This design comes from an exercise in tuning for small area and a short achievable clock period on the open sky130 flow, not from production work.
Where RTL was checked, it was by simulation tests only, not by an equivalence proof against the original.
Not every run is shown, and edits may drop behaviour that the tests do not exercise.
No functional check of the RTL was part of runs 1 and 2. The clock port is modelled as an ideal driver; clocking choices that lean on that would not hold on a real chip.

Run 1, M1 wires:
Supply wires on this layer in grey. Cells faint in the background.
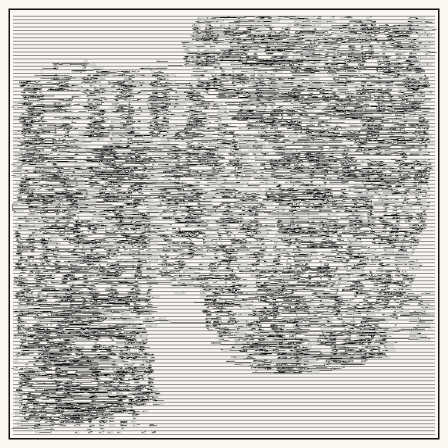
Run 1, metal 2:
Cells faint in the background.
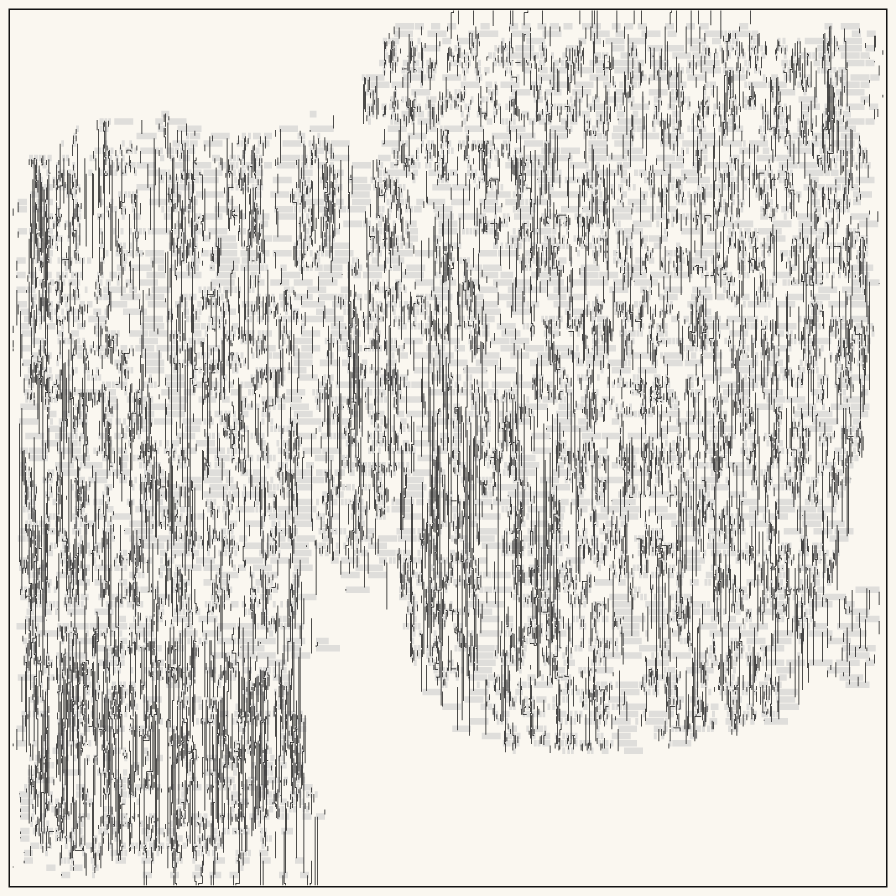
Run 1, metal 3:
Scale bar: 100 um.
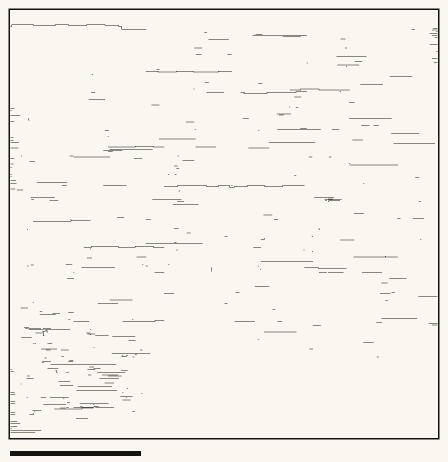
Run 1, met4 routing:
Supply wires on this layer in grey. Cells faint in the background.
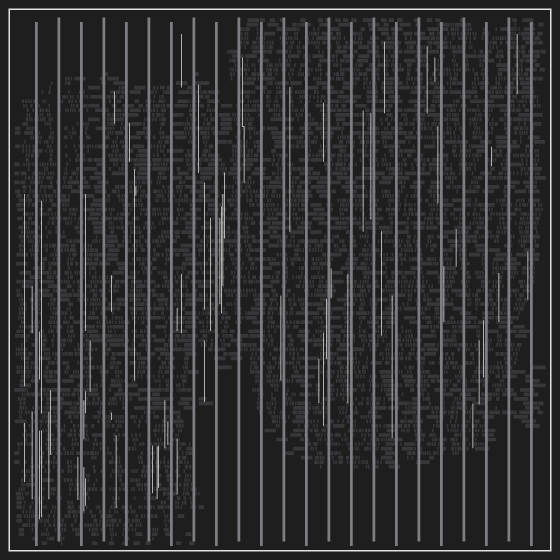
==> flow/flow/run.sh <==
#!/bin/bash
# Standard ORFS layout, except that synthesis does not extract full/half adder cells
# (ADDER_MAP_FILE empty), so ABC maps all arithmetic to plain gates.
set -euo pipefail
bash standard.sh ADDER_MAP_FILE= finish > make_finish.log 2>&1
==> flow/standard.sh <==
#!/bin/bash
# synth_recipe.tcl (not shown) runs the flow's synth.tcl, then flattens the netlist and writes it again
# the make line also repeats each setting of config.mk as NAME=value (left out here)
make -C /OpenROAD-flow-scripts/flow DESIGN_CONFIG=/design/flow/config.mk WORK_HOME=/design/flow/orfs CLKGATE_MAP_FILE= SYNTH_SCRIPT=/design/flow/synth_recipe.tcl "${@:-finish}"
==> flow/config.mk <==
export PLATFORM = sky130hd
export DESIGN_NAME = cordic
export DESIGN_NICKNAME = cordic
export VERILOG_FILES = /design/flow/design.v
export SDC_FILE = /design/flow/constraint.sdc
export NUM_CORES = 4
export LEC_CHECK = 0
export ABC_AREA = 1
export CAP_MARGIN = 20
export CORE_MARGIN = 2
export CORE_UTILIZATION = 40
export SETUP_SLACK_MARGIN = 1.5
export SLEW_MARGIN = 20
==> flow/constraint.sdc <==
create_clock -name core_clock -period 4.0 [get_ports {clk}]
set_input_delay 0.8000 -clock core_clock [delete_from_list [all_inputs] [get_ports {clk}]]
set_output_delay 0.8000 -clock core_clock [all_outputs]
set_load 0.01 [all_outputs]
==> flow/design.v <==
module cordic #(
    parameter data_width = 16,
    parameter iterations = 15
    )(
    input clk,
    input reset_n,
    input logic signed [data_width-1:0] angle,
    input logic signed [data_width-1:0] x_i,
    input logic signed [data_width-1:0] y_i,
    output logic signed [data_width-1:0] cos,
    output logic signed [data_width-1:0] sin,
    input valid_in,
    output logic valid_out
    );
    function automatic [15:0] rca(input [15:0] a, input [15:0] b, input cin);
        logic c;
        c = cin;
        for (int k = 0; k < 16; k++) begin
            rca[k] = a[k] ^ b[k] ^ c;
            c = (a[k] & b[k]) | (c & (a[k] ^ b[k]));
        end
    endfunction
    function automatic [15:0] sk(input [15:0] a, input [15:0] b, input cin);
        logic [15:0] p0, g, p;
        p0 = a ^ b;
        g = a & b;
        p = p0;
        g[0] = g[0] | (p0[0] & cin);
        for (int l = 0; l < 4; l++)
            for (int j = 0; j < 16; j++)
                if ((j >> l) & 1) begin
                    g[j] = g[j] | (p[j] & g[((j >> l) << l) - 1]);
                    p[j] = p[j] & p[((j >> l) << l) - 1];
                end
        sk = p0 ^ {g[14:0], cin};
    endfunction
    function automatic [15:0] ks(input [15:0] a, input [15:0] b, input cin);
        logic [15:0] p0, g, p, gn, pn;
        p0 = a ^ b;
        g = a & b;
        p = p0;
        g[0] = g[0] | (p0[0] & cin);
        for (int l = 0; l < 4; l++) begin
            gn = g; pn = p;
            for (int j = 0; j < 16; j++)
                if (j >= (1 << l)) begin
                    gn[j] = g[j] | (p[j] & g[j - (1 << l)]);
                    pn[j] = p[j] & p[j - (1 << l)];
                end
            g = gn; p = pn;
        end
        ks = p0 ^ {g[14:0], cin};
    endfunction
    function automatic [15:0] bk(input [15:0] a, input [15:0] b, input cin);
        logic [15:0] p0, g, p;
        p0 = a ^ b;
        g = a & b;
        p = p0;
        g[0] = g[0] | (p0[0] & cin);
        for (int l = 0; l < 4; l++)
            for (int j = 0; j < 16; j++)
                if (((j + 1) % (2 << l)) == 0) begin
                    g[j] = g[j] | (p[j] & g[j - (1 << l)]);
                    p[j] = p[j] & p[j - (1 << l)];
                end
        for (int l = 2; l >= 0; l--)
            for (int j = 0; j < 16; j++)
                if (((j + 1) % (2 << l)) == (1 << l) && j >= (2 << l)) begin
                    g[j] = g[j] | (p[j] & g[j - (1 << l)]);
                    p[j] = p[j] & p[j - (1 << l)];
                end
        bk = p0 ^ {g[14:0], cin};
    endfunction
    function automatic [15:0] rpg(input [15:0] a, input [15:0] b, input cin);
        logic [15:0] p0, g;
        p0 = a ^ b;
        g = a & b;
        g[0] = g[0] | (p0[0] & cin);
        for (int j = 1; j < 16; j++) g[j] = g[j] | (p0[j] & g[j-1]);
        rpg = p0 ^ {g[14:0], cin};
    endfunction
    function automatic [15:0] csel(input [15:0] a, input [15:0] b, input cin);
        logic c, c0, c1;
        logic [7:0] h0, h1;
        c = cin;
        for (int k = 0; k < 8; k++) begin
            csel[k] = a[k] ^ b[k] ^ c;
            c = (a[k] & b[k]) | (c & (a[k] ^ b[k]));
        end
        c0 = 1'b0; c1 = 1'b1;
        for (int k = 8; k < 16; k++) begin
            h0[k-8] = a[k] ^ b[k] ^ c0;
            h1[k-8] = a[k] ^ b[k] ^ c1;
            c0 = (a[k] & b[k]) | (c0 & (a[k] ^ b[k]));
            c1 = (a[k] & b[k]) | (c1 & (a[k] ^ b[k]));
        end
        csel[15:8] = c ? h1 : h0;
    endfunction
    logic [14:0] vp;
    always_ff @(posedge clk or negedge reset_n)
        if (!reset_n) vp <= '0;
        else vp <= {vp[13:0], valid_in};
    assign valid_out = vp[14];
    logic [15:0] s0, d0, e0, n0;
    assign s0 = x_i + y_i;
    assign d0 = x_i - y_i;
    assign e0 = y_i - x_i;
    assign n0 = ~x_i + ~y_i + 16'd2;
    logic [15:0] z0;
    always_comb case (angle[15:14])
        2'b00: z0 = angle;
        2'b01: z0 = {2'b00, angle[13:0]};
        2'b10: z0 = {2'b11, angle[13:0]};
        default: z0 = -angle;
    endcase
    logic [15:0] x1n, y1n;
    always_comb case (angle[15:14])
        2'b00: begin x1n = d0; y1n = s0; end
        2'b11: begin x1n = s0; y1n = e0; end
        default: begin x1n = n0; y1n = d0; end
    endcase
    logic [15:0] z1n;
    assign z1n = (angle[15] & ~angle[14]) ? z0 + 16'sd12867 : z0 - 16'sd12867;
    logic signed [15:0] x1, y1;
    logic signed [14:0] z1;
    always_ff @(posedge clk) begin x1 <= x1n; y1 <= y1n; z1 <= z1n[14:0]; end
    logic sx1;
    always_ff @(posedge clk) sx1 <= ~z1n[14];
    logic signed [15:0] x2_c, y2_c;
    logic signed [15:0] xh1, yh1;
    assign xh1 = x1 >>> 1;
    assign yh1 = y1 >>> 1;
    assign x2_c = sk(x1, yh1 ^ {16{sx1}}, sx1);
    assign y2_c = sk(y1, xh1 ^ {16{z1[14]}}, z1[14]);
    logic signed [13:0] z2_c;
    logic signed [14:0] z2_f;
    assign z2_f = z1[14] ? z1 + 15'sd7596 : z1 - 15'sd7596;
    assign z2_c = z2_f[13:0];
    logic signed [15:0] x2, y2;
    logic signed [13:0] z2;
    always_ff @(posedge clk) begin x2 <= x2_c; y2 <= y2_c; z2 <= z2_c; end
    logic sx2;
    always_ff @(posedge clk) sx2 <= ~z2_c[13];
    logic signed [15:0] x3_c, y3_c;
    logic signed [15:0] xh2, yh2;
    assign xh2 = x2 >>> 2;
    assign yh2 = y2 >>> 2;
    assign x3_c = sk(x2, yh2 ^ {16{sx2}}, sx2);
    assign y3_c = sk(y2, xh2 ^ {16{z2[13]}}, z2[13]);
    logic signed [12:0] z3_c;
    logic signed [13:0] z3_f;
    assign z3_f = z2[13] ? z2 + 14'sd4013 : z2 - 14'sd4013;
    assign z3_c = z3_f[12:0];
    logic signed [15:0] x3, y3;
    logic signed [12:0] z3;
    always_ff @(posedge clk) begin x3 <= x3_c; y3 <= y3_c; z3 <= z3_c; end
    logic sx3;
    always_ff @(posedge clk) sx3 <= ~z3_c[12];
    logic signed [15:0] x4_c, y4_c;
    logic signed [15:0] xh3, yh3;
    assign xh3 = x3 >>> 3;
    assign yh3 = y3 >>> 3;
    assign x4_c = sk(x3, yh3 ^ {16{sx3}}, sx3);
    assign y4_c = sk(y3, xh3 ^ {16{z3[12]}}, z3[12]);
    logic signed [11:0] z4_c;
    logic signed [12:0] z4_f;
    assign z4_f = z3[12] ? z3 + 13'sd2037 : z3 - 13'sd2037;
    assign z4_c = z4_f[11:0];
    logic signed [15:0] x4, y4;
    logic signed [11:0] z4;
    always_ff @(posedge clk) begin x4 <= x4_c; y4 <= y4_c; z4 <= z4_c; end
    logic sx4;
    always_ff @(posedge clk) sx4 <= ~z4_c[11];
    logic signed [15:0] x5_c, y5_c;
    logic signed [15:0] xh4, yh4;
    assign xh4 = x4 >>> 4;
    assign yh4 = y4 >>> 4;
    assign x5_c = sk(x4, yh4 ^ {16{sx4}}, sx4);
    assign y5_c = sk(y4, xh4 ^ {16{z4[11]}}, z4[11]);
    logic signed [10:0] z5_c;
    logic signed [11:0] z5_f;
    assign z5_f = z4[11] ? z4 + 12'sd1021 : z4 - 12'sd1021;
    assign z5_c = z5_f[10:0];
    logic signed [15:0] x5, y5;
    logic signed [10:0] z5;
    always_ff @(posedge clk) begin x5 <= x5_c; y5 <= y5_c; z5 <= z5_c; end
    logic sx5;
    always_ff @(posedge clk) sx5 <= ~z5_c[10];
    logic signed [15:0] x6_c, y6_c;
    logic signed [15:0] xh5, yh5;
    assign xh5 = x5 >>> 5;
    assign yh5 = y5 >>> 5;
    assign x6_c = sk(x5, yh5 ^ {16{sx5}}, sx5);
    assign y6_c = sk(y5, xh5 ^ {16{z5[10]}}, z5[10]);
    logic signed [9:0] z6_c;
    logic signed [10:0] z6_f;
    assign z6_f = z5[10] ? z5 + 11'sd511 : z5 - 11'sd511;
    assign z6_c = z6_f[9:0];
    logic signed [15:0] x6, y6;
    logic signed [9:0] z6;
    always_ff @(posedge clk) begin x6 <= x6_c; y6 <= y6_c; z6 <= z6_c; end
    logic sx6;
    always_ff @(posedge clk) sx6 <= ~z6_c[9];
    logic signed [15:0] x7_c, y7_c;
    logic signed [15:0] xh6, yh6;
    assign xh6 = x6 >>> 6;
    assign yh6 = y6 >>> 6;
    assign x7_c = sk(x6, yh6 ^ {16{sx6}}, sx6);
    assign y7_c = sk(y6, xh6 ^ {16{z6[9]}}, z6[9]);
    logic signed [8:0] z7_c;
    assign z7_c = {~z6[8], z6[7:0]};
    logic signed [15:0] x7, y7;
    logic signed [8:0] z7;
    always_ff @(posedge clk) begin x7 <= x7_c; y7 <= y7_c; z7 <= z7_c; end
    logic sx7;
    always_ff @(posedge clk) sx7 <= ~z7_c[8];
    logic signed [15:0] x8_c, y8_c;
    logic signed [15:0] xh7, yh7;
    assign xh7 = x7 >>> 7;
    assign yh7 = y7 >>> 7;
    assign x8_c = sk(x7, yh7 ^ {16{sx7}}, sx7);
    assign y8_c = sk(y7, xh7 ^ {16{z7[8]}}, z7[8]);
    logic signed [7:0] z8_c;
    assign z8_c = {~z7[7], z7[6:0]};
    logic signed [15:0] x8, y8;
    logic signed [7:0] z8;
    always_ff @(posedge clk) begin x8 <= x8_c; y8 <= y8_c; z8 <= z8_c; end
    logic sx8;
    always_ff @(posedge clk) sx8 <= ~z8_c[7];
    logic signed [15:0] x9_c, y9_c;
    logic signed [15:0] xh8, yh8;
    assign xh8 = x8 >>> 8;
    assign yh8 = y8 >>> 8;
    assign x9_c = sk(x8, yh8 ^ {16{sx8}}, sx8);
    assign y9_c = sk(y8, xh8 ^ {16{z8[7]}}, z8[7]);
    logic signed [6:0] z9_c;
    assign z9_c = {~z8[6], z8[5:0]};
    logic signed [15:0] x9, y9;
    logic signed [6:0] z9;
    always_ff @(posedge clk) begin x9 <= x9_c; y9 <= y9_c; z9 <= z9_c; end
    logic sx9;
    always_ff @(posedge clk) sx9 <= ~z9_c[6];
    logic signed [15:0] x10_c, y10_c;
    logic signed [15:0] xh9, yh9;
    assign xh9 = x9 >>> 9;
    assign yh9 = y9 >>> 9;
    assign x10_c = sk(x9, yh9 ^ {16{sx9}}, sx9);
    assign y10_c = sk(y9, xh9 ^ {16{z9[6]}}, z9[6]);
    logic signed [5:0] z10_c;
    assign z10_c = {~z9[5], z9[4:0]};
    logic signed [15:0] x10, y10;
    logic signed [5:0] z10;
    always_ff @(posedge clk) begin x10 <= x10_c; y10 <= y10_c; z10 <= z10_c; end
    logic sx10;
    always_ff @(posedge clk) sx10 <= ~z10_c[5];
    logic signed [15:0] x11_c, y11_c;
    logic signed [15:0] xh10, yh10;
    assign xh10 = x10 >>> 10;
    assign yh10 = y10 >>> 10;
    assign x11_c = sk(x10, yh10 ^ {16{sx10}}, sx10);
    assign y11_c = sk(y10, xh10 ^ {16{z10[5]}}, z10[5]);
    logic signed [4:0] z11_c;
    assign z11_c = {~z10[4], z10[3:0]};
    logic signed [15:0] x11, y11;
    logic signed [4:0] z11;
    always_ff @(posedge clk) begin x11 <= x11_c; y11 <= y11_c; z11 <= z11_c; end
    logic sx11;
    always_ff @(posedge clk) sx11 <= ~z11_c[4];
    logic signed [15:0] x12_c, y12_c;
    logic signed [15:0] xh11, yh11;
    assign xh11 = x11 >>> 11;
    assign yh11 = y11 >>> 11;
    assign x12_c = sk(x11, yh11 ^ {16{sx11}}, sx11);
    assign y12_c = sk(y11, xh11 ^ {16{z11[4]}}, z11[4]);
    logic signed [3:0] z12_c;
    assign z12_c = {~z11[3], z11[2:0]};
    logic signed [15:0] x12, y12;
    logic signed [3:0] z12;
    always_ff @(posedge clk) begin x12 <= x12_c; y12 <= y12_c; z12 <= z12_c; end
    logic sx12;
    always_ff @(posedge clk) sx12 <= ~z12_c[3];
    logic signed [15:0] x13_c, y13_c;
    logic signed [15:0] xh12, yh12;
    assign xh12 = x12 >>> 12;
    assign yh12 = y12 >>> 12;
    assign x13_c = sk(x12, yh12 ^ {16{sx12}}, sx12);
    assign y13_c = sk(y12, xh12 ^ {16{z12[3]}}, z12[3]);
    logic signed [2:0] z13_c;
    assign z13_c = {~z12[2], z12[1:0]};
    logic signed [15:0] x13, y13;
    logic signed [2:0] z13;
    always_ff @(posedge clk) begin x13 <= x13_c; y13 <= y13_c; z13 <= z13_c; end
    logic sx13;
    always_ff @(posedge clk) sx13 <= ~z13_c[2];
    logic signed [15:0] x14_c, y14_c;
    logic signed [15:0] xh13, yh13;
    assign xh13 = x13 >>> 13;
    assign yh13 = y13 >>> 13;
    assign x14_c = sk(x13, yh13 ^ {16{sx13}}, sx13);
    assign y14_c = sk(y13, xh13 ^ {16{z13[2]}}, z13[2]);
    logic signed [1:0] z14_c;
    assign z14_c = {~z13[1], z13[0:0]};
    logic signed [15:0] x14, y14;
    logic signed [1:0] z14;
    always_ff @(posedge clk) begin x14 <= x14_c; y14 <= y14_c; z14 <= z14_c; end
    logic sx14;
    always_ff @(posedge clk) sx14 <= ~z14_c[1];
    logic signed [15:0] x15_c, y15_c;
    logic signed [15:0] xh14, yh14;
    assign xh14 = x14 >>> 14;
    assign yh14 = y14 >>> 14;
    assign x15_c = sk(x14, yh14 ^ {16{sx14}}, sx14);
    assign y15_c = sk(y14, xh14 ^ {16{z14[1]}}, z14[1]);
    logic signed [15:0] x15, y15;
    always_ff @(posedge clk) begin x15 <= x15_c; y15 <= y15_c; end
    assign cos = x15;
    assign sin = y15;
endmodule
==> notes.md, run 1 <==
Finish:
- The final standard cell count with taps included and fillers excluded is 8089.
- The multi-input combinational cells in the finished layout cover a total of 24700 um^2.
- The count of nets after finishing is 6720.
- Relative to the synthesized area, the layout overhead comes to 11.2%.
- Leaving out fill and tap cells, the most frequent cells in the layout are 2367 x sky130_fd_sc_hd__nand2_1, 919 x sky130_fd_sc_hd__inv_1, 588 x sky130_fd_sc_hd__dfxtp_1, 524 x sky130_fd_sc_hd__nor2_1, 403 x sky130_fd_sc_hd__xor2_1.

CTS:
- The total of hold buffers inserted after clock tree synthesis is 0.
- The clock tree from TritonCTS is done.
- The clock transition at the registers of the reported paths is 0.07 ns.
- In this run the clock root is driven by a sky130_fd_sc_hd__clkbuf_16.
- The count of H-tree levels built during CTS is 3.
- Clock tree synthesis found a total of 618 sinks.
- The CTS buffer count is 71.

Yosys:
- The synthesized netlist net count is 6606.
- The share of synthesized area in the top cell type comes to 0.292.
- The synthesized area is 41400 um^2.
- After synthesis, the share of flip-flops with an asynchronous set or reset is 0.0243.
- The unique cell type count in the Yosys netlist is 67.
- The most common flop cell mapped by yosys is sky130_fd_sc_hd__dfxtp_1.

Die:
- The die area is 106000 um^2.
- In this run the vertical extent of the chip is 326 um.
- Measured along the x axis, the die boundary spans 326 um.

Run status:
- The run finished with no timing, DRC or antenna violations.

Timing:
- The setup TNS is 0 ns.
- The setup clock skew after layout is 0.0196 ns.
- The final worst-path cycle share is 0.594.

Setup path:
- The highest net fanout along the worst path is 4.
- The library cell contributing the largest single delay on the critical path is sky130_fd_sc_hd__clkdlybuf4s50_1.
- The destination of the worst register-to-register timing path is y3[13].

Placement:
- The post-placement cell area is 43300 um^2.
- At the placement stage, the worst setup path has a slack of 0.846 ns.

Drt:
- The number of nets with antenna violations after routing is 0.
- The routed metal-1 wire length is 45400 um.
- The number of remaining DRC errors is 0.

GRT:
- The largest net degree at the start of global routing is 35.
- The global-route layer with the greatest usage is met2.

Hold path:
- The worst hold endpoint is z8[2].
Back to the opening pictures, 'M1 wires':
The wires run mostly horizontal. 6438 nets have wire on it. The layer holds 47% of the routed length. The longest straight run is 55.7 um. The layer carries 45.4 mm of wire.
routed wire length: 95700 um
vias: 37.4k
met1 track demand over resource: 0.226

Back to the opening pictures, 'metal 2':
The layer carries 44.7 mm of wire. The wires run mostly vertical. The layer holds 47% of the routed length. The longest straight run is 138 um. 5309 nets have wire on it.
GR Util met2: 0.322

Back to the opening pictures, 'metal 3':
The layer carries 2690 um of wire. The wires run mostly horizontal.
global-route met3 utilization: 0.0208

Back to the opening pictures, 'met4 routing':
The longest straight run is 128 um. The layer carries 2880 um of wire. The layer holds 3.0% of the routed length.

-- run 1: area by class of cell --
cell class	count	share of cell area
Sequential cell	618	0.271
Multi-Input combinational cell	4900	0.538
Clock inverter	33	0.00873
Inverter	967	0.0798
Timing Repair Buffer	111	0.0232
Tap cell	1368	0.0372
Clock buffer	92	0.0425
-- run 1: how the worst max path moves through the flow --
stage,startpoint,to,slack [ns],cells past startpoint
finish,y_i[6],x1[12],1.62,13
global route,sx2,x3[15],1.48,14
CTS,sx2,x3[15],1.50,13
detailed placement,x_i[1],x1[15],0.85,16
global placement,x_i[1],x1[14],0.86,16
floorplan,y_i[7],x1[13],1.84,14
-- run 1: logic make-up (layout without fill, tap and decap cells) --
kind of cell | Yosys count | count (layout) | share of synthesized area
AND/OR/NAND/NOR | 3753 | 3753 | 0.387
buffers and inverters | 1037 | 1203 | 0.105
flip-flops | 618 | 618 | 0.301
XOR/XNOR | 590 | 590 | 0.128
AO/OA/AOI/OAI | 555 | 555 | 0.0795
adder cells (fa/ha/maj) | 2 | 2 | 0.000484
-- run 1: repair_timing --
item / CTS / global route
endpoints found under the setup margin: 22 / 133
setup buffers: 0 / 16
resized for setup: 4 / 69
pin swaps: 0 / 4
gates cloned: 0 / 0
--- run 2: outline of the changes from run 1 ---
flow/design.v: 318 -> 1758 lines; modules unchanged: 0
  cordic: edited, 318 -> 1758 lines
==> flow/run.sh (new file) <==
#!/bin/bash
# synth_recipe.tcl (not shown) runs the flow's synth.tcl, then flattens the netlist and writes it again
# the make line also repeats each setting of config.mk as NAME=value (left out here)
make -C /OpenROAD-flow-scripts/flow DESIGN_CONFIG=/design/flow/config.mk WORK_HOME=/design/flow/orfs CLKGATE_MAP_FILE= SYNTH_SCRIPT=/design/flow/synth_recipe.tcl finish
removed: flow/flow/run.sh
removed: flow/standard.sh
==> notes.md, run 2 <==
Finish:
- The non-clock buffer contribution to total cell area is 0.0483.
- From synthesis to final layout, the design area changed by 19.7%.
- Counting the inverters off the clock network in the layout gives 718.
- Non-clock buffers in the final layout number 234.
- The fraction of standard cell area in multi-input logic is 0.510.
- For this run, the number of standard cells in the final layout without fillers is 5990.
- The clock buffer instance count of the final layout is 89.
- The clock network area share is 0.0554.
- The biggest slice of the area belongs to multi-input gates.
- The layout multi-input combinational cell count is 3117.
- The flip-flop and latch count is 618.
- Leaving out fill and tap cells, the most frequent cells in the layout are 849 x sky130_fd_sc_hd__nand2_1, 666 x sky130_fd_sc_hd__inv_1, 561 x sky130_fd_sc_hd__dfxtp_1, 377 x sky130_fd_sc_hd__xor2_1, 256 x sky130_fd_sc_hd__nand3_1.
- Registers represent a cell area share of 0.289.
- The count of nets after finishing is 5182.

CTS:
- The count of buffers added by post-CTS timing repair for setup is 43.
- The number of gates resized after CTS is 156.
- TritonCTS built the clock tree.
- The count of H-tree levels built during CTS is 3.
- The total of hold buffers inserted after clock tree synthesis is 0.
- The clock transition at the registers of the reported paths is 0.06 ns.
- Clock tree synthesis inserted a total of 71 buffers.
- The number of sinks on the clock net is 618.

GRT:
- The wire length of the first global-routing pass is 128000 um.
- Entering global routing, the biggest net connects 45 pins.
- The initial antenna violation count is 1.

Drt:
- The number of nets with antenna violations after routing is 0.

Yosys:
- Of the total synthesized cell area, the portion taken by XOR and XNOR cells is 0.144.
- The synthesized area is 36300 um^2.
- Of the total synthesized cell area, the portion taken by full adders, half adders and majority gates is 0.147.
- The number of standard cells after synthesis is 4526.
- The number of different library cells used by synthesis comes to 67.
- The share of synthesized area in the top cell type comes to 0.333.
- The synthesized-area fraction occupied by ao, oa, aoi and oai cells is 0.0840.
- Of the total synthesized cell area, the portion taken by AND, OR, NAND and NOR gates is 0.194.
- The most common flop cell mapped by yosys is sky130_fd_sc_hd__dfxtp_1.
- The number of nets handed over by synthesis was 4948.
- Of all flip-flops after synthesis, the portion carrying an async set or reset was 0.0243.
- After synthesis, the share of cell area in mux cells is 0.00276.

Placement:
- The post-placement cell area is 38500 um^2.

Setup path:
- In this run the worst path has a maximum fanout of 5.
- The library cell contributing the largest single delay on the critical path is sky130_fd_sc_hd__dfxtp_4.
- The destination of the worst register-to-register timing path is y7[15].
- Following the worst setup path forward leads to its endpoint at y7[15].
- The critical path crosses 14 cells after its start point.
- The beginning of the critical path is z6[9].
- The worst setup path is launched from a register.

Timing:
- The setup TNS is 0 ns.

Run status:
- The flow ran to the end and the layout has no timing, DRC or antenna violations.

Die:
- The inserted tap cell count is 1176.
## run 2: cell count changes after synthesis, moves of 38 or more
| cell | change |
|---|---|
| sky130_fd_sc_hd__inv_1 | -217 |
| sky130_fd_sc_hd__fa_1 | +93 |
| sky130_fd_sc_hd__nand4_1 | +53 |
| sky130_fd_sc_hd__nand2_2 | -81 |
| sky130_fd_sc_hd__nand3_1 | -67 |
| sky130_fd_sc_hd__ha_1 | +278 |
| sky130_fd_sc_hd__o21ai_0 | +47 |
| sky130_fd_sc_hd__buf_6 | -38 |
| sky130_fd_sc_hd__nor2_1 | -305 |
| sky130_fd_sc_hd__nand3b_1 | -91 |
| sky130_fd_sc_hd__nand2_1 | -1499 |
| sky130_fd_sc_hd__or2_2 | -57 |
## run 2: per-layer routing
| layer | GRT usage | share of wire | up-vias |
|---|---|---|---|
| met3 | 0.0244 | 0.031 | 128 |
| met4 | 0.0474 | 0.025 | 0 |
| met5 | 0 | 0 | - |
| li1 | - | - | 14800 |
| met2 | 0.294 | 0.50 | 390 |
| met1 | 0.203 | 0.45 | 13000 |
Run 2, final layout:
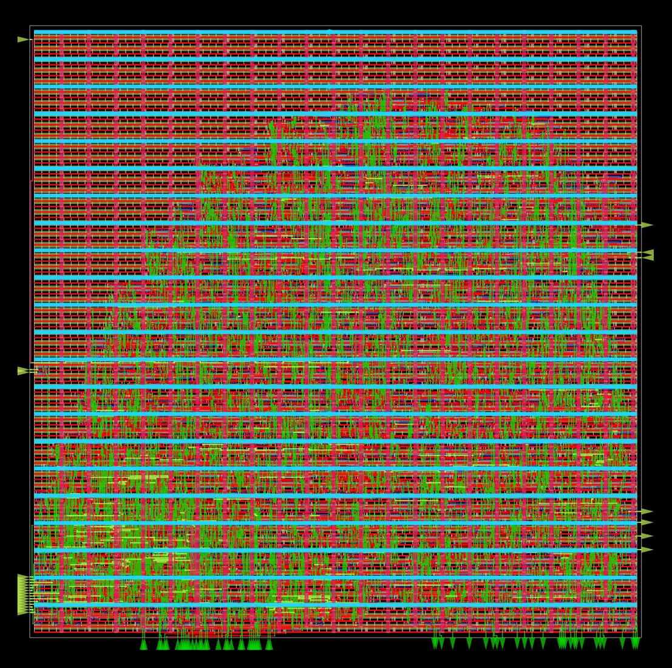
die extent in x: 305 um
Die Outline Area: 93100 um^2
routed wire length: 78200 um

Run 2, M1 wires:
Supply wires on this layer in grey. Cells faint in the background.
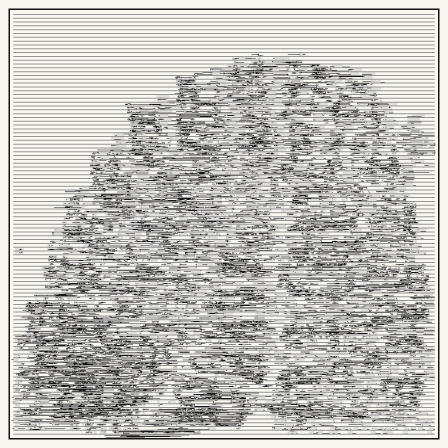
The wires run mostly horizontal. The layer carries 35.0 mm of wire. The layer holds 45% of the routed length. 4928 nets have wire on it.
met1 track demand over resource: 0.203
vias: 28.3k

Run 2, metal 2:
Cells faint in the background.
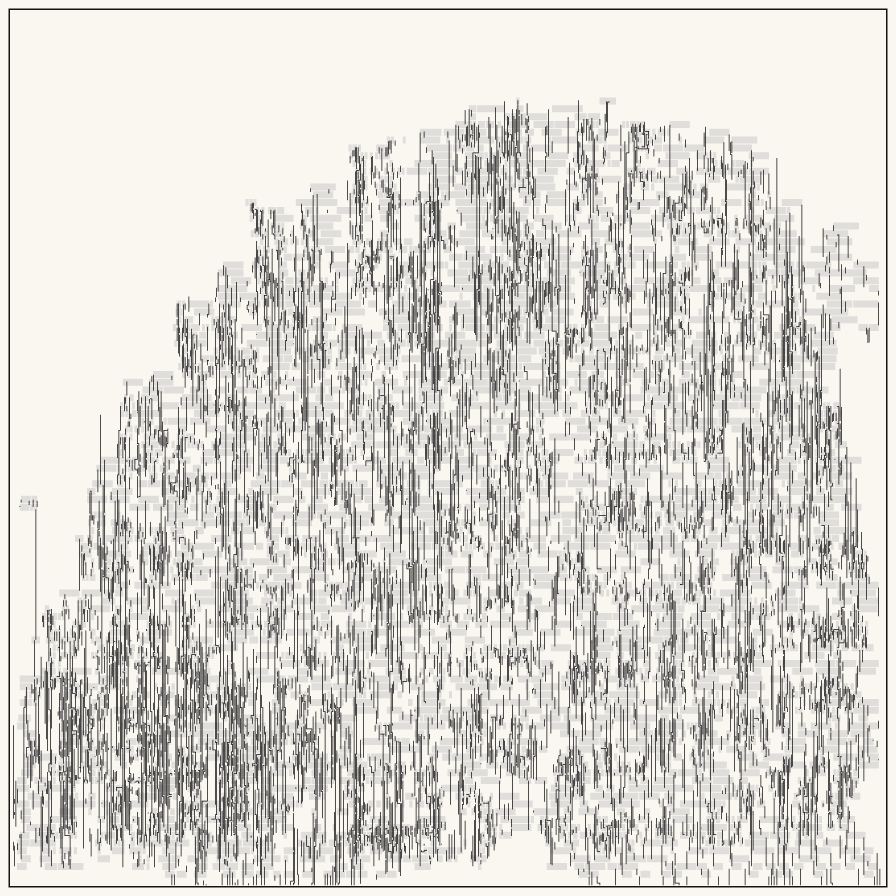
The longest straight run is 80.2 um. The layer carries 38.8 mm of wire. The layer holds 50% of the routed length.
GR Util met2: 0.294

Run 2, met4 routing:
Supply wires on this layer in grey. Cells faint in the background.
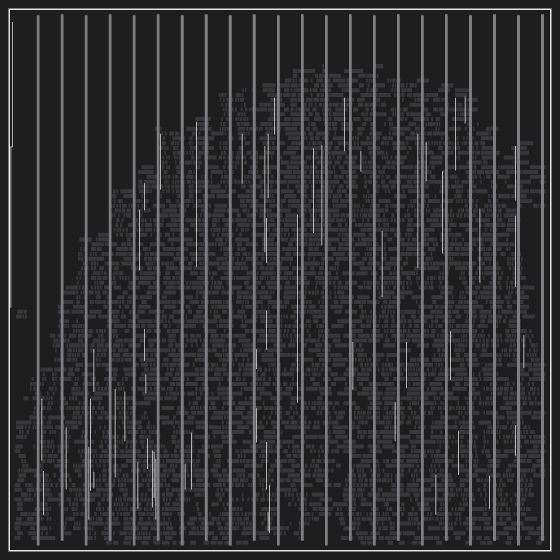
The layer carries 1920 um of wire. 37 nets have wire on it. The wires run mostly vertical. The longest straight run is 106 um. The layer holds 2.5% of the routed length.

--- run 3 (diff from run 2) ---
--- a/flow/design.v
+++ b/flow/design.v
@@ -250,8 +250,8 @@
     assign zn2 = zf2[13:0];
     logic signed [15:0] x2, y2;
     logic [13:0] z2;
-    always_ff @(posedge clk) begin x2 <= xn2; y2 <= yn2; z2 <= zn2; end
     logic sx2;
+    always_ff @(posedge clk) begin x2 <= xn2; y2 <= yn2; z2 <= zn2; end
     always_ff @(posedge clk) sx2 <= ~zn2[13];
     logic [15:0] xo2, yo2;
     logic signed [15:0] ys2, xs2;
@@ -441,8 +441,8 @@
     assign zn3 = zf3[12:0];
     logic signed [15:0] x3, y3;
     logic [12:0] z3;
-    always_ff @(posedge clk) begin x3 <= xn3; y3 <= yn3; z3 <= zn3; end
     logic sx3;
+    always_ff @(posedge clk) begin x3 <= xn3; y3 <= yn3; z3 <= zn3; end
     always_ff @(posedge clk) sx3 <= ~zn3[12];
     logic [15:0] xo3, yo3;
     logic signed [15:0] ys3, xs3;
@@ -620,8 +620,8 @@
     assign zn4 = zf4[11:0];
     logic signed [15:0] x4, y4;
     logic [11:0] z4;
-    always_ff @(posedge clk) begin x4 <= xn4; y4 <= yn4; z4 <= zn4; end
     logic sx4;
+    always_ff @(posedge clk) begin x4 <= xn4; y4 <= yn4; z4 <= zn4; end
     always_ff @(posedge clk) sx4 <= ~zn4[11];
     logic [15:0] xo4, yo4;
     logic signed [15:0] ys4, xs4;
@@ -779,8 +779,8 @@
     assign zn5 = zf5[10:0];
     logic signed [15:0] x5, y5;
     logic [10:0] z5;
-    always_ff @(posedge clk) begin x5 <= xn5; y5 <= yn5; z5 <= zn5; end
     logic sx5;
+    always_ff @(posedge clk) begin x5 <= xn5; y5 <= yn5; z5 <= zn5; end
     always_ff @(posedge clk) sx5 <= ~zn5[10];
     logic [15:0] xo5, yo5;
     logic signed [15:0] ys5, xs5;
@@ -926,8 +926,8 @@
     assign zn6 = zf6[9:0];
     logic signed [15:0] x6, y6;
     logic [9:0] z6;
-    always_ff @(posedge clk) begin x6 <= xn6; y6 <= yn6; z6 <= zn6; end
     logic sx6;
+    always_ff @(posedge clk) begin x6 <= xn6; y6 <= yn6; z6 <= zn6; end
     always_ff @(posedge clk) sx6 <= ~zn6[9];
     logic [15:0] xo6, yo6;
     logic signed [15:0] ys6, xs6;
@@ -1059,8 +1059,8 @@
     assign zn7 = {~z6[8], z6[7:0]};
     logic signed [15:0] x7, y7;
     logic [8:0] z7;
-    always_ff @(posedge clk) begin x7 <= xn7; y7 <= yn7; z7 <= zn7; end
     logic sx7;
+    always_ff @(posedge clk) begin x7 <= xn7; y7 <= yn7; z7 <= zn7; end
     always_ff @(posedge clk) sx7 <= ~zn7[8];
     logic [15:0] xo7, yo7;
     logic signed [15:0] ys7, xs7;
@@ -1188,8 +1188,8 @@
     assign zn8 = {~z7[7], z7[6:0]};
     logic signed [15:0] x8, y8;
     logic [7:0] z8;
-    always_ff @(posedge clk) begin x8 <= xn8; y8 <= yn8; z8 <= zn8; end
     logic sx8;
+    always_ff @(posedge clk) begin x8 <= xn8; y8 <= yn8; z8 <= zn8; end
     always_ff @(posedge clk) sx8 <= ~zn8[7];
     logic [15:0] xo8, yo8;
     logic signed [15:0] ys8, xs8;
@@ -1297,8 +1297,8 @@
     assign zn9 = {~z8[6], z8[5:0]};
     logic signed [15:0] x9, y9;
     logic [6:0] z9;
-    always_ff @(posedge clk) begin x9 <= xn9; y9 <= yn9; z9 <= zn9; end
     logic sx9;
+    always_ff @(posedge clk) begin x9 <= xn9; y9 <= yn9; z9 <= zn9; end
     always_ff @(posedge clk) sx9 <= ~zn9[6];
     logic [15:0] xo9, yo9;
     logic signed [15:0] ys9, xs9;
@@ -1394,8 +1394,8 @@
     assign zn10 = {~z9[5], z9[4:0]};
     logic signed [15:0] x10, y10;
     logic [5:0] z10;
-    always_ff @(posedge clk) begin x10 <= xn10; y10 <= yn10; z10 <= zn10; end
     logic sx10;
+    always_ff @(posedge clk) begin x10 <= xn10; y10 <= yn10; z10 <= zn10; end
     always_ff @(posedge clk) sx10 <= ~zn10[5];
     logic [15:0] xo10, yo10;
     logic signed [15:0] ys10, xs10;
@@ -1479,8 +1479,8 @@
     assign zn11 = {~z10[4], z10[3:0]};
     logic signed [15:0] x11, y11;
     logic [4:0] z11;
-    always_ff @(posedge clk) begin x11 <= xn11; y11 <= yn11; z11 <= zn11; end
     logic sx11;
+    always_ff @(posedge clk) begin x11 <= xn11; y11 <= yn11; z11 <= zn11; end
     always_ff @(posedge clk) sx11 <= ~zn11[4];
     logic [15:0] xo11, yo11;
     logic signed [15:0] ys11, xs11;
@@ -1560,8 +1560,8 @@
     assign zn12 = {~z11[3], z11[2:0]};
     logic signed [15:0] x12, y12;
     logic [3:0] z12;
-    always_ff @(posedge clk) begin x12 <= xn12; y12 <= yn12; z12 <= zn12; end
     logic sx12;
+    always_ff @(posedge clk) begin x12 <= xn12; y12 <= yn12; z12 <= zn12; end
     always_ff @(posedge clk) sx12 <= ~zn12[3];
     logic [15:0] xo12, yo12;
     logic signed [15:0] ys12, xs12;
@@ -1629,8 +1629,8 @@
     assign zn13 = {~z12[2], z12[1:0]};
     logic signed [15:0] x13, y13;
     logic [2:0] z13;
-    always_ff @(posedge clk) begin x13 <= xn13; y13 <= yn13; z13 <= zn13; end
     logic sx13;
+    always_ff @(posedge clk) begin x13 <= xn13; y13 <= yn13; z13 <= zn13; end
     always_ff @(posedge clk) sx13 <= ~zn13[2];
     logic [15:0] xo13, yo13;
     logic signed [15:0] ys13, xs13;
@@ -1694,8 +1694,8 @@
     assign zn14 = {~z13[1], z13[0:0]};
     logic signed [15:0] x14, y14;
     logic [1:0] z14;
-    always_ff @(posedge clk) begin x14 <= xn14; y14 <= yn14; z14 <= zn14; end
     logic sx14;
+    always_ff @(posedge clk) begin x14 <= xn14; y14 <= yn14; z14 <= zn14; end
     always_ff @(posedge clk) sx14 <= ~zn14[1];
     logic [15:0] xo14, yo14;
     logic signed [15:0] ys14, xs14;
==> flow/flow/run.sh (new file) <==
#!/bin/bash
# Standard ORFS layout, except that synthesis does not extract full/half adder cells
# (ADDER_MAP_FILE empty), so ABC maps all arithmetic to plain gates.
set -euo pipefail
bash standard.sh ADDER_MAP_FILE= finish > make_finish.log 2>&1
==> flow/standard.sh (new file) <==
#!/bin/bash
# synth_recipe.tcl (not shown) runs the flow's synth.tcl, then flattens the netlist and writes it again
# the make line also repeats each setting of config.mk as NAME=value (left out here)
make -C /OpenROAD-flow-scripts/flow DESIGN_CONFIG=/design/flow/config.mk WORK_HOME=/design/flow/orfs CLKGATE_MAP_FILE= SYNTH_SCRIPT=/design/flow/synth_recipe.tcl "${@:-finish}"
--- a/flow/config.mk
+++ b/flow/config.mk
@@ -9,5 +9,5 @@
 export CAP_MARGIN = 20
 export CORE_MARGIN = 2
 export CORE_UTILIZATION = 40
-export SETUP_SLACK_MARGIN = 1.5
+export SETUP_SLACK_MARGIN = 2.0
 export SLEW_MARGIN = 20
removed: flow/run.sh
==> notes.md, run 3 <==
Setup path:
- The maximum cell stage delay along the critical path is 0.39 ns.
- The slowest stage of the critical path is the sky130_fd_sc_hd__dfxtp_4 cell.
- Among cell families on the critical path, the largest total delay comes from XOR/XNOR gates.
- The highest net fanout along the worst path is 5.
- The worst endpoint data arrival time is 2.58 ns.
- The number of buffer and inverter instances along the worst setup path is 3.
- The worst setup path is launched from a register.

Yosys:
- Counting every net in the synthesized netlist gives 5872.
- The commonest cells after synthesis are 1795 x sky130_fd_sc_hd__nand2_1, 833 x sky130_fd_sc_hd__inv_1, 603 x sky130_fd_sc_hd__dfxtp_1.
- The share of the Yosys chip area taken by registers is 0.328.
- Of the post-synthesis cell area, the dominant cell type holds 0.318.
- In this run, synthesis inferred 0 flip-flops with an integrated enable.
- The largest total area in the synthesized netlist belongs to sky130_fd_sc_hd__dfxtp_1.
- For this run, the leading register cell type out of synthesis is sky130_fd_sc_hd__dfxtp_1.
- The number of standard cells after synthesis is 5821.
- The unique cell type count in the Yosys netlist is 68.
- The proportion of register bits with asynchronous set or reset after synthesis is 0.0243.
- After synthesis the cells add up to 37900 um^2.

Die:
- The horizontal extent of the die is 312 um.
- The die covers 97300 um^2.
- The die is 312 um tall.

Drt:
- Detailed routing placed a total of 3360 um of wire on met3.
- For this run, design rule violations remaining after detail routing come to 0.
- The routed length on met2 is 53200 um.
- The uppermost layer routed is met4.
- The detail route stage leaves a number of antenna-violating nets equal to 0.
- In the final routing, the length of wire on met1 measures 44100 um.

CTS:
- The count of H-tree levels built during CTS is 3.
- The clock transition at the registers of the reported paths is 0.06 ns.
- TritonCTS built the clock tree.
- The number of sinks on the clock net is 618.

Timing:
- The setup clock skew after layout is 0.0246 ns.
- The final worst-path cycle share is 0.520.
- The number of failing setup endpoints in the final timing report is 0.
- The worst path meets setup with 1.92 ns of slack.
- The final max-slew violation count is 0.
- After routing, the total negative slack on setup checks comes to 0 ns.

Run status:
- The flow ran to the end and the layout has no timing, DRC or antenna violations.

GRT:
- The global-route layer with the greatest usage is met2.
- For met3 alone, demand over resource in global routing was 0.0260.
- The largest net degree at the start of global routing is 31.
- Global routing finished with a remaining overflow of 0.
- The initial antenna violation count is 0.
- The wire length of the first global-routing pass is 158000 um.

Finish:
- From synthesis to final layout, the design area changed by 29.1%.
- The library cells used most frequently in the layout, excluding fill and tap cells, are 1489 x sky130_fd_sc_hd__nand2_1, 786 x sky130_fd_sc_hd__inv_1, 545 x sky130_fd_sc_hd__dfxtp_1, 454 x sky130_fd_sc_hd__nand3_1, 359 x sky130_fd_sc_hd__nor2_1.
- The most common cell after layout, fill and taps aside is sky130_fd_sc_hd__nand2_1.
- The final standard cell count with taps included and fillers excluded is 7514.
- At the end of the flow, the number of nets in the layout was 6256.

Run:
- The number of max-capacitance violations reported is 0.

Placement:
- Prior to clock tree synthesis, the placed netlist has a worst setup slack of 0.751 ns.
- The sum of net half-perimeters after detailed placement is 73800 um.
- Once placement finished, the instance area stood at 40100 um^2.
==> run 3: final timing paths <==
kind                       startpoint      to  depth (start not counted)
max in group asynchronous     reset_n  vp[11]                          1
min reg2reg                     z6[2]   z7[2]                          0
max reg2reg                    z4[11]  y5[12]                         10
max                            z4[11]  y5[12]                         10
min                             z6[2]   z7[2]                          0
min in group asynchronous     reset_n   vp[2]                          1
==> run 3: timing repair <==
item	4_1_cts	5_1_grt
pin swaps	67	289
hold buffers	0	0
gates resized for setup	427	938
setup buffers	90	165
gates cloned	10	21
endpoints found under the setup margin	306	271
==> run 3: final cells by class <==
class	instances	area (um^2)
clock buffer	94	1950
tap	1254	1570
sequential	618	12600
inverter	858	3350
timing repair buffer	369	3410
timing repair inverter	3	21.3
clock inverter	33	430
fill	9114	44600
multi-input combinational	4285	25600
==> run 3: logic make-up after synthesis <==
family | Yosys count | share of synthesized area
and+or+nand+nor | 3183 | 0.358
buffers and inverters | 934 | 0.102
DFF | 618 | 0.328
AOI/OAI and AO/OA | 553 | 0.0859
xor gates and xnor gates | 531 | 0.125
muxes | 2 | 0.000528
Run 3, the clock tree on the layout:
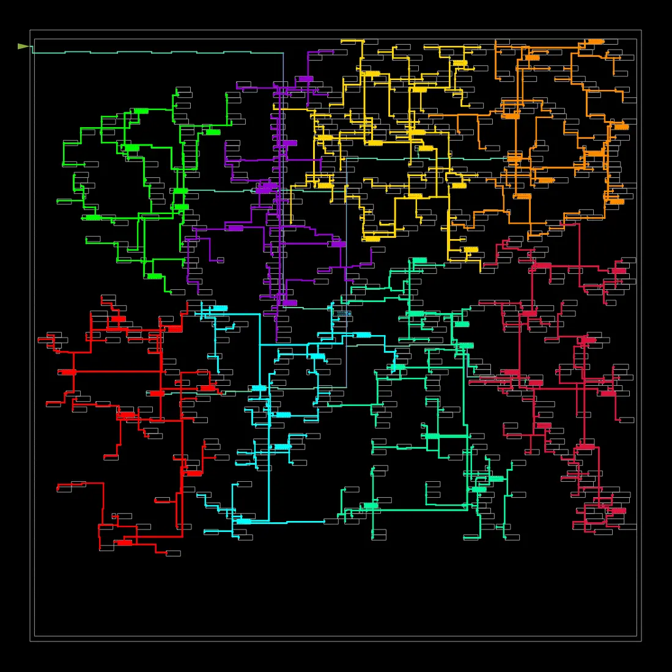
cts bufs inserted: 70
clock root buffer: sky130_fd_sc_hd__clkbuf_16
count of flip-flops and latches: 618

Run 3, met4 routing:
Supply wires on this layer in grey. Cells faint in the background.
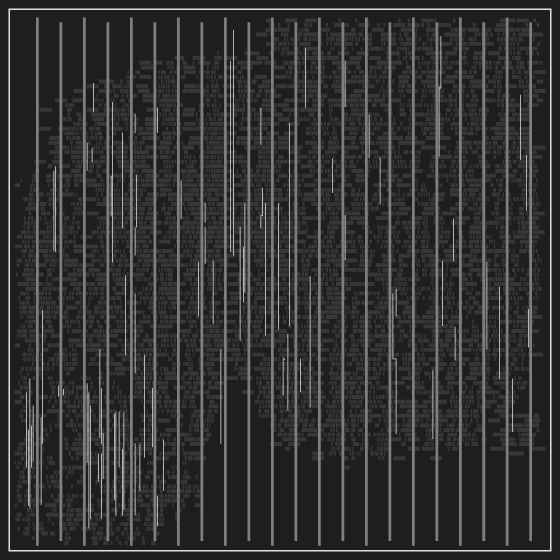
The layer carries 3320 um of wire. 64 nets have wire on it. The longest straight run is 130 um.
routed wire length: 104000 um
vias: 36.5k

Run 3, metal 2:
Cells faint in the background.
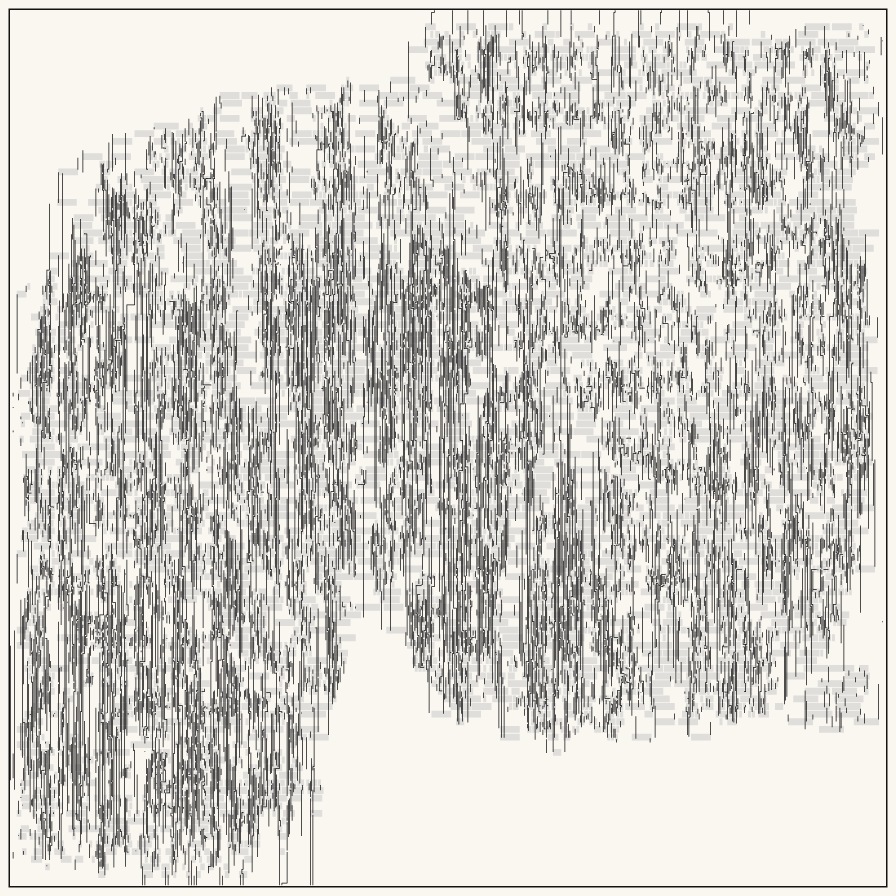
The longest straight run is 81.8 um. The layer holds 51% of the routed length. The layer carries 53.2 mm of wire.
GR Util met2: 0.358

Run 3, M1 wires:
Supply wires on this layer in grey. Cells faint in the background.
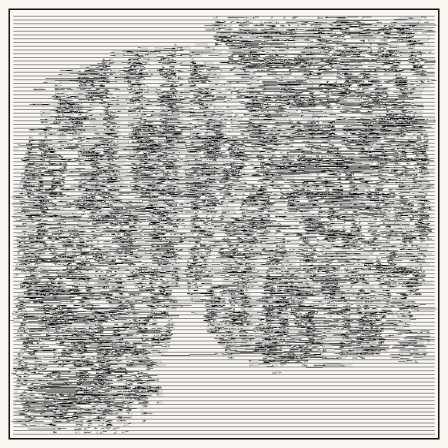
The layer holds 42% of the routed length. 6015 nets have wire on it. The wires run mostly horizontal. The layer carries 44.1 mm of wire.
met1 track demand over resource: 0.230

--- run 4 (diff from run 3) ---
--- a/flow/config.mk
+++ b/flow/config.mk
@@ -9,5 +9,7 @@
 export CAP_MARGIN = 20
 export CORE_MARGIN = 2
 export CORE_UTILIZATION = 40
-export SETUP_SLACK_MARGIN = 2.0
+export CTS_BUF_LIST = sky130_fd_sc_hd__clkbuf_4
+export CTS_CLUSTER_SIZE = 20
+export SETUP_SLACK_MARGIN = 1.8
 export SLEW_MARGIN = 20
==> notes.md, run 4 <==
Yosys:
- Counting flops with an async set or reset pin after synthesis yields a share of 0.0243.
- The unique cell type count in the Yosys netlist is 68.
- The synthesized area is 37900 um^2.
- The synthesized-area fraction occupied by ao, oa, aoi and oai cells is 0.0859.
- The sequential element share of the synthesized area is 0.328.
- The number of standard cells after synthesis is 5821.
- The proportion of netlist area held by the largest area contributor is 0.318.
- The mux contribution to synthesized area is 0.000528.
- The synthesized design spends more area on one cell type than any other, namely sky130_fd_sc_hd__dfxtp_1.
- After synthesis, the largest family of logic cells by area is simple AND/OR/NAND/NOR gates.
- The number of nets in the synthesized netlist is 5872.

Run status:
- The flow ran to the end and the layout has no timing, DRC or antenna violations.

Finish:
- The number of non-clock inverters in the layout is 859.
- 4273 cells are multi-input combinational gates.
- Measured on the final layout, buffering overhead outside the clock network stands at 0.0368.
- At the end of the flow, the number of nets in the layout was 6143.
- Leaving out the clock tree, the finished layout contains a buffer count of 171.
- The fraction of standard cell area in multi-input logic is 0.514.
- The area growth from synthesis to layout is 14.4%.
- The flip-flop and latch count is 618.
- The number of filler cells placed in the layout is 9911.
- The most common cell after layout, fill and taps aside is sky130_fd_sc_hd__nand2_1.
- In the final layout, the multi-input gates occupy 22300 um^2.
- The clock network area share is 0.0481.

CTS:
- The clock tree from TritonCTS is done.
- Buffers inserted during clock tree synthesis total 169.
- The root cell of the clock tree is sky130_fd_sc_hd__clkbuf_4.

Placement:
- The sum of net half-perimeters after detailed placement is 73400 um.
- Timing analysis after detailed placement gives a worst setup slack of 0.739 ns.

Timing:
- In the final timing run, aggregate negative setup slack is 0 ns.
- The final worst-path cycle share is 0.583.
- Once routing completed, OpenROAD measured the worst setup slack at 1.67 ns.

Setup path:
- The destination of the critical timing path is valid_out.
- The cell depth of the worst flop-to-flop path is 13.
- In this run the worst setup path begins at vp[14].
- STA classifies the critical path startpoint as a register.
- The slowest stage of the critical path belongs to the cell sky130_fd_sc_hd__dfrtp_1.
- In this run the critical register-to-register path is launched from z6[9].

Die:
- The die covers 97300 um^2.
- Measured along the y axis, the die boundary spans 312 um.
- The flow inserted 1254 tap cells.

GRT:
- The initial antenna violation count is 2.
- The first global-routing pass estimated 155000 um of wire.

Drt:
- The number of nets with antenna violations after routing is 0.
## run 4: cell types whose count changed in the layout (fill, tap and decap cells not counted), moves of 44 or more
cell / change
sky130_fd_sc_hd__nand2_4: -47
sky130_fd_sc_hd__nand3_2: -79
sky130_fd_sc_hd__nand3_1: +80
sky130_fd_sc_hd__clkbuf_4: +226
sky130_fd_sc_hd__nand2_1: +271
sky130_fd_sc_hd__o21ai_0: +44
sky130_fd_sc_hd__clkbuf_16: -78
sky130_fd_sc_hd__nor2_1: +118
sky130_fd_sc_hd__nor2_2: -74
sky130_fd_sc_hd__nand2_2: -217
sky130_fd_sc_hd__xnor2_1: +48
sky130_fd_sc_hd__buf_4: -153
sky130_fd_sc_hd__nor2_4: -44
## run 4: metal layers
| layer | vias up | part of all wire | track usage |
|---|---|---|---|
| met4 | 0 | 0.034 | 0.0788 |
| met5 | - | 0 | 0 |
| met2 | 583 | 0.49 | 0.346 |
| met3 | 199 | 0.035 | 0.0317 |
| li1 | 18800 | - | - |
| met1 | 15600 | 0.44 | 0.221 |
Run 4, metal 2:
Cells faint in the background.
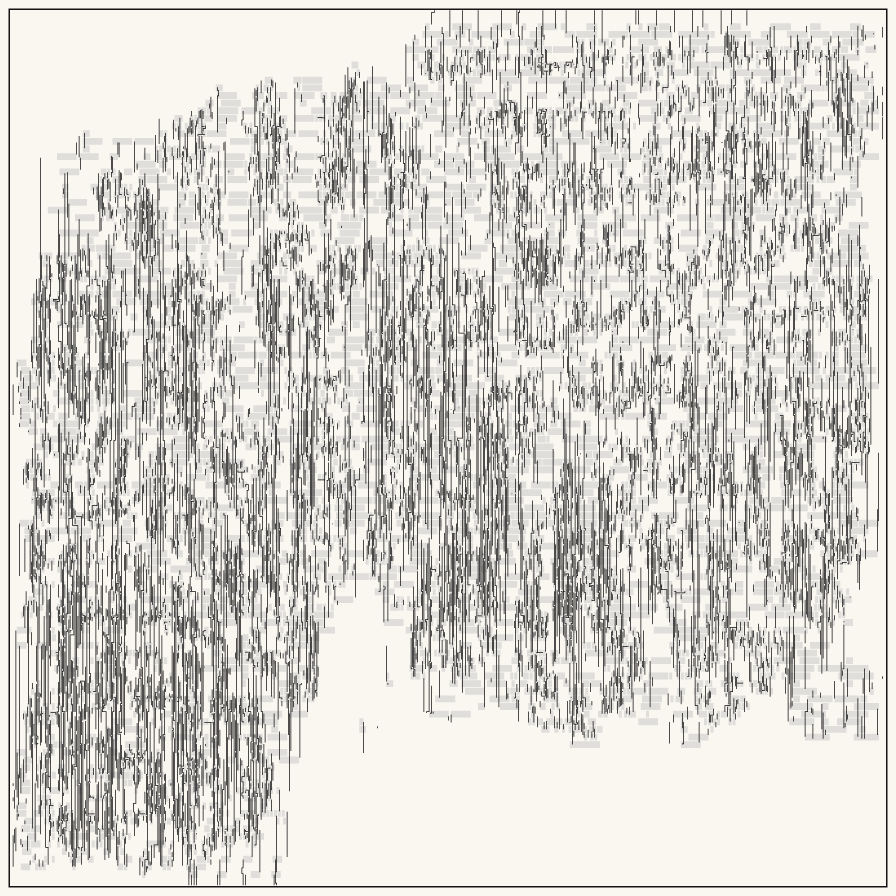
The longest straight run is 106 um. 4943 nets have wire on it. The wires run mostly vertical.
routed wire length: 94200 um
vias: 35.2k

Run 4, the clock tree on the layout:
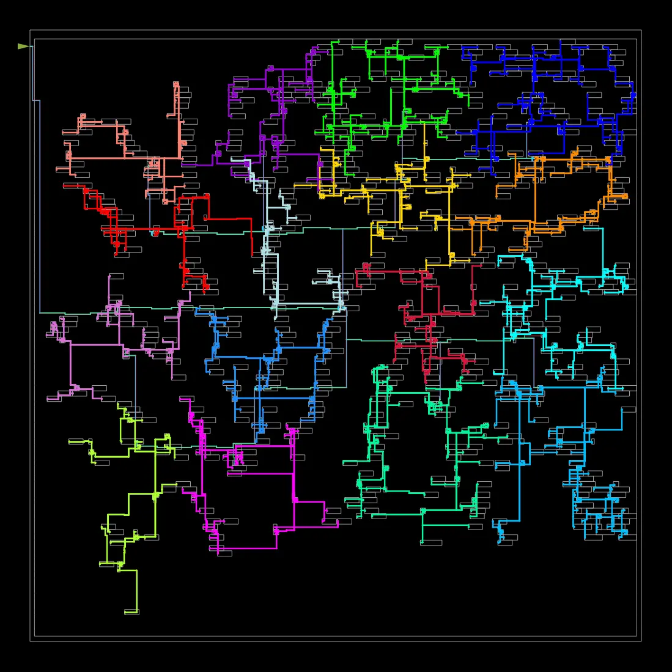
number of sinks on the clock net: 618
maximum level of the CTS H-tree: 4

Run 4, M1 wires:
Supply wires on this layer in grey. Cells faint in the background.
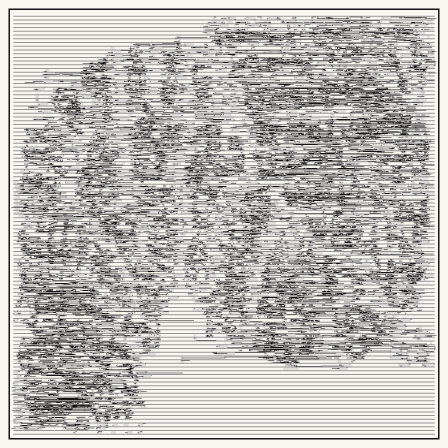
The layer holds 44% of the routed length. 5906 nets have wire on it. The layer carries 41.3 mm of wire.
met1 track demand over resource: 0.221

Run 4, met4 routing:
Supply wires on this layer in grey. Cells faint in the background.
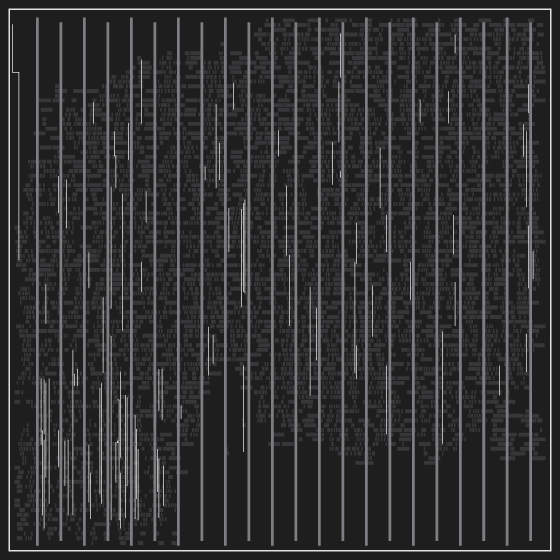
The layer carries 3160 um of wire. The longest straight run is 108 um. 67 nets have wire on it. The layer holds 3.4% of the routed length. The wires run mostly vertical.

--- run 5 (diff from run 4) ---
==> flow/flow/run.sh (replaced) <==
#!/bin/bash
# Standard ORFS layout with two changes: synthesis does not extract full/half adder cells
# (ADDER_MAP_FILE empty), so ABC maps all arithmetic to plain gates; and clock tree
# synthesis inserts no dummy loads.
set -euo pipefail
bash standard.sh ADDER_MAP_FILE= \
  "CTS_ARGS=-sink_clustering_enable -repair_clock_nets -dont_use_dummy_load" \
  finish > make_finish.log 2>&1
--- a/flow/config.mk
+++ b/flow/config.mk
@@ -9,7 +9,5 @@
 export CAP_MARGIN = 20
 export CORE_MARGIN = 2
 export CORE_UTILIZATION = 40
-export CTS_BUF_LIST = sky130_fd_sc_hd__clkbuf_4
-export CTS_CLUSTER_SIZE = 20
-export SETUP_SLACK_MARGIN = 1.8
+export SETUP_SLACK_MARGIN = 1.9
 export SLEW_MARGIN = 20
==> notes.md, run 5 <==
Placement:
- OpenSTA, run right after detailed placement, puts the worst setup slack at 0.757 ns.
- The post-placement cell area is 39900 um^2.
- The HPWL after detailed placement is 73100 um.

Drt:
- The uppermost layer routed is met5.
- Wire segments on met3 add up to 3270 um in the final route.

Finish:
- The most common cell after layout, fill and taps aside is sky130_fd_sc_hd__nand2_1.
- There are 618 flip-flops and latches.
- The top cell types in the final layout, fill and taps aside, are 1654 x sky130_fd_sc_hd__nand2_1, 805 x sky130_fd_sc_hd__inv_1, 564 x sky130_fd_sc_hd__dfxtp_1, 511 x sky130_fd_sc_hd__nand3_1, 419 x sky130_fd_sc_hd__nor2_1.
- The final layout contains 6129 nets.
- The number of non-clock inverters in the layout is 859.
- In the finished layout, the clock tree contains a buffer count of 71.
- Of all the cell area in the finished design, non-clock buffers hold 0.0508.
- The area growth from synthesis to layout is 18.8%.
- The layout multi-input combinational cell count is 4280.
- The clock network area share is 0.0394.

Run status:
- The run finished with no timing, DRC or antenna violations.

GRT:
- The first global-routing pass estimated 153000 um of wire.
- The initial antenna violation count is 2.

CTS:
- The number of sinks on the clock net is 618.
- The clock transition at the registers of the reported paths is 0.06 ns.
- The count of H-tree levels built during CTS is 3.

Yosys:
- The number of nets in the synthesized netlist is 5872.
- Counting flops with a built-in enable in the synthesized netlist gives 0.
- The commonest cells after synthesis are 1795 x sky130_fd_sc_hd__nand2_1, 833 x sky130_fd_sc_hd__inv_1, 603 x sky130_fd_sc_hd__dfxtp_1.
- Synthesis handed over a netlist of 5821 instances.
- The unique cell type count in the Yosys netlist is 68.
- The synthesized area is 37900 um^2.
- The synthesized design spends more area on one cell type than any other, namely sky130_fd_sc_hd__dfxtp_1.

Setup path:
- For this run, the slowest stage of the critical path takes 0.37 ns.
- The highest net fanout along the worst path is 4.
- The worst endpoint data arrival time is 2.65 ns.
- The library cell contributing the largest single delay on the critical path is sky130_fd_sc_hd__dfxtp_4.

Timing:
- The final max-slew violation count came to 0.
- The setup clock skew after layout is 0.0653 ns.

Die:
- The design received a total of 1254 well taps at floorplan.
## run 5: cell counts after synthesis
No cell type changed its count.
## run 5: timing repair
action / in CTS / in global routing
pin swaps: 38 / 95
hold buffers: 0 / 0
cloned: 5 / 10
buffers inserted: 46 / 98
resized for setup: 309 / 414
endpoints found under the setup margin: 252 / 215
## run 5: path summary, 6_finish.rpt
check	startpoint	endpoint	slack, ns	depth (start not counted)
worst max-delay path	z5[10]	y6[7]	1.82	11
worst min-delay path	z9[4]	z10[4]	0.29	0
worst max register to register	z5[10]	y6[7]	1.82	11
worst min register to register	z9[4]	z10[4]	0.29	0
max in group asynchronous	reset_n	vp[9]	3.00	1
min in group asynchronous	reset_n	vp[7]	0.58	1
## run 5: cell families (layout without fill, tap and decap cells)
| group | count (synthesis) | after routing | share of synthesized area |
|---|---|---|---|
| muxes | 2 | 2 | 0.000528 |
| AOI/OAI and AO/OA | 553 | 553 | 0.0859 |
| buffers and inverters | 934 | 1178 | 0.102 |
| DFF | 618 | 618 | 0.328 |
| xor gates and xnor gates | 531 | 531 | 0.125 |
| and+or+nand+nor | 3183 | 3194 | 0.358 |
Run 5, metal 2:
Cells faint in the background.
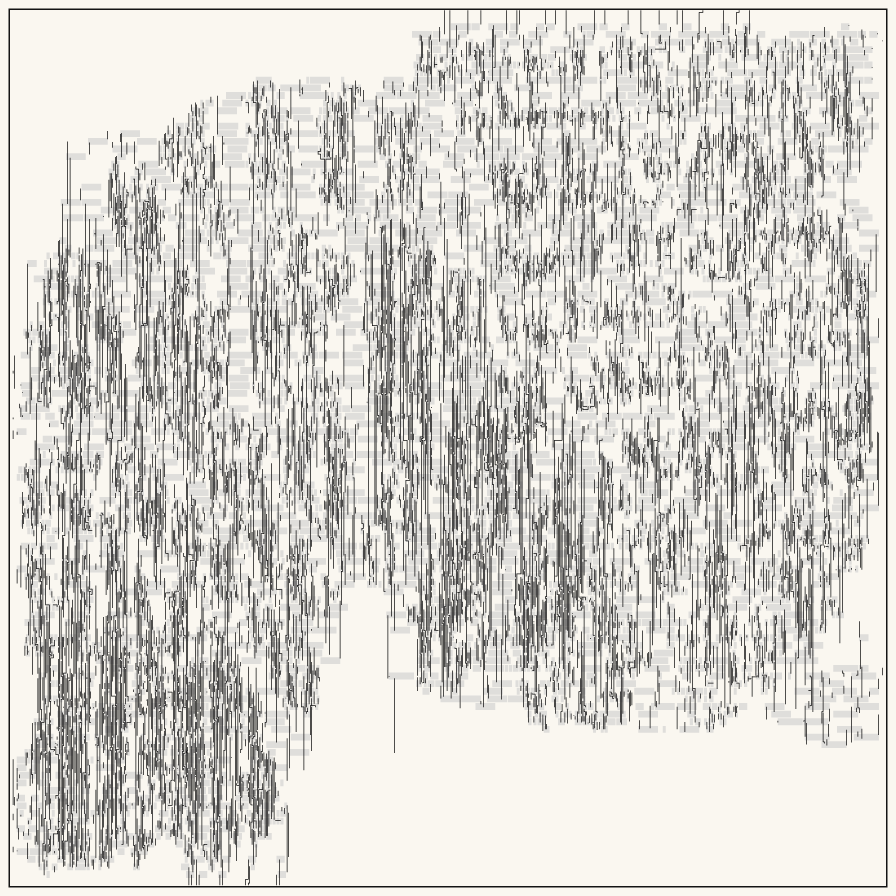
4920 nets have wire on it. The wires run mostly vertical.
GR Util met2: 0.338
routed wire length: 95300 um
vias: 35.0k

Run 5, M1 wires:
Supply wires on this layer in grey. Cells faint in the background.
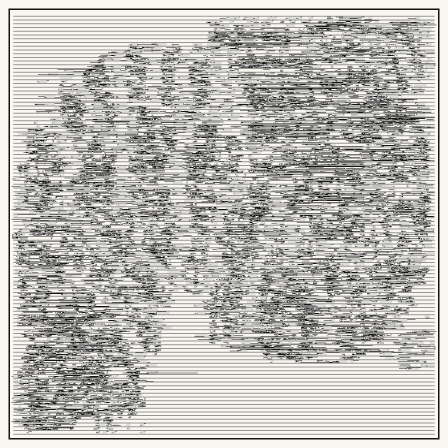
The layer carries 41.5 mm of wire. The longest straight run is 64.4 um. 5880 nets have wire on it.
met1 track demand over resource: 0.223

Run 5, final layout:
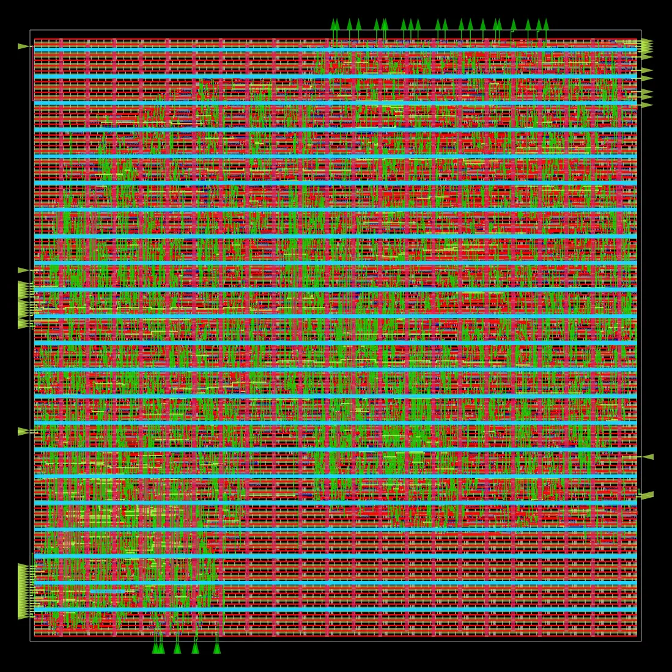
final standard cell area without fillers: 45100 um^2
die extent in x: 312 um
Row Count: 112
top-level I/O count: 84

Run 5, met4 routing:
Supply wires on this layer in grey. Cells faint in the background.
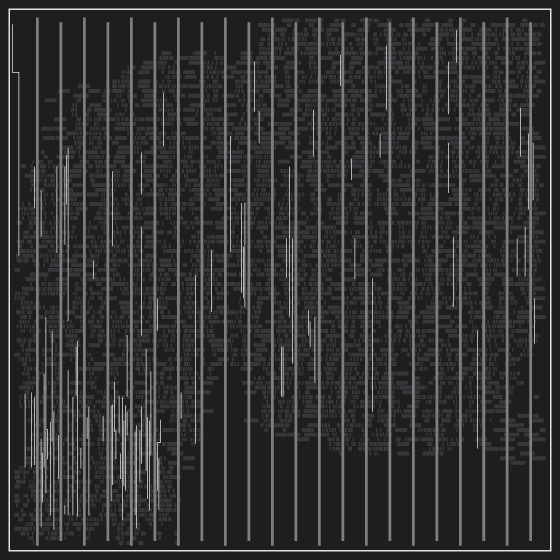
The layer carries 3700 um of wire. The longest straight run is 106 um.

--- run 6 (diff from run 5) ---
==> flow/flow/run.sh (replaced) <==
#!/bin/bash
# Standard ORFS layout with three changes: synthesis does not extract full/half adder cells
# (ADDER_MAP_FILE empty), so ABC maps all arithmetic to plain gates; every port still gets
# its own buffer, but a sky130_fd_sc_hd__buf_2 rather than the delay cell the default picks;
# and clock tree synthesis inserts no dummy loads.
set -euo pipefail
bash standard.sh ADDER_MAP_FILE= \
  "BUFFER_PORTS_ARGS=-buffer_cell sky130_fd_sc_hd__buf_2" \
  "CTS_ARGS=-sink_clustering_enable -repair_clock_nets -dont_use_dummy_load" \
  finish > make_finish.log 2>&1
--- a/flow/config.mk
+++ b/flow/config.mk
@@ -9,5 +9,5 @@
 export CAP_MARGIN = 20
 export CORE_MARGIN = 2
 export CORE_UTILIZATION = 40
-export SETUP_SLACK_MARGIN = 1.9
+export SETUP_SLACK_MARGIN = 2.0
 export SLEW_MARGIN = 20
==> notes.md, run 6 <==
Drt:
- The detail route stage leaves a number of antenna-violating nets equal to 0.
- For this run, design rule violations remaining after detail routing come to 0.

Die:
- The cell row count is 112.
- The flow inserted 1254 tap cells.
- The die covers 97300 um^2.
- Pin placement for this block handled 84 I/O pins.
- The die is 312 um wide.
- Measured along the y axis, the die boundary spans 312 um.

CTS:
- Counting the buffers created by CTS gives 70.
- Buffers inserted to repair hold after CTS numbered 0.
- CTS built an H-tree with a depth of 3.
- The clock tree from TritonCTS is done.
- The number of sinks on the clock net is 618.

Setup path:
- In this design, the largest share of critical-path delay is due to buffers and inverters.
- The highest net fanout along the worst path is 5.
- The maximum cell stage delay along the critical path is 0.37 ns.
- The critical path contains buffers and inverters numbering 10 combined.
- The slowest stage of the critical path belongs to the cell sky130_fd_sc_hd__dfxtp_4.
- The type of origin of the critical path is a register.

Yosys:
- sky130_fd_sc_hd__dfxtp_1 takes more of the synthesized area than any other cell.
- Of the total synthesized cell area, the portion taken by full adders, half adders and majority gates is 0.
- The synthesized-area fraction occupied by ao, oa, aoi and oai cells is 0.0859.
- The main combinational cell family by area after synthesis is simple AND/OR/NAND/NOR gates.
- For this run, the leading register cell type out of synthesis is sky130_fd_sc_hd__dfxtp_1.
- The number of synthesized flops with an enable pin is 0.
- The xor and xnor fraction of the mapped netlist area is 0.125.
- In this run, distinct cell masters in the synthesized netlist total 68.
- The sequential element share of the synthesized area is 0.328.
- After synthesis, the most frequently instantiated cells are 1795 x sky130_fd_sc_hd__nand2_1, 833 x sky130_fd_sc_hd__inv_1, 603 x sky130_fd_sc_hd__dfxtp_1.
- In this run the cell area of the synthesized design comes to 37900 um^2.

Finish:
- The non-clock buffer contribution to total cell area is 0.0512.
- The multi-input combinational cells in the finished layout cover a total of 24400 um^2.
- In the final design, more cell area goes to multi-input gates than to any other class.
- The post-synthesis to final-layout area growth is 21.1%.
- In the layout the commonest cells are 1604 x sky130_fd_sc_hd__nand2_1, 795 x sky130_fd_sc_hd__inv_1, 541 x sky130_fd_sc_hd__dfxtp_1, 495 x sky130_fd_sc_hd__nand3_1, 386 x sky130_fd_sc_hd__nor2_1.
- In the final design database the tool counted 6161 nets.

Run:
- The number of max-capacitance violations reported is 0.

Placement:
- The placement-stage worst setup slack is 1.23 ns.
- Summing all placed instances gives a cell area of 39700 um^2.

Timing:
- Adding up every negative setup slack in the final design gives 0 ns.
- Of the available clock period, the critical path in the final layout requires 0.515.
- The clock arrives with 0.0757 ns of skew.
- Setup violations remaining at the end of the flow were counted as 0.
- The final max-slew violation count was 0.
- The final worst-path setup slack is 1.94 ns.

Run status:
- The flow ran to the end and the layout has no timing, DRC or antenna violations.

GRT:
- The remaining global-route overflow is 0.
- The wire length of the first global-routing pass is 152000 um.
-- run 6: worst paths after layout --
check	end	slack, ns	cells past startpoint	startpoint
min	vp[13]	0.07	1	reset_n
max	y6[11]	1.94	16	z5[10]
min reg2reg	z7[6]	0.25	0	z6[6]
max reg2reg	y6[11]	1.94	16	z5[10]
min in group core_clock	z7[6]	0.25	0	z6[6]
max in group asynchronous	vp[10]	3.69	1	reset_n
-- run 6: per-layer routing --
metal	GRT usage	wire (um)	vias to the layer above
met5	0	0	-
met4	0.0528	2890	0
met3	0.0255	3100	176
met2	0.338	48700	588
met1	0.227	42700	16000
li1	-	-	18700
-- run 6: what timing repair did --
| item | 4_1_cts | 5_1_grt |
|---|---|---|
| setup endpoints to repair | 269 | 245 |
| setup buffers | 44 | 130 |
| pin swaps | 29 | 203 |
| cloned | 5 | 16 |
| gates resized for setup | 151 | 665 |
Run 6, M1 wires:
Supply wires on this layer in grey. Cells faint in the background.
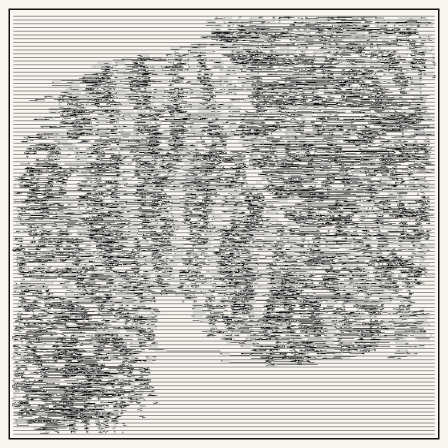
The layer carries 42.7 mm of wire. 5915 nets have wire on it. The longest straight run is 79.1 um.
met1 track demand over resource: 0.227
routed wire length: 97400 um
vias: 35.4k

Run 6, final layout:
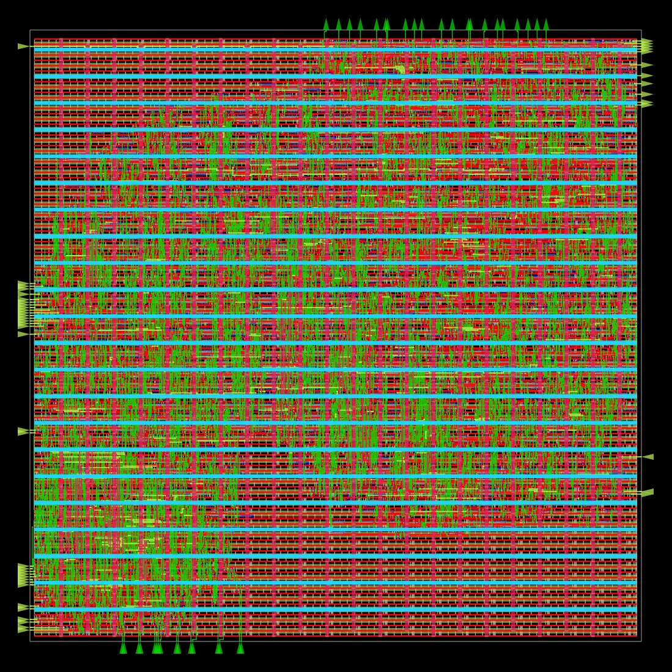
Final Non-Filler Cells: 7362
final standard cell area without fillers: 46000 um^2

Run 6, metal 3:
Scale bar: 100 um.
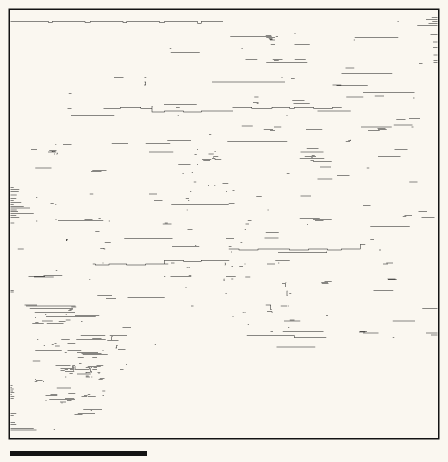
The layer carries 3100 um of wire. The wires run mostly horizontal. The longest straight run is 52.9 um. 259 nets have wire on it.
global-route met3 utilization: 0.0255

Run 6, met4 routing:
Supply wires on this layer in grey. Cells faint in the background.
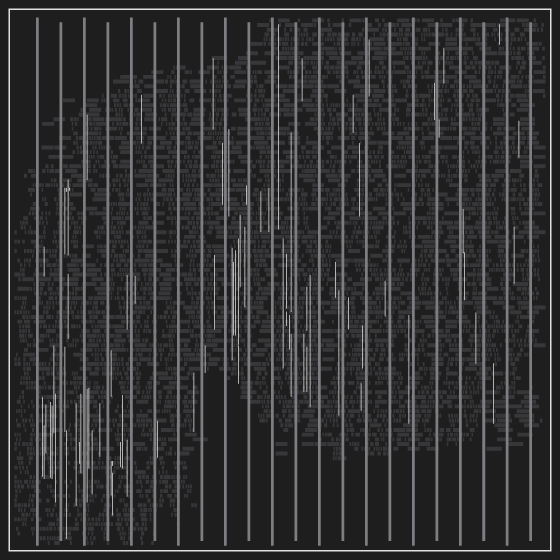
59 nets have wire on it. The longest straight run is 118 um. The layer holds 3.0% of the routed length.

--- run 7 (diff from run 6) ---
--- a/flow/config.mk
+++ b/flow/config.mk
@@ -9,5 +9,5 @@
 export CAP_MARGIN = 20
 export CORE_MARGIN = 2
 export CORE_UTILIZATION = 40
-export SETUP_SLACK_MARGIN = 2.0
+export SETUP_SLACK_MARGIN = 1.8
 export SLEW_MARGIN = 20
==> notes.md, run 7 <==
Run status:
- The run finished with no timing, DRC or antenna violations.

Finish:
- Summing all multi-input logic gate instances after layout gives 22100 um^2.
- Among all cell classes, the greatest summed area belongs to multi-input gates.
- The clock buffer instance count of the final layout is 69.
- The number of non-clock inverters in the layout is 859.
- Multi-input logic gates represent a cell area share of 0.522.
- The layout has 9759 filler cells.
- Multi-input combinational cells in the finished layout were counted as 4273.
- The number of non-clock buffers in the layout is 168.

Timing:
- The final worst-path cycle share is 0.523.
- The setup clock skew after layout is 0.0825 ns.
- Setup violations remaining at the end of the flow were counted as 0.
- The final worst-path setup slack is 1.91 ns.
- Adding up every negative setup slack in the final design gives 0 ns.

Yosys:
- The synthesized netlist net count is 5872.
- Of the total synthesized cell area, the portion taken by full adders, half adders and majority gates is 0.
- Of the post-synthesis cell area, the dominant cell type holds 0.318.
- The xor and xnor fraction of the mapped netlist area is 0.125.
- In the synthesized netlist, the number of instances is 5821.
- After synthesis, the largest family of logic cells by area is simple AND/OR/NAND/NOR gates.

GRT:
- The wire length of the first global-routing pass is 151000 um.
- The initial antenna violation count was 2.

Setup path:
- The largest single stage delay on the critical path is 0.23 ns.
- The largest individual stage delay along the critical path comes from the cell sky130_fd_sc_hd__nor3_1.
- The number of cells on the worst reg-to-reg path is 13.
- In this run the worst path has a maximum fanout of 8.

Die:
- The horizontal extent of the die is 312 um.
- In this run the core area contains 112 standard-cell rows.

CTS:
- TritonCTS built the clock tree.
- Clock tree synthesis selected as its root buffer the cell sky130_fd_sc_hd__clkbuf_16.

Drt:
- The detail route stage leaves a number of antenna-violating nets equal to 0.
==> run 7: cell counts after synthesis <==
No cell type changed its count.
==> run 7: worst max path at each step <==
stage	from	end	slack [ns]	cells past startpoint
final	y_i[8]	x1[12]	1.91	15
after global routing	angle[15]	z1[9]	1.78	12
after CTS	sx4	x5[15]	1.81	13
after detailed placement	x_i[10]	x1[15]	1.0	14
after global placement	x_i[10]	x1[15]	1.01	14
after floorplan	y_i[3]	x1[8]	1.81	13
==> run 7: cells by family (layout without fill, tap and decap cells) <==
kind of cell,Yosys count,after routing
AND/OR/NAND/NOR,3183,3187
XOR/XNOR,531,531
multiplexers,2,2
other,0,1
flip-flops,618,618
buffers and inverters,934,1096
AO/OA/AOI/OAI,553,553
==> run 7: repair_timing <==
action                     4_1_cts  5_1_grt
setup endpoints to repair      155      216
pin swaps                        1       19
cloned                           2        5
hold buffers                     0        0
setup buffers                    0       70
gates resized for setup         47      172
Run 7, metal 2:
Cells faint in the background.
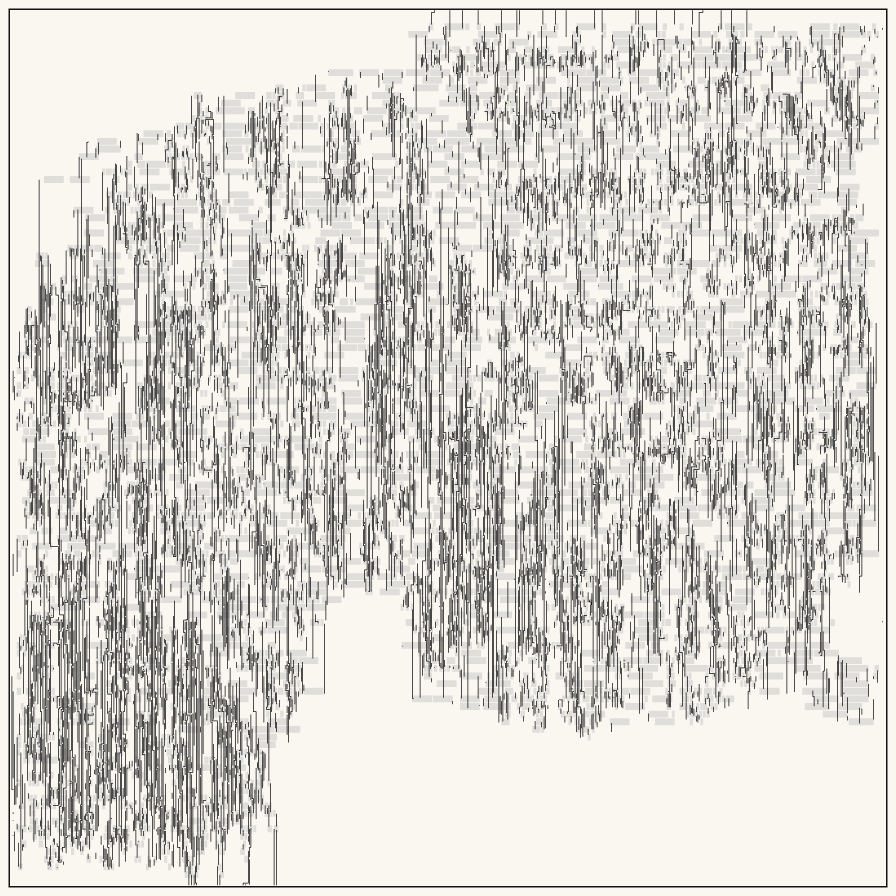
The wires run mostly vertical. The layer carries 45.5 mm of wire. The longest straight run is 92.8 um. The layer holds 49% of the routed length. 4805 nets have wire on it.
routed wire length: 92500 um
vias: 34.4k
GR Util met2: 0.337

Run 7, the clock tree on the layout:
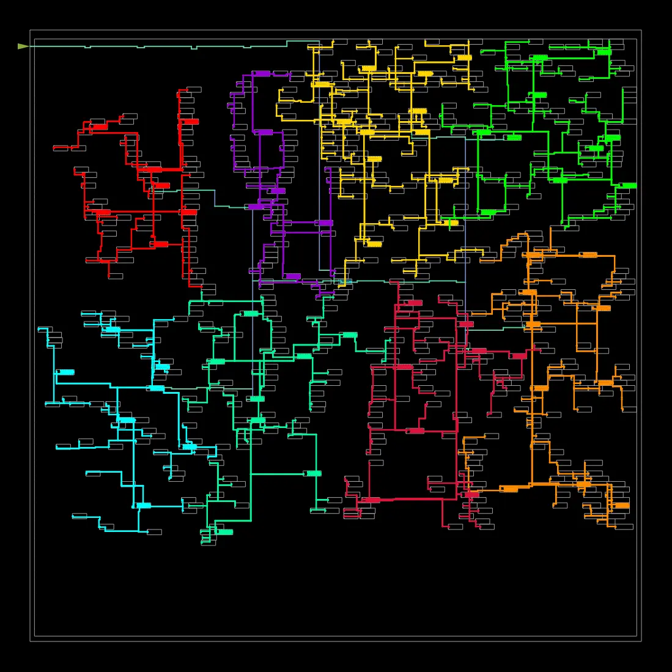
cts bufs inserted: 69
maximum level of the CTS H-tree: 3

Run 7, final layout:
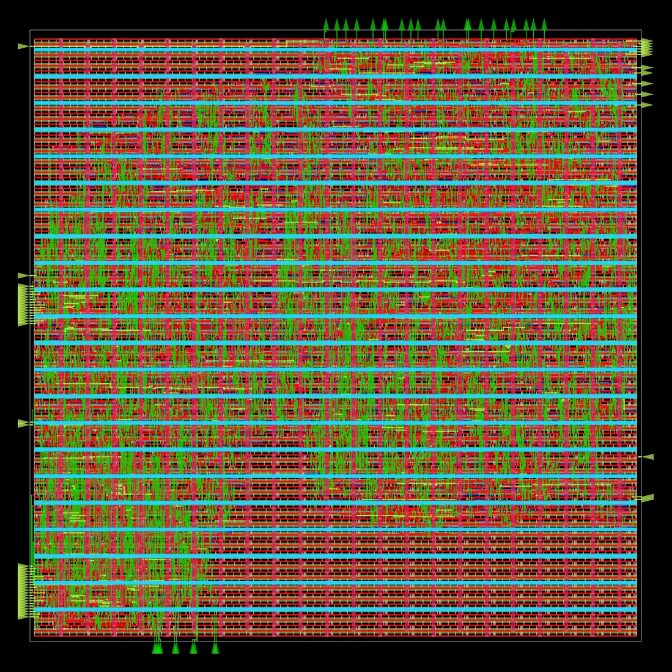
Finished Core Util: 0.453
Vert. Die Dim: 312 um
final standard cell area without fillers: 42400 um^2
Die Outline Area: 97300 um^2
Final Non-Filler Cells: 7242

Run 7, M1 wires:
Supply wires on this layer in grey. Cells faint in the background.
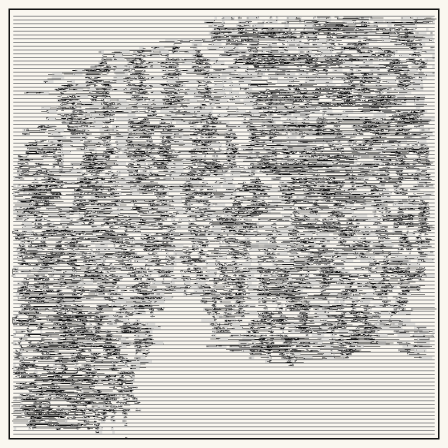
The layer carries 40.8 mm of wire. The longest straight run is 80.0 um. 5802 nets have wire on it. The wires run mostly horizontal.
met1 track demand over resource: 0.220

--- run 8 (diff from run 7) ---
--- a/flow/config.mk
+++ b/flow/config.mk
@@ -8,6 +8,6 @@
 export ABC_AREA = 1
 export CAP_MARGIN = 20
 export CORE_MARGIN = 2
-export CORE_UTILIZATION = 40
-export SETUP_SLACK_MARGIN = 1.8
+export CORE_UTILIZATION = 55
+export SETUP_SLACK_MARGIN = 1.7
 export SLEW_MARGIN = 20
==> notes.md, run 8 <==
Setup path:
- The family of cells with the greatest summed delay on the critical path is simple AND/OR/NAND/NOR gates.
- The library cell contributing the largest single delay on the critical path is sky130_fd_sc_hd__dfxtp_4.

Yosys:
- Of the total synthesized cell area, the portion taken by full adders, half adders and majority gates is 0.
- The commonest cells after synthesis are 1795 x sky130_fd_sc_hd__nand2_1, 833 x sky130_fd_sc_hd__inv_1, 603 x sky130_fd_sc_hd__dfxtp_1.
- Synthesis instantiated 68 different standard cells from the library.
- In the synthesized netlist the async set-or-reset flop fraction comes to 0.0243.
- Synthesis produced 5821 cells.
- The proportion of netlist area held by the largest area contributor is 0.318.

Finish:
- The number of non-clock inverters in the layout is 858.
- Fill cells in the final layout number 6775.
- Counting plain and timing-repair buffers in the layout gives 141.
- The fraction of standard cell area in multi-input logic is 0.530.
- The clock buffer instance count of the final layout is 69.
- After the last flow step, the layout net total stands at 6012.
- There are 618 flip-flops and latches.

Run status:
- The flow ran to the end and the layout has no timing, DRC or antenna violations.

Run:
- The tool flagged a number of max-cap violations equal to 0.

Die:
- In this run the count of I/O pins placed on the die edge is 84.
- The inserted tap cell count is 882.

Timing:
- The setup TNS is 0 ns.
- The number of failing setup endpoints in the final timing report is 0.
- The final worst-path cycle share is 0.542.

GRT:
- Summed over all layers, the global routing overflow is 0.
- The initial antenna violation count is 0.

Placement:
- The sum of net half-perimeters after detailed placement is 72200 um.

CTS:
- The H-tree was split into 3 levels.
- The number of gates resized after CTS was 27.
- TritonCTS built the clock tree.
## run 8: metal layers
metal,part of all wire,global-route usage,vias up
li1,-,-,18400
met1,0.44,0.307,15300
met2,0.49,0.466,553
met3,0.034,0.0268,191
met4,0.039,0.100,0
met5,0,0,-
## run 8: per-stage QoR
stage / instance area, um^2 / setup slack, ns
after floorplan: 37900 / 1.78
after global placement: 38900 / 1.22
after detailed placement: 38900 / 1.19
after CTS: 40700 / 1.70
after global routing: 41400 / 1.57
final: 41400 / 1.83
## run 8: worst paths after layout
check / start / depth (start not counted) / to / slack (ns)
setup / recovery: z2[13] / 11 / y3[13] / 1.83
hold / removal: reset_n / 1 / vp[8] / 0.09
setup reg to reg: z2[13] / 11 / y3[13] / 1.83
hold reg to reg: z7[3] / 0 / z8[3] / 0.32
max in group asynchronous: reset_n / 1 / vp[12] / 3.67
min in group core_clock: valid_in / 1 / vp[0] / 0.32
Run 8, metal 2:
Cells faint in the background.
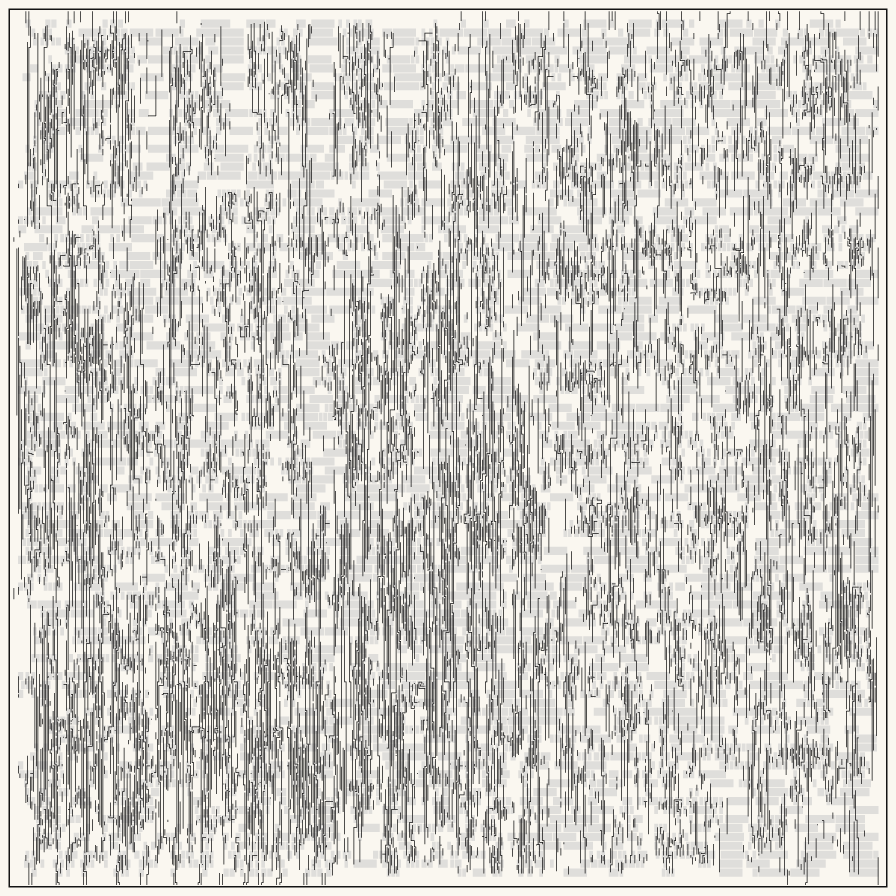
4790 nets have wire on it. The wires run mostly vertical. The layer holds 49% of the routed length. The layer carries 44.8 mm of wire.
GR Util met2: 0.466
routed wire length: 91900 um

Run 8, metal 3:
Scale bar: 100 um.
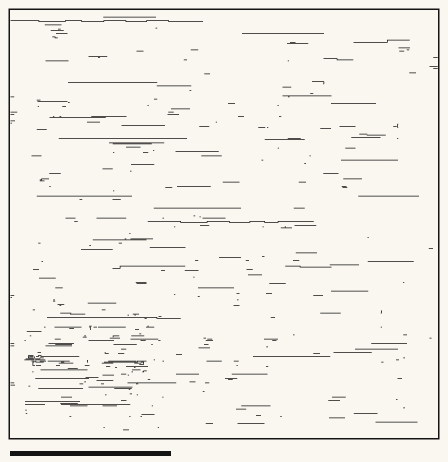
222 nets have wire on it. The wires run mostly horizontal. The longest straight run is 79.6 um. The layer carries 3080 um of wire.
global-route met3 utilization: 0.0268

Run 8, final layout:
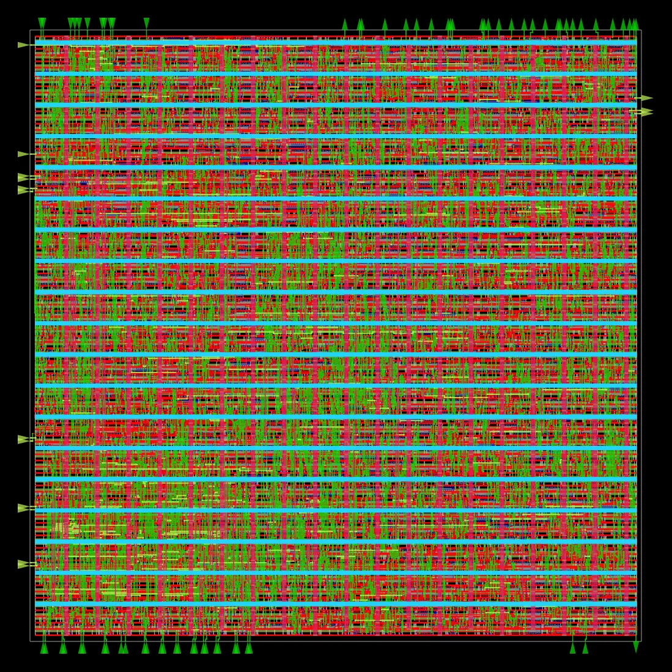
Die Outline Area: 71100 um^2
Row Count: 96
Final Non-Filler Cells: 6841
Vert. Die Dim: 267 um
die extent in x: 267 um

Run 8, the clock tree on the layout:
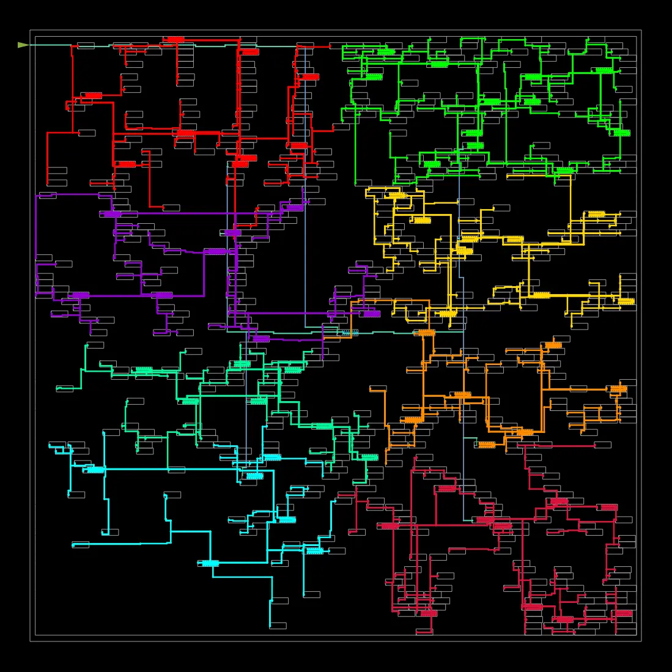

--- run 9 (diff from run 8) ---
==> flow/flow/run.sh (replaced) <==
#!/bin/bash
# Standard ORFS layout with three changes: synthesis does not extract full/half adder cells
# (ADDER_MAP_FILE empty), so ABC maps all arithmetic to plain gates; every port still gets
# its own buffer, but a sky130_fd_sc_hd__buf_2 rather than the delay cell the default picks;
# and clock tree synthesis inserts no dummy loads and uses the settings in flow/cts_args.
set -euo pipefail
CTS_EXTRA=$(cat flow/cts_args)
bash standard.sh ADDER_MAP_FILE= \
  "BUFFER_PORTS_ARGS=-buffer_cell sky130_fd_sc_hd__buf_2" \
  "CTS_ARGS=-sink_clustering_enable -repair_clock_nets -dont_use_dummy_load $CTS_EXTRA" \
  finish > make_finish.log 2>&1
==> flow/flow/cts_args (new file) <==
-buf_list sky130_fd_sc_hd__clkbuf_8
--- a/flow/config.mk
+++ b/flow/config.mk
@@ -8,6 +8,6 @@
 export ABC_AREA = 1
 export CAP_MARGIN = 20
 export CORE_MARGIN = 2
-export CORE_UTILIZATION = 55
-export SETUP_SLACK_MARGIN = 1.7
+export CORE_UTILIZATION = 40
+export SETUP_SLACK_MARGIN = 1.8
 export SLEW_MARGIN = 20
==> notes.md, run 9 <==
Run status:
- The run finished with no timing, DRC or antenna violations.

Setup path:
- The library cell contributing the largest single delay on the critical path is sky130_fd_sc_hd__nor3_1.
- The worst endpoint data arrival time is 2.63 ns.
- Broken down by cell family, the worst path's largest delay share belongs to simple AND/OR/NAND/NOR gates.
- The beginning of the critical path is y_i[8].
- The type of origin of the critical path is an input pin.
- Counting cells, the worst reg-to-reg path comes to 14.
- Together, buffers and inverters on the worst path number 4.
- The launch point of the worst reg-to-reg path is sx5.
- Of all nets on the critical path, the largest fanout is 8.

GRT:
- In this run the most used layer during global routing was met2.
- The largest net degree at the start of global routing is 37.
- The met1 layer usage reported by global route is 0.218.

Finish:
- In the finished layout, the clock tree contains a buffer count of 102.
- The multi-input combinational cells in the finished layout cover a total of 22100 um^2.
- The number of non-clock buffers in the layout is 160.
- The post-layout utilization of the core is 0.448.
- Measured on the final layout, buffering overhead outside the clock network stands at 0.0267.
- The clock network area share is 0.0335.
- The fraction of standard cell area in multi-input logic is 0.526.

Die:
- In this run the count of I/O pins placed on the die edge is 84.
- The horizontal extent of the die is 312 um.

Hold path:
- The worst hold endpoint is vp[0].
- In this run the most critical hold path is launched from valid_in.

Run:
- The number of max-capacitance violations reported is 0.

Drt:
- The routed design uses 3040 um of met3 wire.
- The count of nets left with antenna violations once routing finished came out at 0.

Timing:
- Dividing the final minimum period by the clock period gives 0.520.
- The setup TNS is 0 ns.

Yosys:
- For this run, asynchronously set or reset flops after synthesis account for 0.0243.
- The proportion of netlist area held by the largest area contributor is 0.318.
## run 9: cell counts after synthesis
Identical to the previous run, type by type.
## run 9: repair_timing
| action | in CTS | in global routing |
|---|---|---|
| pin swaps | 1 | 18 |
| setup endpoints to repair | 156 | 214 |
| gates resized for setup | 41 | 150 |
| endpoints found under the hold margin | 15 | 0 |
| buffers inserted | 0 | 61 |
| hold buffers | 1 | 0 |
| gates cloned | 2 | 5 |
## run 9: logic make-up after synthesis
kind of cell,share of synthesized area
xor gates and xnor gates,0.125
AOI/OAI and AO/OA,0.0859
DFF,0.328
buffers and inverters,0.102
muxes,0.000528
and+or+nand+nor,0.358
## run 9: per-stage QoR
stage,hold WS [ns],std cells
3_3_place_gp,0.310,7095
6_report,0.199,7268
2_1_floorplan,0.310,5821
4_1_cts,0.116,7200
5_1_grt,0.124,7267
3_5_place_dp,0.312,7095
Run 9, the clock tree on the layout:
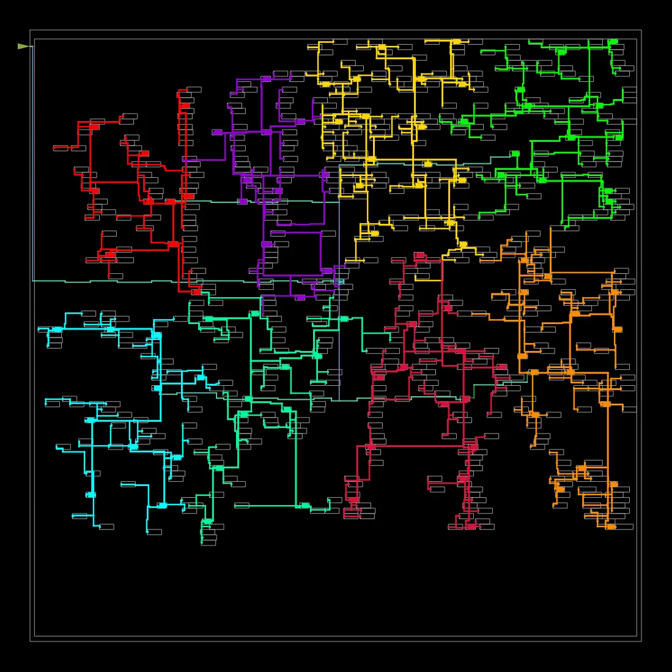
cts bufs inserted: 102
clock root buffer: sky130_fd_sc_hd__clkbuf_8

Run 9, final layout:
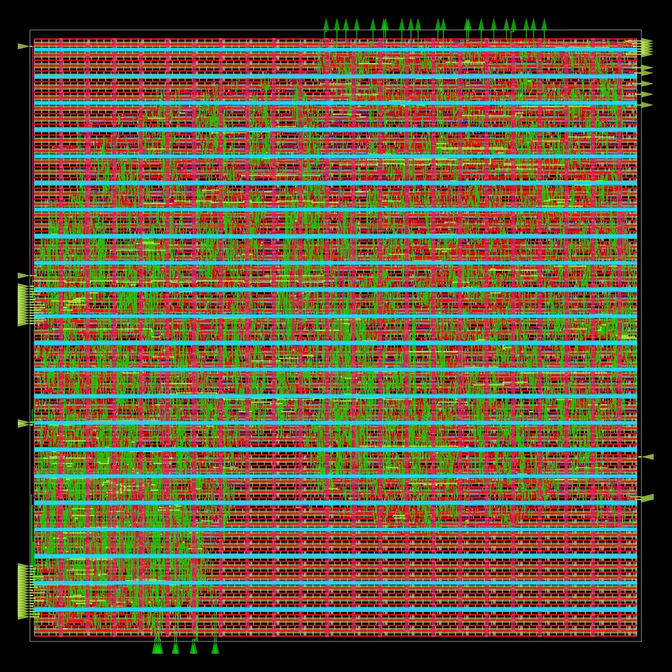
Final Non-Filler Cells: 7268
final standard cell area without fillers: 42000 um^2
Vert. Die Dim: 312 um
Row Count: 112

Run 9, metal 3:
Scale bar: 100 um.
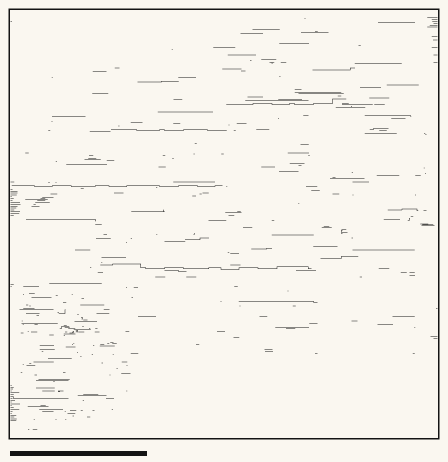
The wires run mostly horizontal. The layer carries 3040 um of wire. 229 nets have wire on it.
vias: 34.5k
routed wire length: 92400 um
global-route met3 utilization: 0.0257

Run 9, met4 routing:
Supply wires on this layer in grey. Cells faint in the background.
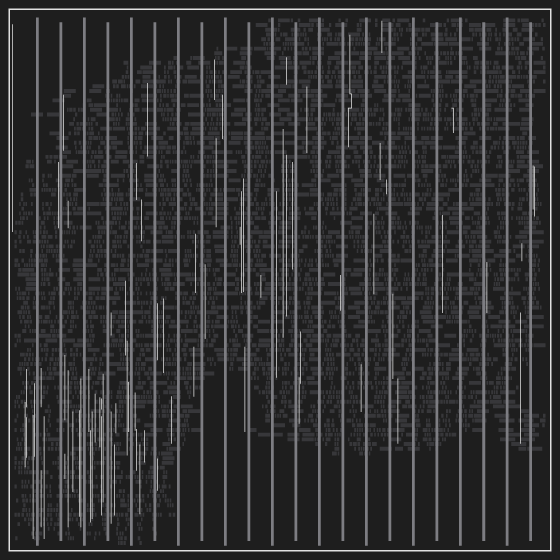
The layer holds 3.5% of the routed length. The layer carries 3220 um of wire.

--- run 10 (diff from run 9) ---
==> flow/flow/cts_args (replaced) <==
-sink_clustering_size 30 -sink_clustering_max_diameter 120
==> notes.md, run 10 <==
Drt:
- The uppermost layer routed is met4.
- The met3 layer wire length in the routed design is 2240 um.
- The number of remaining DRC errors is 0.
- The routed metal-1 wire length is 41000 um.

Setup path:
- The beginning of the critical path is z3[12].
- The cell depth of the worst flop-to-flop path is 10.
- The slowest stage of the critical path is the sky130_fd_sc_hd__dfxtp_4 cell.
- Following the worst setup path forward leads to its endpoint at y4[12].
- On the worst path, the slowest cell contributes a delay of 0.40 ns.
- The family of cells with the greatest summed delay on the critical path is buffers and inverters.
- The destination of the worst register-to-register timing path is y4[12].
- The worst endpoint data arrival time is 2.56 ns.
- In this run the register-to-register setup slack is 1.90 ns.
- The worst setup path is launched from a register.

Yosys:
- By count the netlist is led by 1795 x sky130_fd_sc_hd__nand2_1, 833 x sky130_fd_sc_hd__inv_1, 603 x sky130_fd_sc_hd__dfxtp_1.
- Of the synthesized area, sequential elements account for 0.328.
- The proportion of register bits with asynchronous set or reset after synthesis is 0.0243.
- The number of standard cells after synthesis is 5821.
- The most common flop cell mapped by yosys is sky130_fd_sc_hd__dfxtp_1.
- The share of synthesized cell area in and, or, nand and nor gates is 0.358.
- Of the total synthesized cell area, the portion taken by XOR and XNOR cells is 0.125.
- The number of nets in the synthesized netlist is 5872.
- The adder and majority cell fraction of the synthesized area is 0.
- The number of synthesized flops with an enable pin is 0.
- The unique cell type count in the Yosys netlist is 68.
- The biggest area contributor in the post-synthesis netlist is sky130_fd_sc_hd__dfxtp_1.
- The share of synthesized area in the top cell type comes to 0.318.

Finish:
- The final standard cell count with taps included and fillers excluded is 7198.
- The count of nets after finishing is 5996.
- The post-synthesis to final-layout area growth is 9.02%.

Die:
- After floorplanning, the core was divided into 112 placement rows.
- 84 I/O pins were placed.

GRT:
- The initial antenna violation count is 2.
- The remaining global-route overflow is 0.
- The global-route layer with the greatest usage is met2.
- In the global route stage, met3 resource usage came out at 0.0132.
- Entering global routing, the biggest net connects 37 pins.

Run:
- Across the run, the number of max-cap violations was 0.

Timing:
- The setup clock skew after layout is 0.0691 ns.
- Dividing the final minimum period by the clock period gives 0.525.
- Setup total negative slack on the finished layout was measured at 0 ns.

CTS:
- The clock tree from TritonCTS is done.
- The total of hold buffers inserted after clock tree synthesis is 0.
- CTS saw 618 sinks.
- The count of buffers added by post-CTS timing repair for setup is 1.

Run status:
- The flow ran to the end and the layout has no timing, DRC or antenna violations.

Placement:
- The placement-stage worst setup slack is 0.999 ns.
- The number of cells in the design after placement is 7095.
- The HPWL after detailed placement is 73100 um.
==> run 10: cell types whose count changed in the layout (fill, tap and decap cells not counted), moves of 4 or more <==
| cell | previous run | this run |
|---|---|---|
| sky130_fd_sc_hd__clkbuf_8 | 102 | 0 |
| sky130_fd_sc_hd__clkbuf_16 | 2 | 26 |
| sky130_fd_sc_hd__dfxtp_1 | 578 | 570 |
| sky130_fd_sc_hd__buf_4 | 63 | 69 |
| sky130_fd_sc_hd__dfxtp_2 | 12 | 16 |
| sky130_fd_sc_hd__dfxtp_4 | 13 | 17 |
| sky130_fd_sc_hd__xnor2_1 | 179 | 175 |
| sky130_fd_sc_hd__xnor2_2 | 7 | 11 |
==> run 10: cell type report <==
| class | instances | area, um^2 |
|---|---|---|
| clock buffer | 24 | 601 |
| timing repair buffer | 168 | 1200 |
| inverter | 858 | 3280 |
| timing repair inverter | 1 | 7.51 |
| fill | 9867 | 52200 |
| multi-input combinational | 4274 | 22200 |
| sequential | 618 | 12500 |
| tap | 1254 | 1570 |
| antenna | 1 | 2.50 |
Run 10, met4 routing:
Supply wires on this layer in grey. Cells faint in the background.
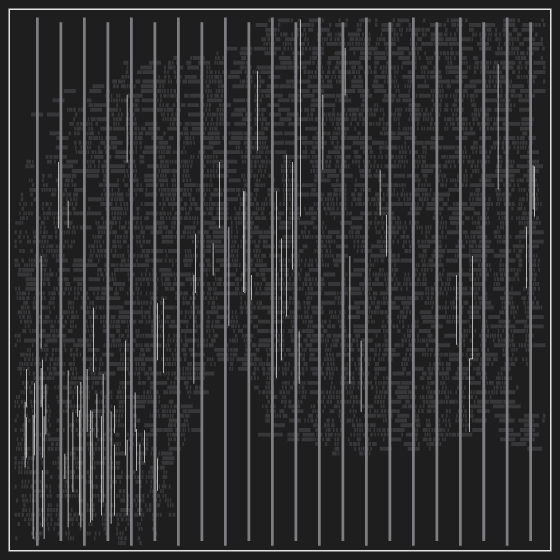
The layer holds 3.3% of the routed length. 54 nets have wire on it.
routed wire length: 91300 um
vias: 34.2k

Run 10, M1 wires:
Supply wires on this layer in grey. Cells faint in the background.
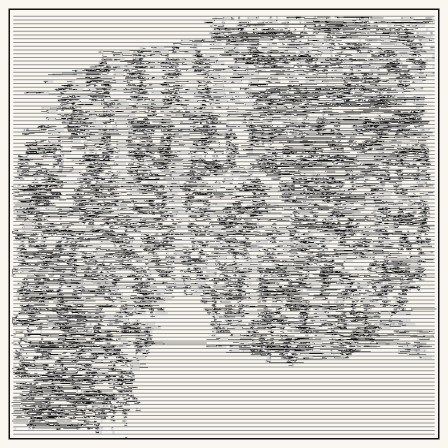
The layer holds 45% of the routed length. The layer carries 41.0 mm of wire.
met1 track demand over resource: 0.220

Run 10, final layout:
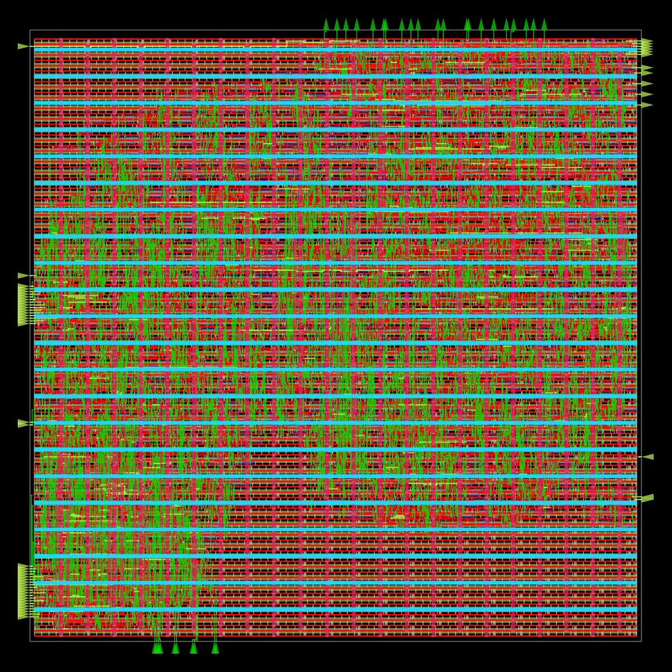
die extent in x: 312 um
Die Outline Area: 97300 um^2
Finished Core Util: 0.442
final standard cell area without fillers: 41400 um^2

Run 10, the clock tree on the layout:
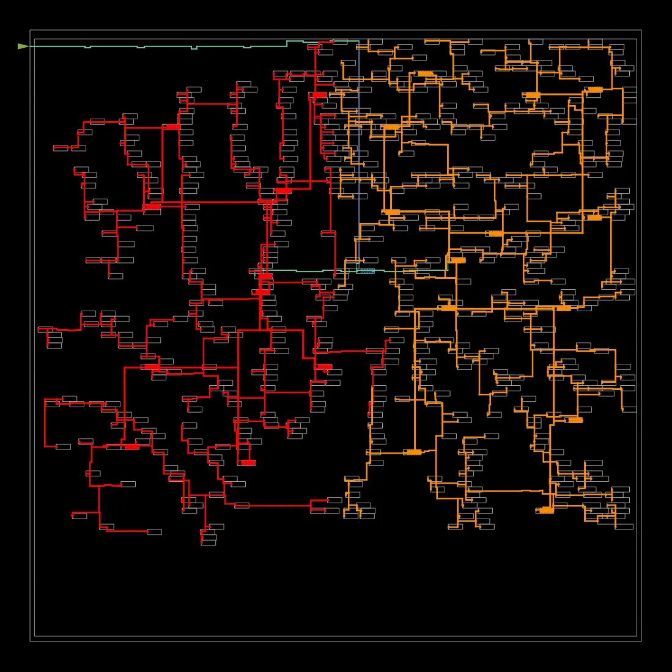
clock root buffer: sky130_fd_sc_hd__clkbuf_16
cts bufs inserted: 24
maximum level of the CTS H-tree: 1

--- run 11 (diff from run 10) ---
==> flow/flow/cts_args (replaced) <==
-sink_clustering_size 24 -sink_clustering_max_diameter 100
==> notes.md, run 11 <==
CTS:
- The tree is rooted in a sky130_fd_sc_hd__clkbuf_16.
- The number of gates resized after CTS is 47.
- After clock tree synthesis, the clock-pin slew on the worst setup and hold paths is 0.09 ns.

Timing:
- The final max-slew violation count is 0.
- Once routing completed, OpenROAD measured the worst setup slack at 1.86 ns.
- The setup TNS is 0 ns.

Finish:
- In the layout the commonest cells are 1771 x sky130_fd_sc_hd__nand2_1, 821 x sky130_fd_sc_hd__inv_1, 574 x sky130_fd_sc_hd__dfxtp_1, 538 x sky130_fd_sc_hd__nand3_1, 480 x sky130_fd_sc_hd__nor2_1.
- The fraction of standard cell area in multi-input logic is 0.533.
- The library cell used most frequently in the layout, excluding fill and tap cells, is sky130_fd_sc_hd__nand2_1.
- The flip-flop and latch area is 12500 um^2.
- The cell type taking the most area is multi-input gates.
- Relative to the synthesized area, the layout overhead comes to 9.92%.
- The sequential share of cell area is 0.300.

Yosys:
- The share of synthesized cell area in and, or, nand and nor gates is 0.358.
- The xor and xnor fraction of the mapped netlist area is 0.125.
- The proportion of netlist area held by the largest area contributor is 0.318.
- The synthesized area is 37900 um^2.
- Of the total synthesized cell area, the portion taken by full adders, half adders and majority gates is 0.
- The synthesized-area fraction occupied by ao, oa, aoi and oai cells came to 0.0859.
- sky130_fd_sc_hd__dfxtp_1 takes more of the synthesized area than any other cell.
- The commonest cells after synthesis are 1795 x sky130_fd_sc_hd__nand2_1, 833 x sky130_fd_sc_hd__inv_1, 603 x sky130_fd_sc_hd__dfxtp_1.
- Counting flops with an async set or reset pin after synthesis yields a share of 0.0243.

Drt:
- In the routed design, unresolved DRC markers number 0.
- The routed design uses 45200 um of met2 wire.

Placement:
- Detailed placement finished with a half-perimeter wire length of 73100 um.
- The number of cells in the design after placement is 7095.
- The placement-stage worst setup slack is 0.999 ns.

Die:
- The initialized floorplan defines 112 standard-cell rows.

GRT:
- The first global-routing pass estimated 149000 um of wire.

Run status:
- The run finished with no timing, DRC or antenna violations.

Setup path:
- The maximum cell stage delay along the critical path is 0.39 ns.
==> run 11: cell counts after synthesis <==
No cell type changed its count.
==> run 11: worst paths after layout <==
path,startpoint,to,slack (ns),cells past startpoint
worst max-delay path,x_i[10],x1[15],1.86,14
worst min-delay path,valid_in,vp[0],0.24,1
worst max register to register,z3[12],y4[12],1.91,10
worst min register to register,z8[3],z9[3],0.27,0
max in group asynchronous,reset_n,vp[8],3.19,2
min in group asynchronous,reset_n,vp[2],0.54,2
==> run 11: worst reg2reg max path, stage by stage, from the launching register on <==
cell and delay [ns]:
sky130_fd_sc_hd__dfxtp_4 0.40, sky130_fd_sc_hd__buf_4 0.19, sky130_fd_sc_hd__buf_4 0.15, sky130_fd_sc_hd__xnor2_2 0.13, sky130_fd_sc_hd__or2_1 0.22, sky130_fd_sc_hd__nand2_1 0.15
sky130_fd_sc_hd__inv_1 0.11, sky130_fd_sc_hd__a31oi_4 0.31, sky130_fd_sc_hd__nand2_4 0.12, sky130_fd_sc_hd__xnor2_1 0.15, sky130_fd_sc_hd__inv_1 0.06
==> run 11: logic make-up after synthesis <==
kind of cell	after synthesis
buf+inv	934
flops	618
xor+xnor	531
compound gates	553
simple gates	3183
mux	2
Run 11, met4 routing:
Supply wires on this layer in grey. Cells faint in the background.
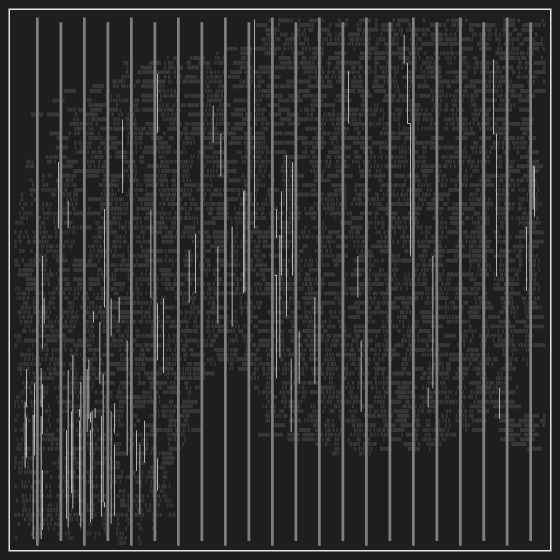
The layer holds 3.6% of the routed length. The layer carries 3320 um of wire. 60 nets have wire on it. The wires run mostly vertical.
routed wire length: 92000 um
vias: 34.3k

Run 11, M1 wires:
Supply wires on this layer in grey. Cells faint in the background.
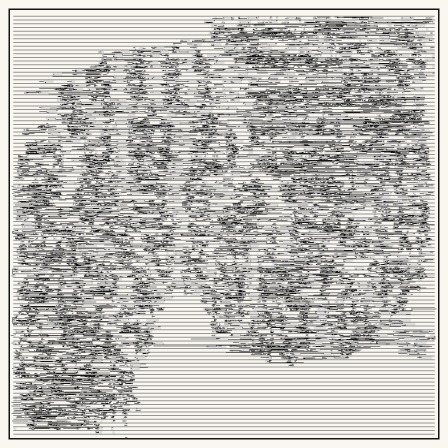
The layer holds 45% of the routed length. The layer carries 41.0 mm of wire. The longest straight run is 63.9 um. 5772 nets have wire on it.
met1 track demand over resource: 0.220

Run 11, final layout:
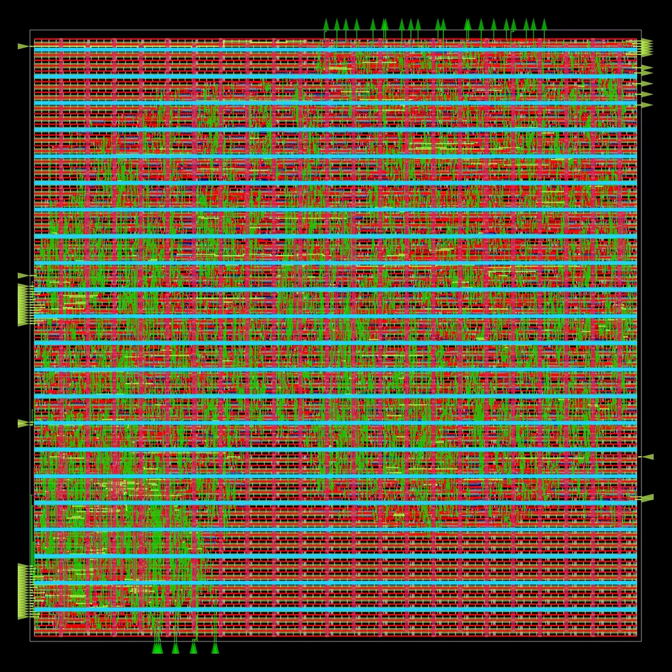
final standard cell area without fillers: 41700 um^2
Finished Core Util: 0.446
Final Non-Filler Cells: 7216

Run 11, metal 3:
Scale bar: 100 um.
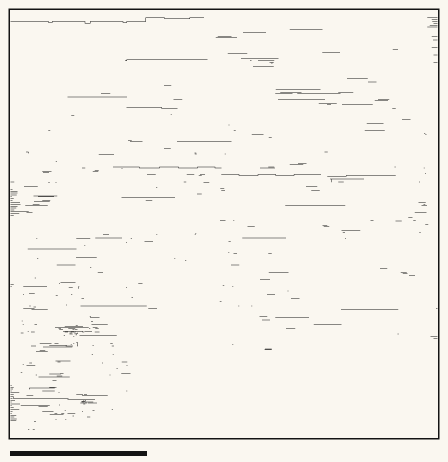
The layer carries 2470 um of wire. The wires run mostly horizontal. The layer holds 2.7% of the routed length.
global-route met3 utilization: 0.0161


==> screenshots <==
The clock tree on the layout.
Plate I
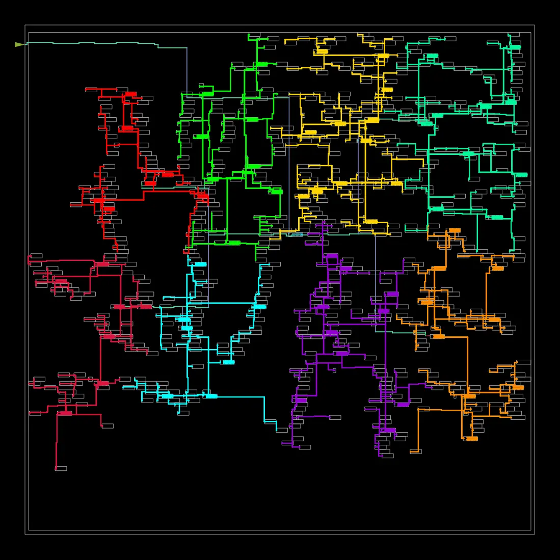
Plate II
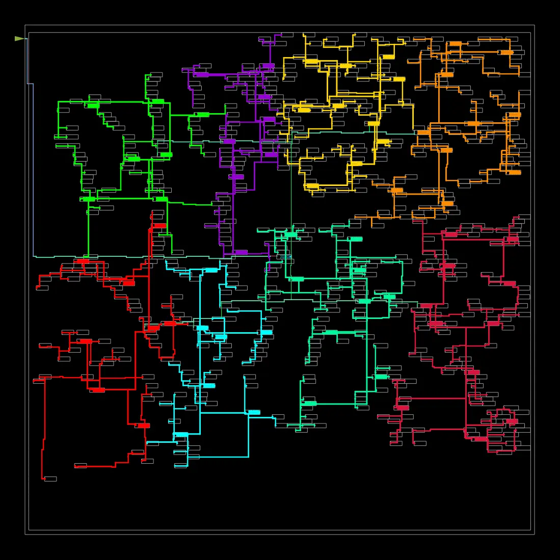
Plate III
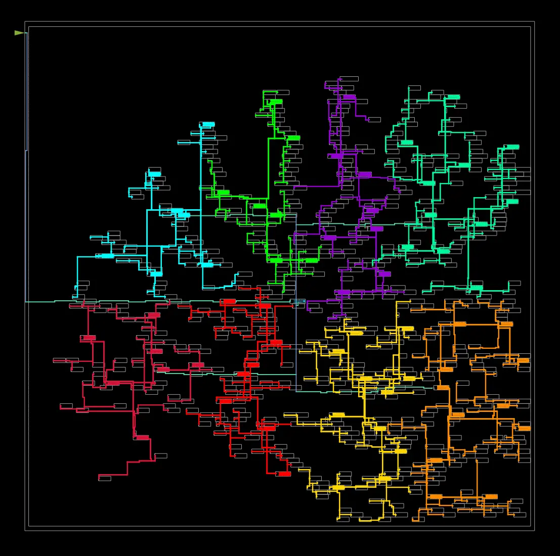
Plate IV
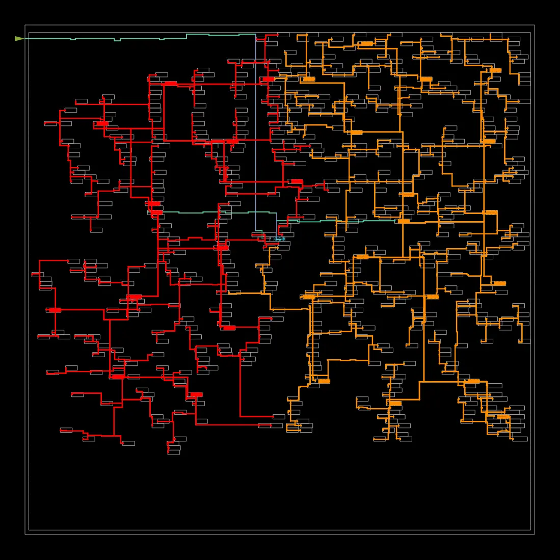
- Plate III = run 2
- Plate IV = run 11
- Plate II = run 5
- Plate I = run 1


==> gallery <==
Final layout.
picture 1
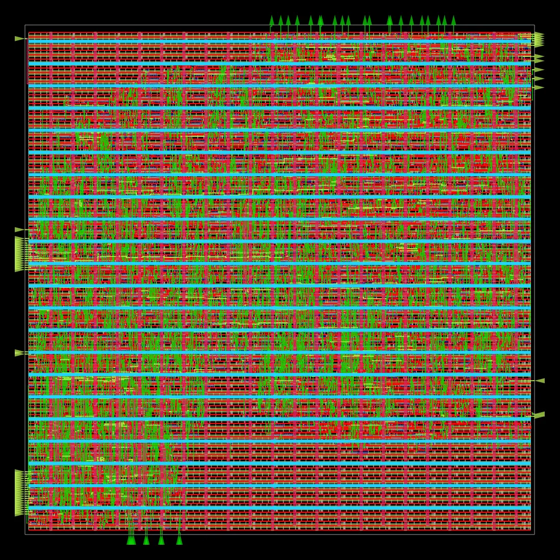
picture 2
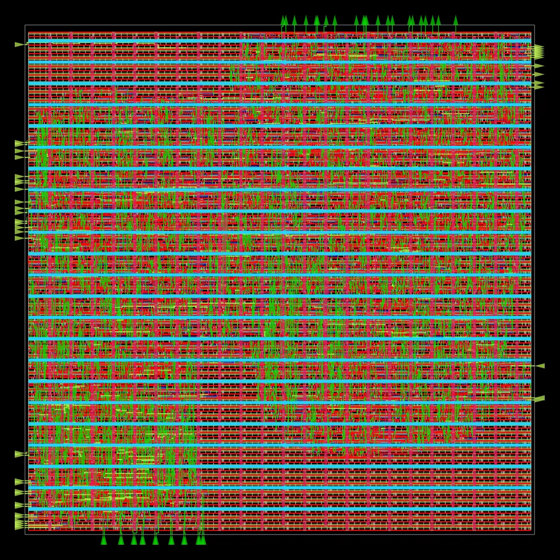
| from | picture |
|---|---|
| run 4 | picture 1 |
| run 1 | picture 2 |

==> static timing again, ports no longer ideal <==
In the flow no input, the clock included, has a driving cell. The finished layouts below were timed again as built, in two steps.
Step 1 sets driving cells, clkbuf_16 on the clock port and buf_2 on the other inputs (assumed; they add their load-dependent delay and slew).
Step 2 moves the port delays by t, midway between the first and last clock arrival at a register: inputs arrive t later, outputs are due t later. That takes back most of the time a late clock gives input paths.
a / b / c = ideal / step 1 / step 2; a / b = the first two.
run	shift t [ns]	slack for setup (ns)	latest minus earliest clock arrival (ns)	worst slew at a driven data input, ns
run 1	0.688	1.625 / 1.656 / 0.972	0.027 / 0.027	0.04
run 2	0.661	1.309 / 1.309 / 0.912	0.028 / 0.028	0.08
run 3	0.694	1.919 / 1.919 / 1.395	0.032 / 0.032	0.05
run 4	1.085	1.668 / 1.604 / 0.856	0.096 / 0.096	0.05
run 5	0.643	1.824 / 1.824 / 1.318	0.066 / 0.065	0.07
run 6	0.652	1.940 / 1.940 / 1.405	0.079 / 0.079	0.04
run 7	0.656	1.908 / 1.944 / 1.290	0.085 / 0.086	0.06
run 8	0.643	1.830 / 1.830 / 1.242	0.073 / 0.073	0.03
run 9	0.746	1.922 / 1.924 / 1.209	0.099 / 0.098	0.06
run 10	0.651	1.898 / 1.898 / 1.285	0.069 / 0.070	0.06
run 11	0.691	1.860 / 1.902 / 1.211	0.104 / 0.104	0.06
After both steps setup and hold are still met in every run listed. For run 4, which loses most, drivers alone change the setup slack by -0.064 ns; drivers and shift together by -0.812 ns.
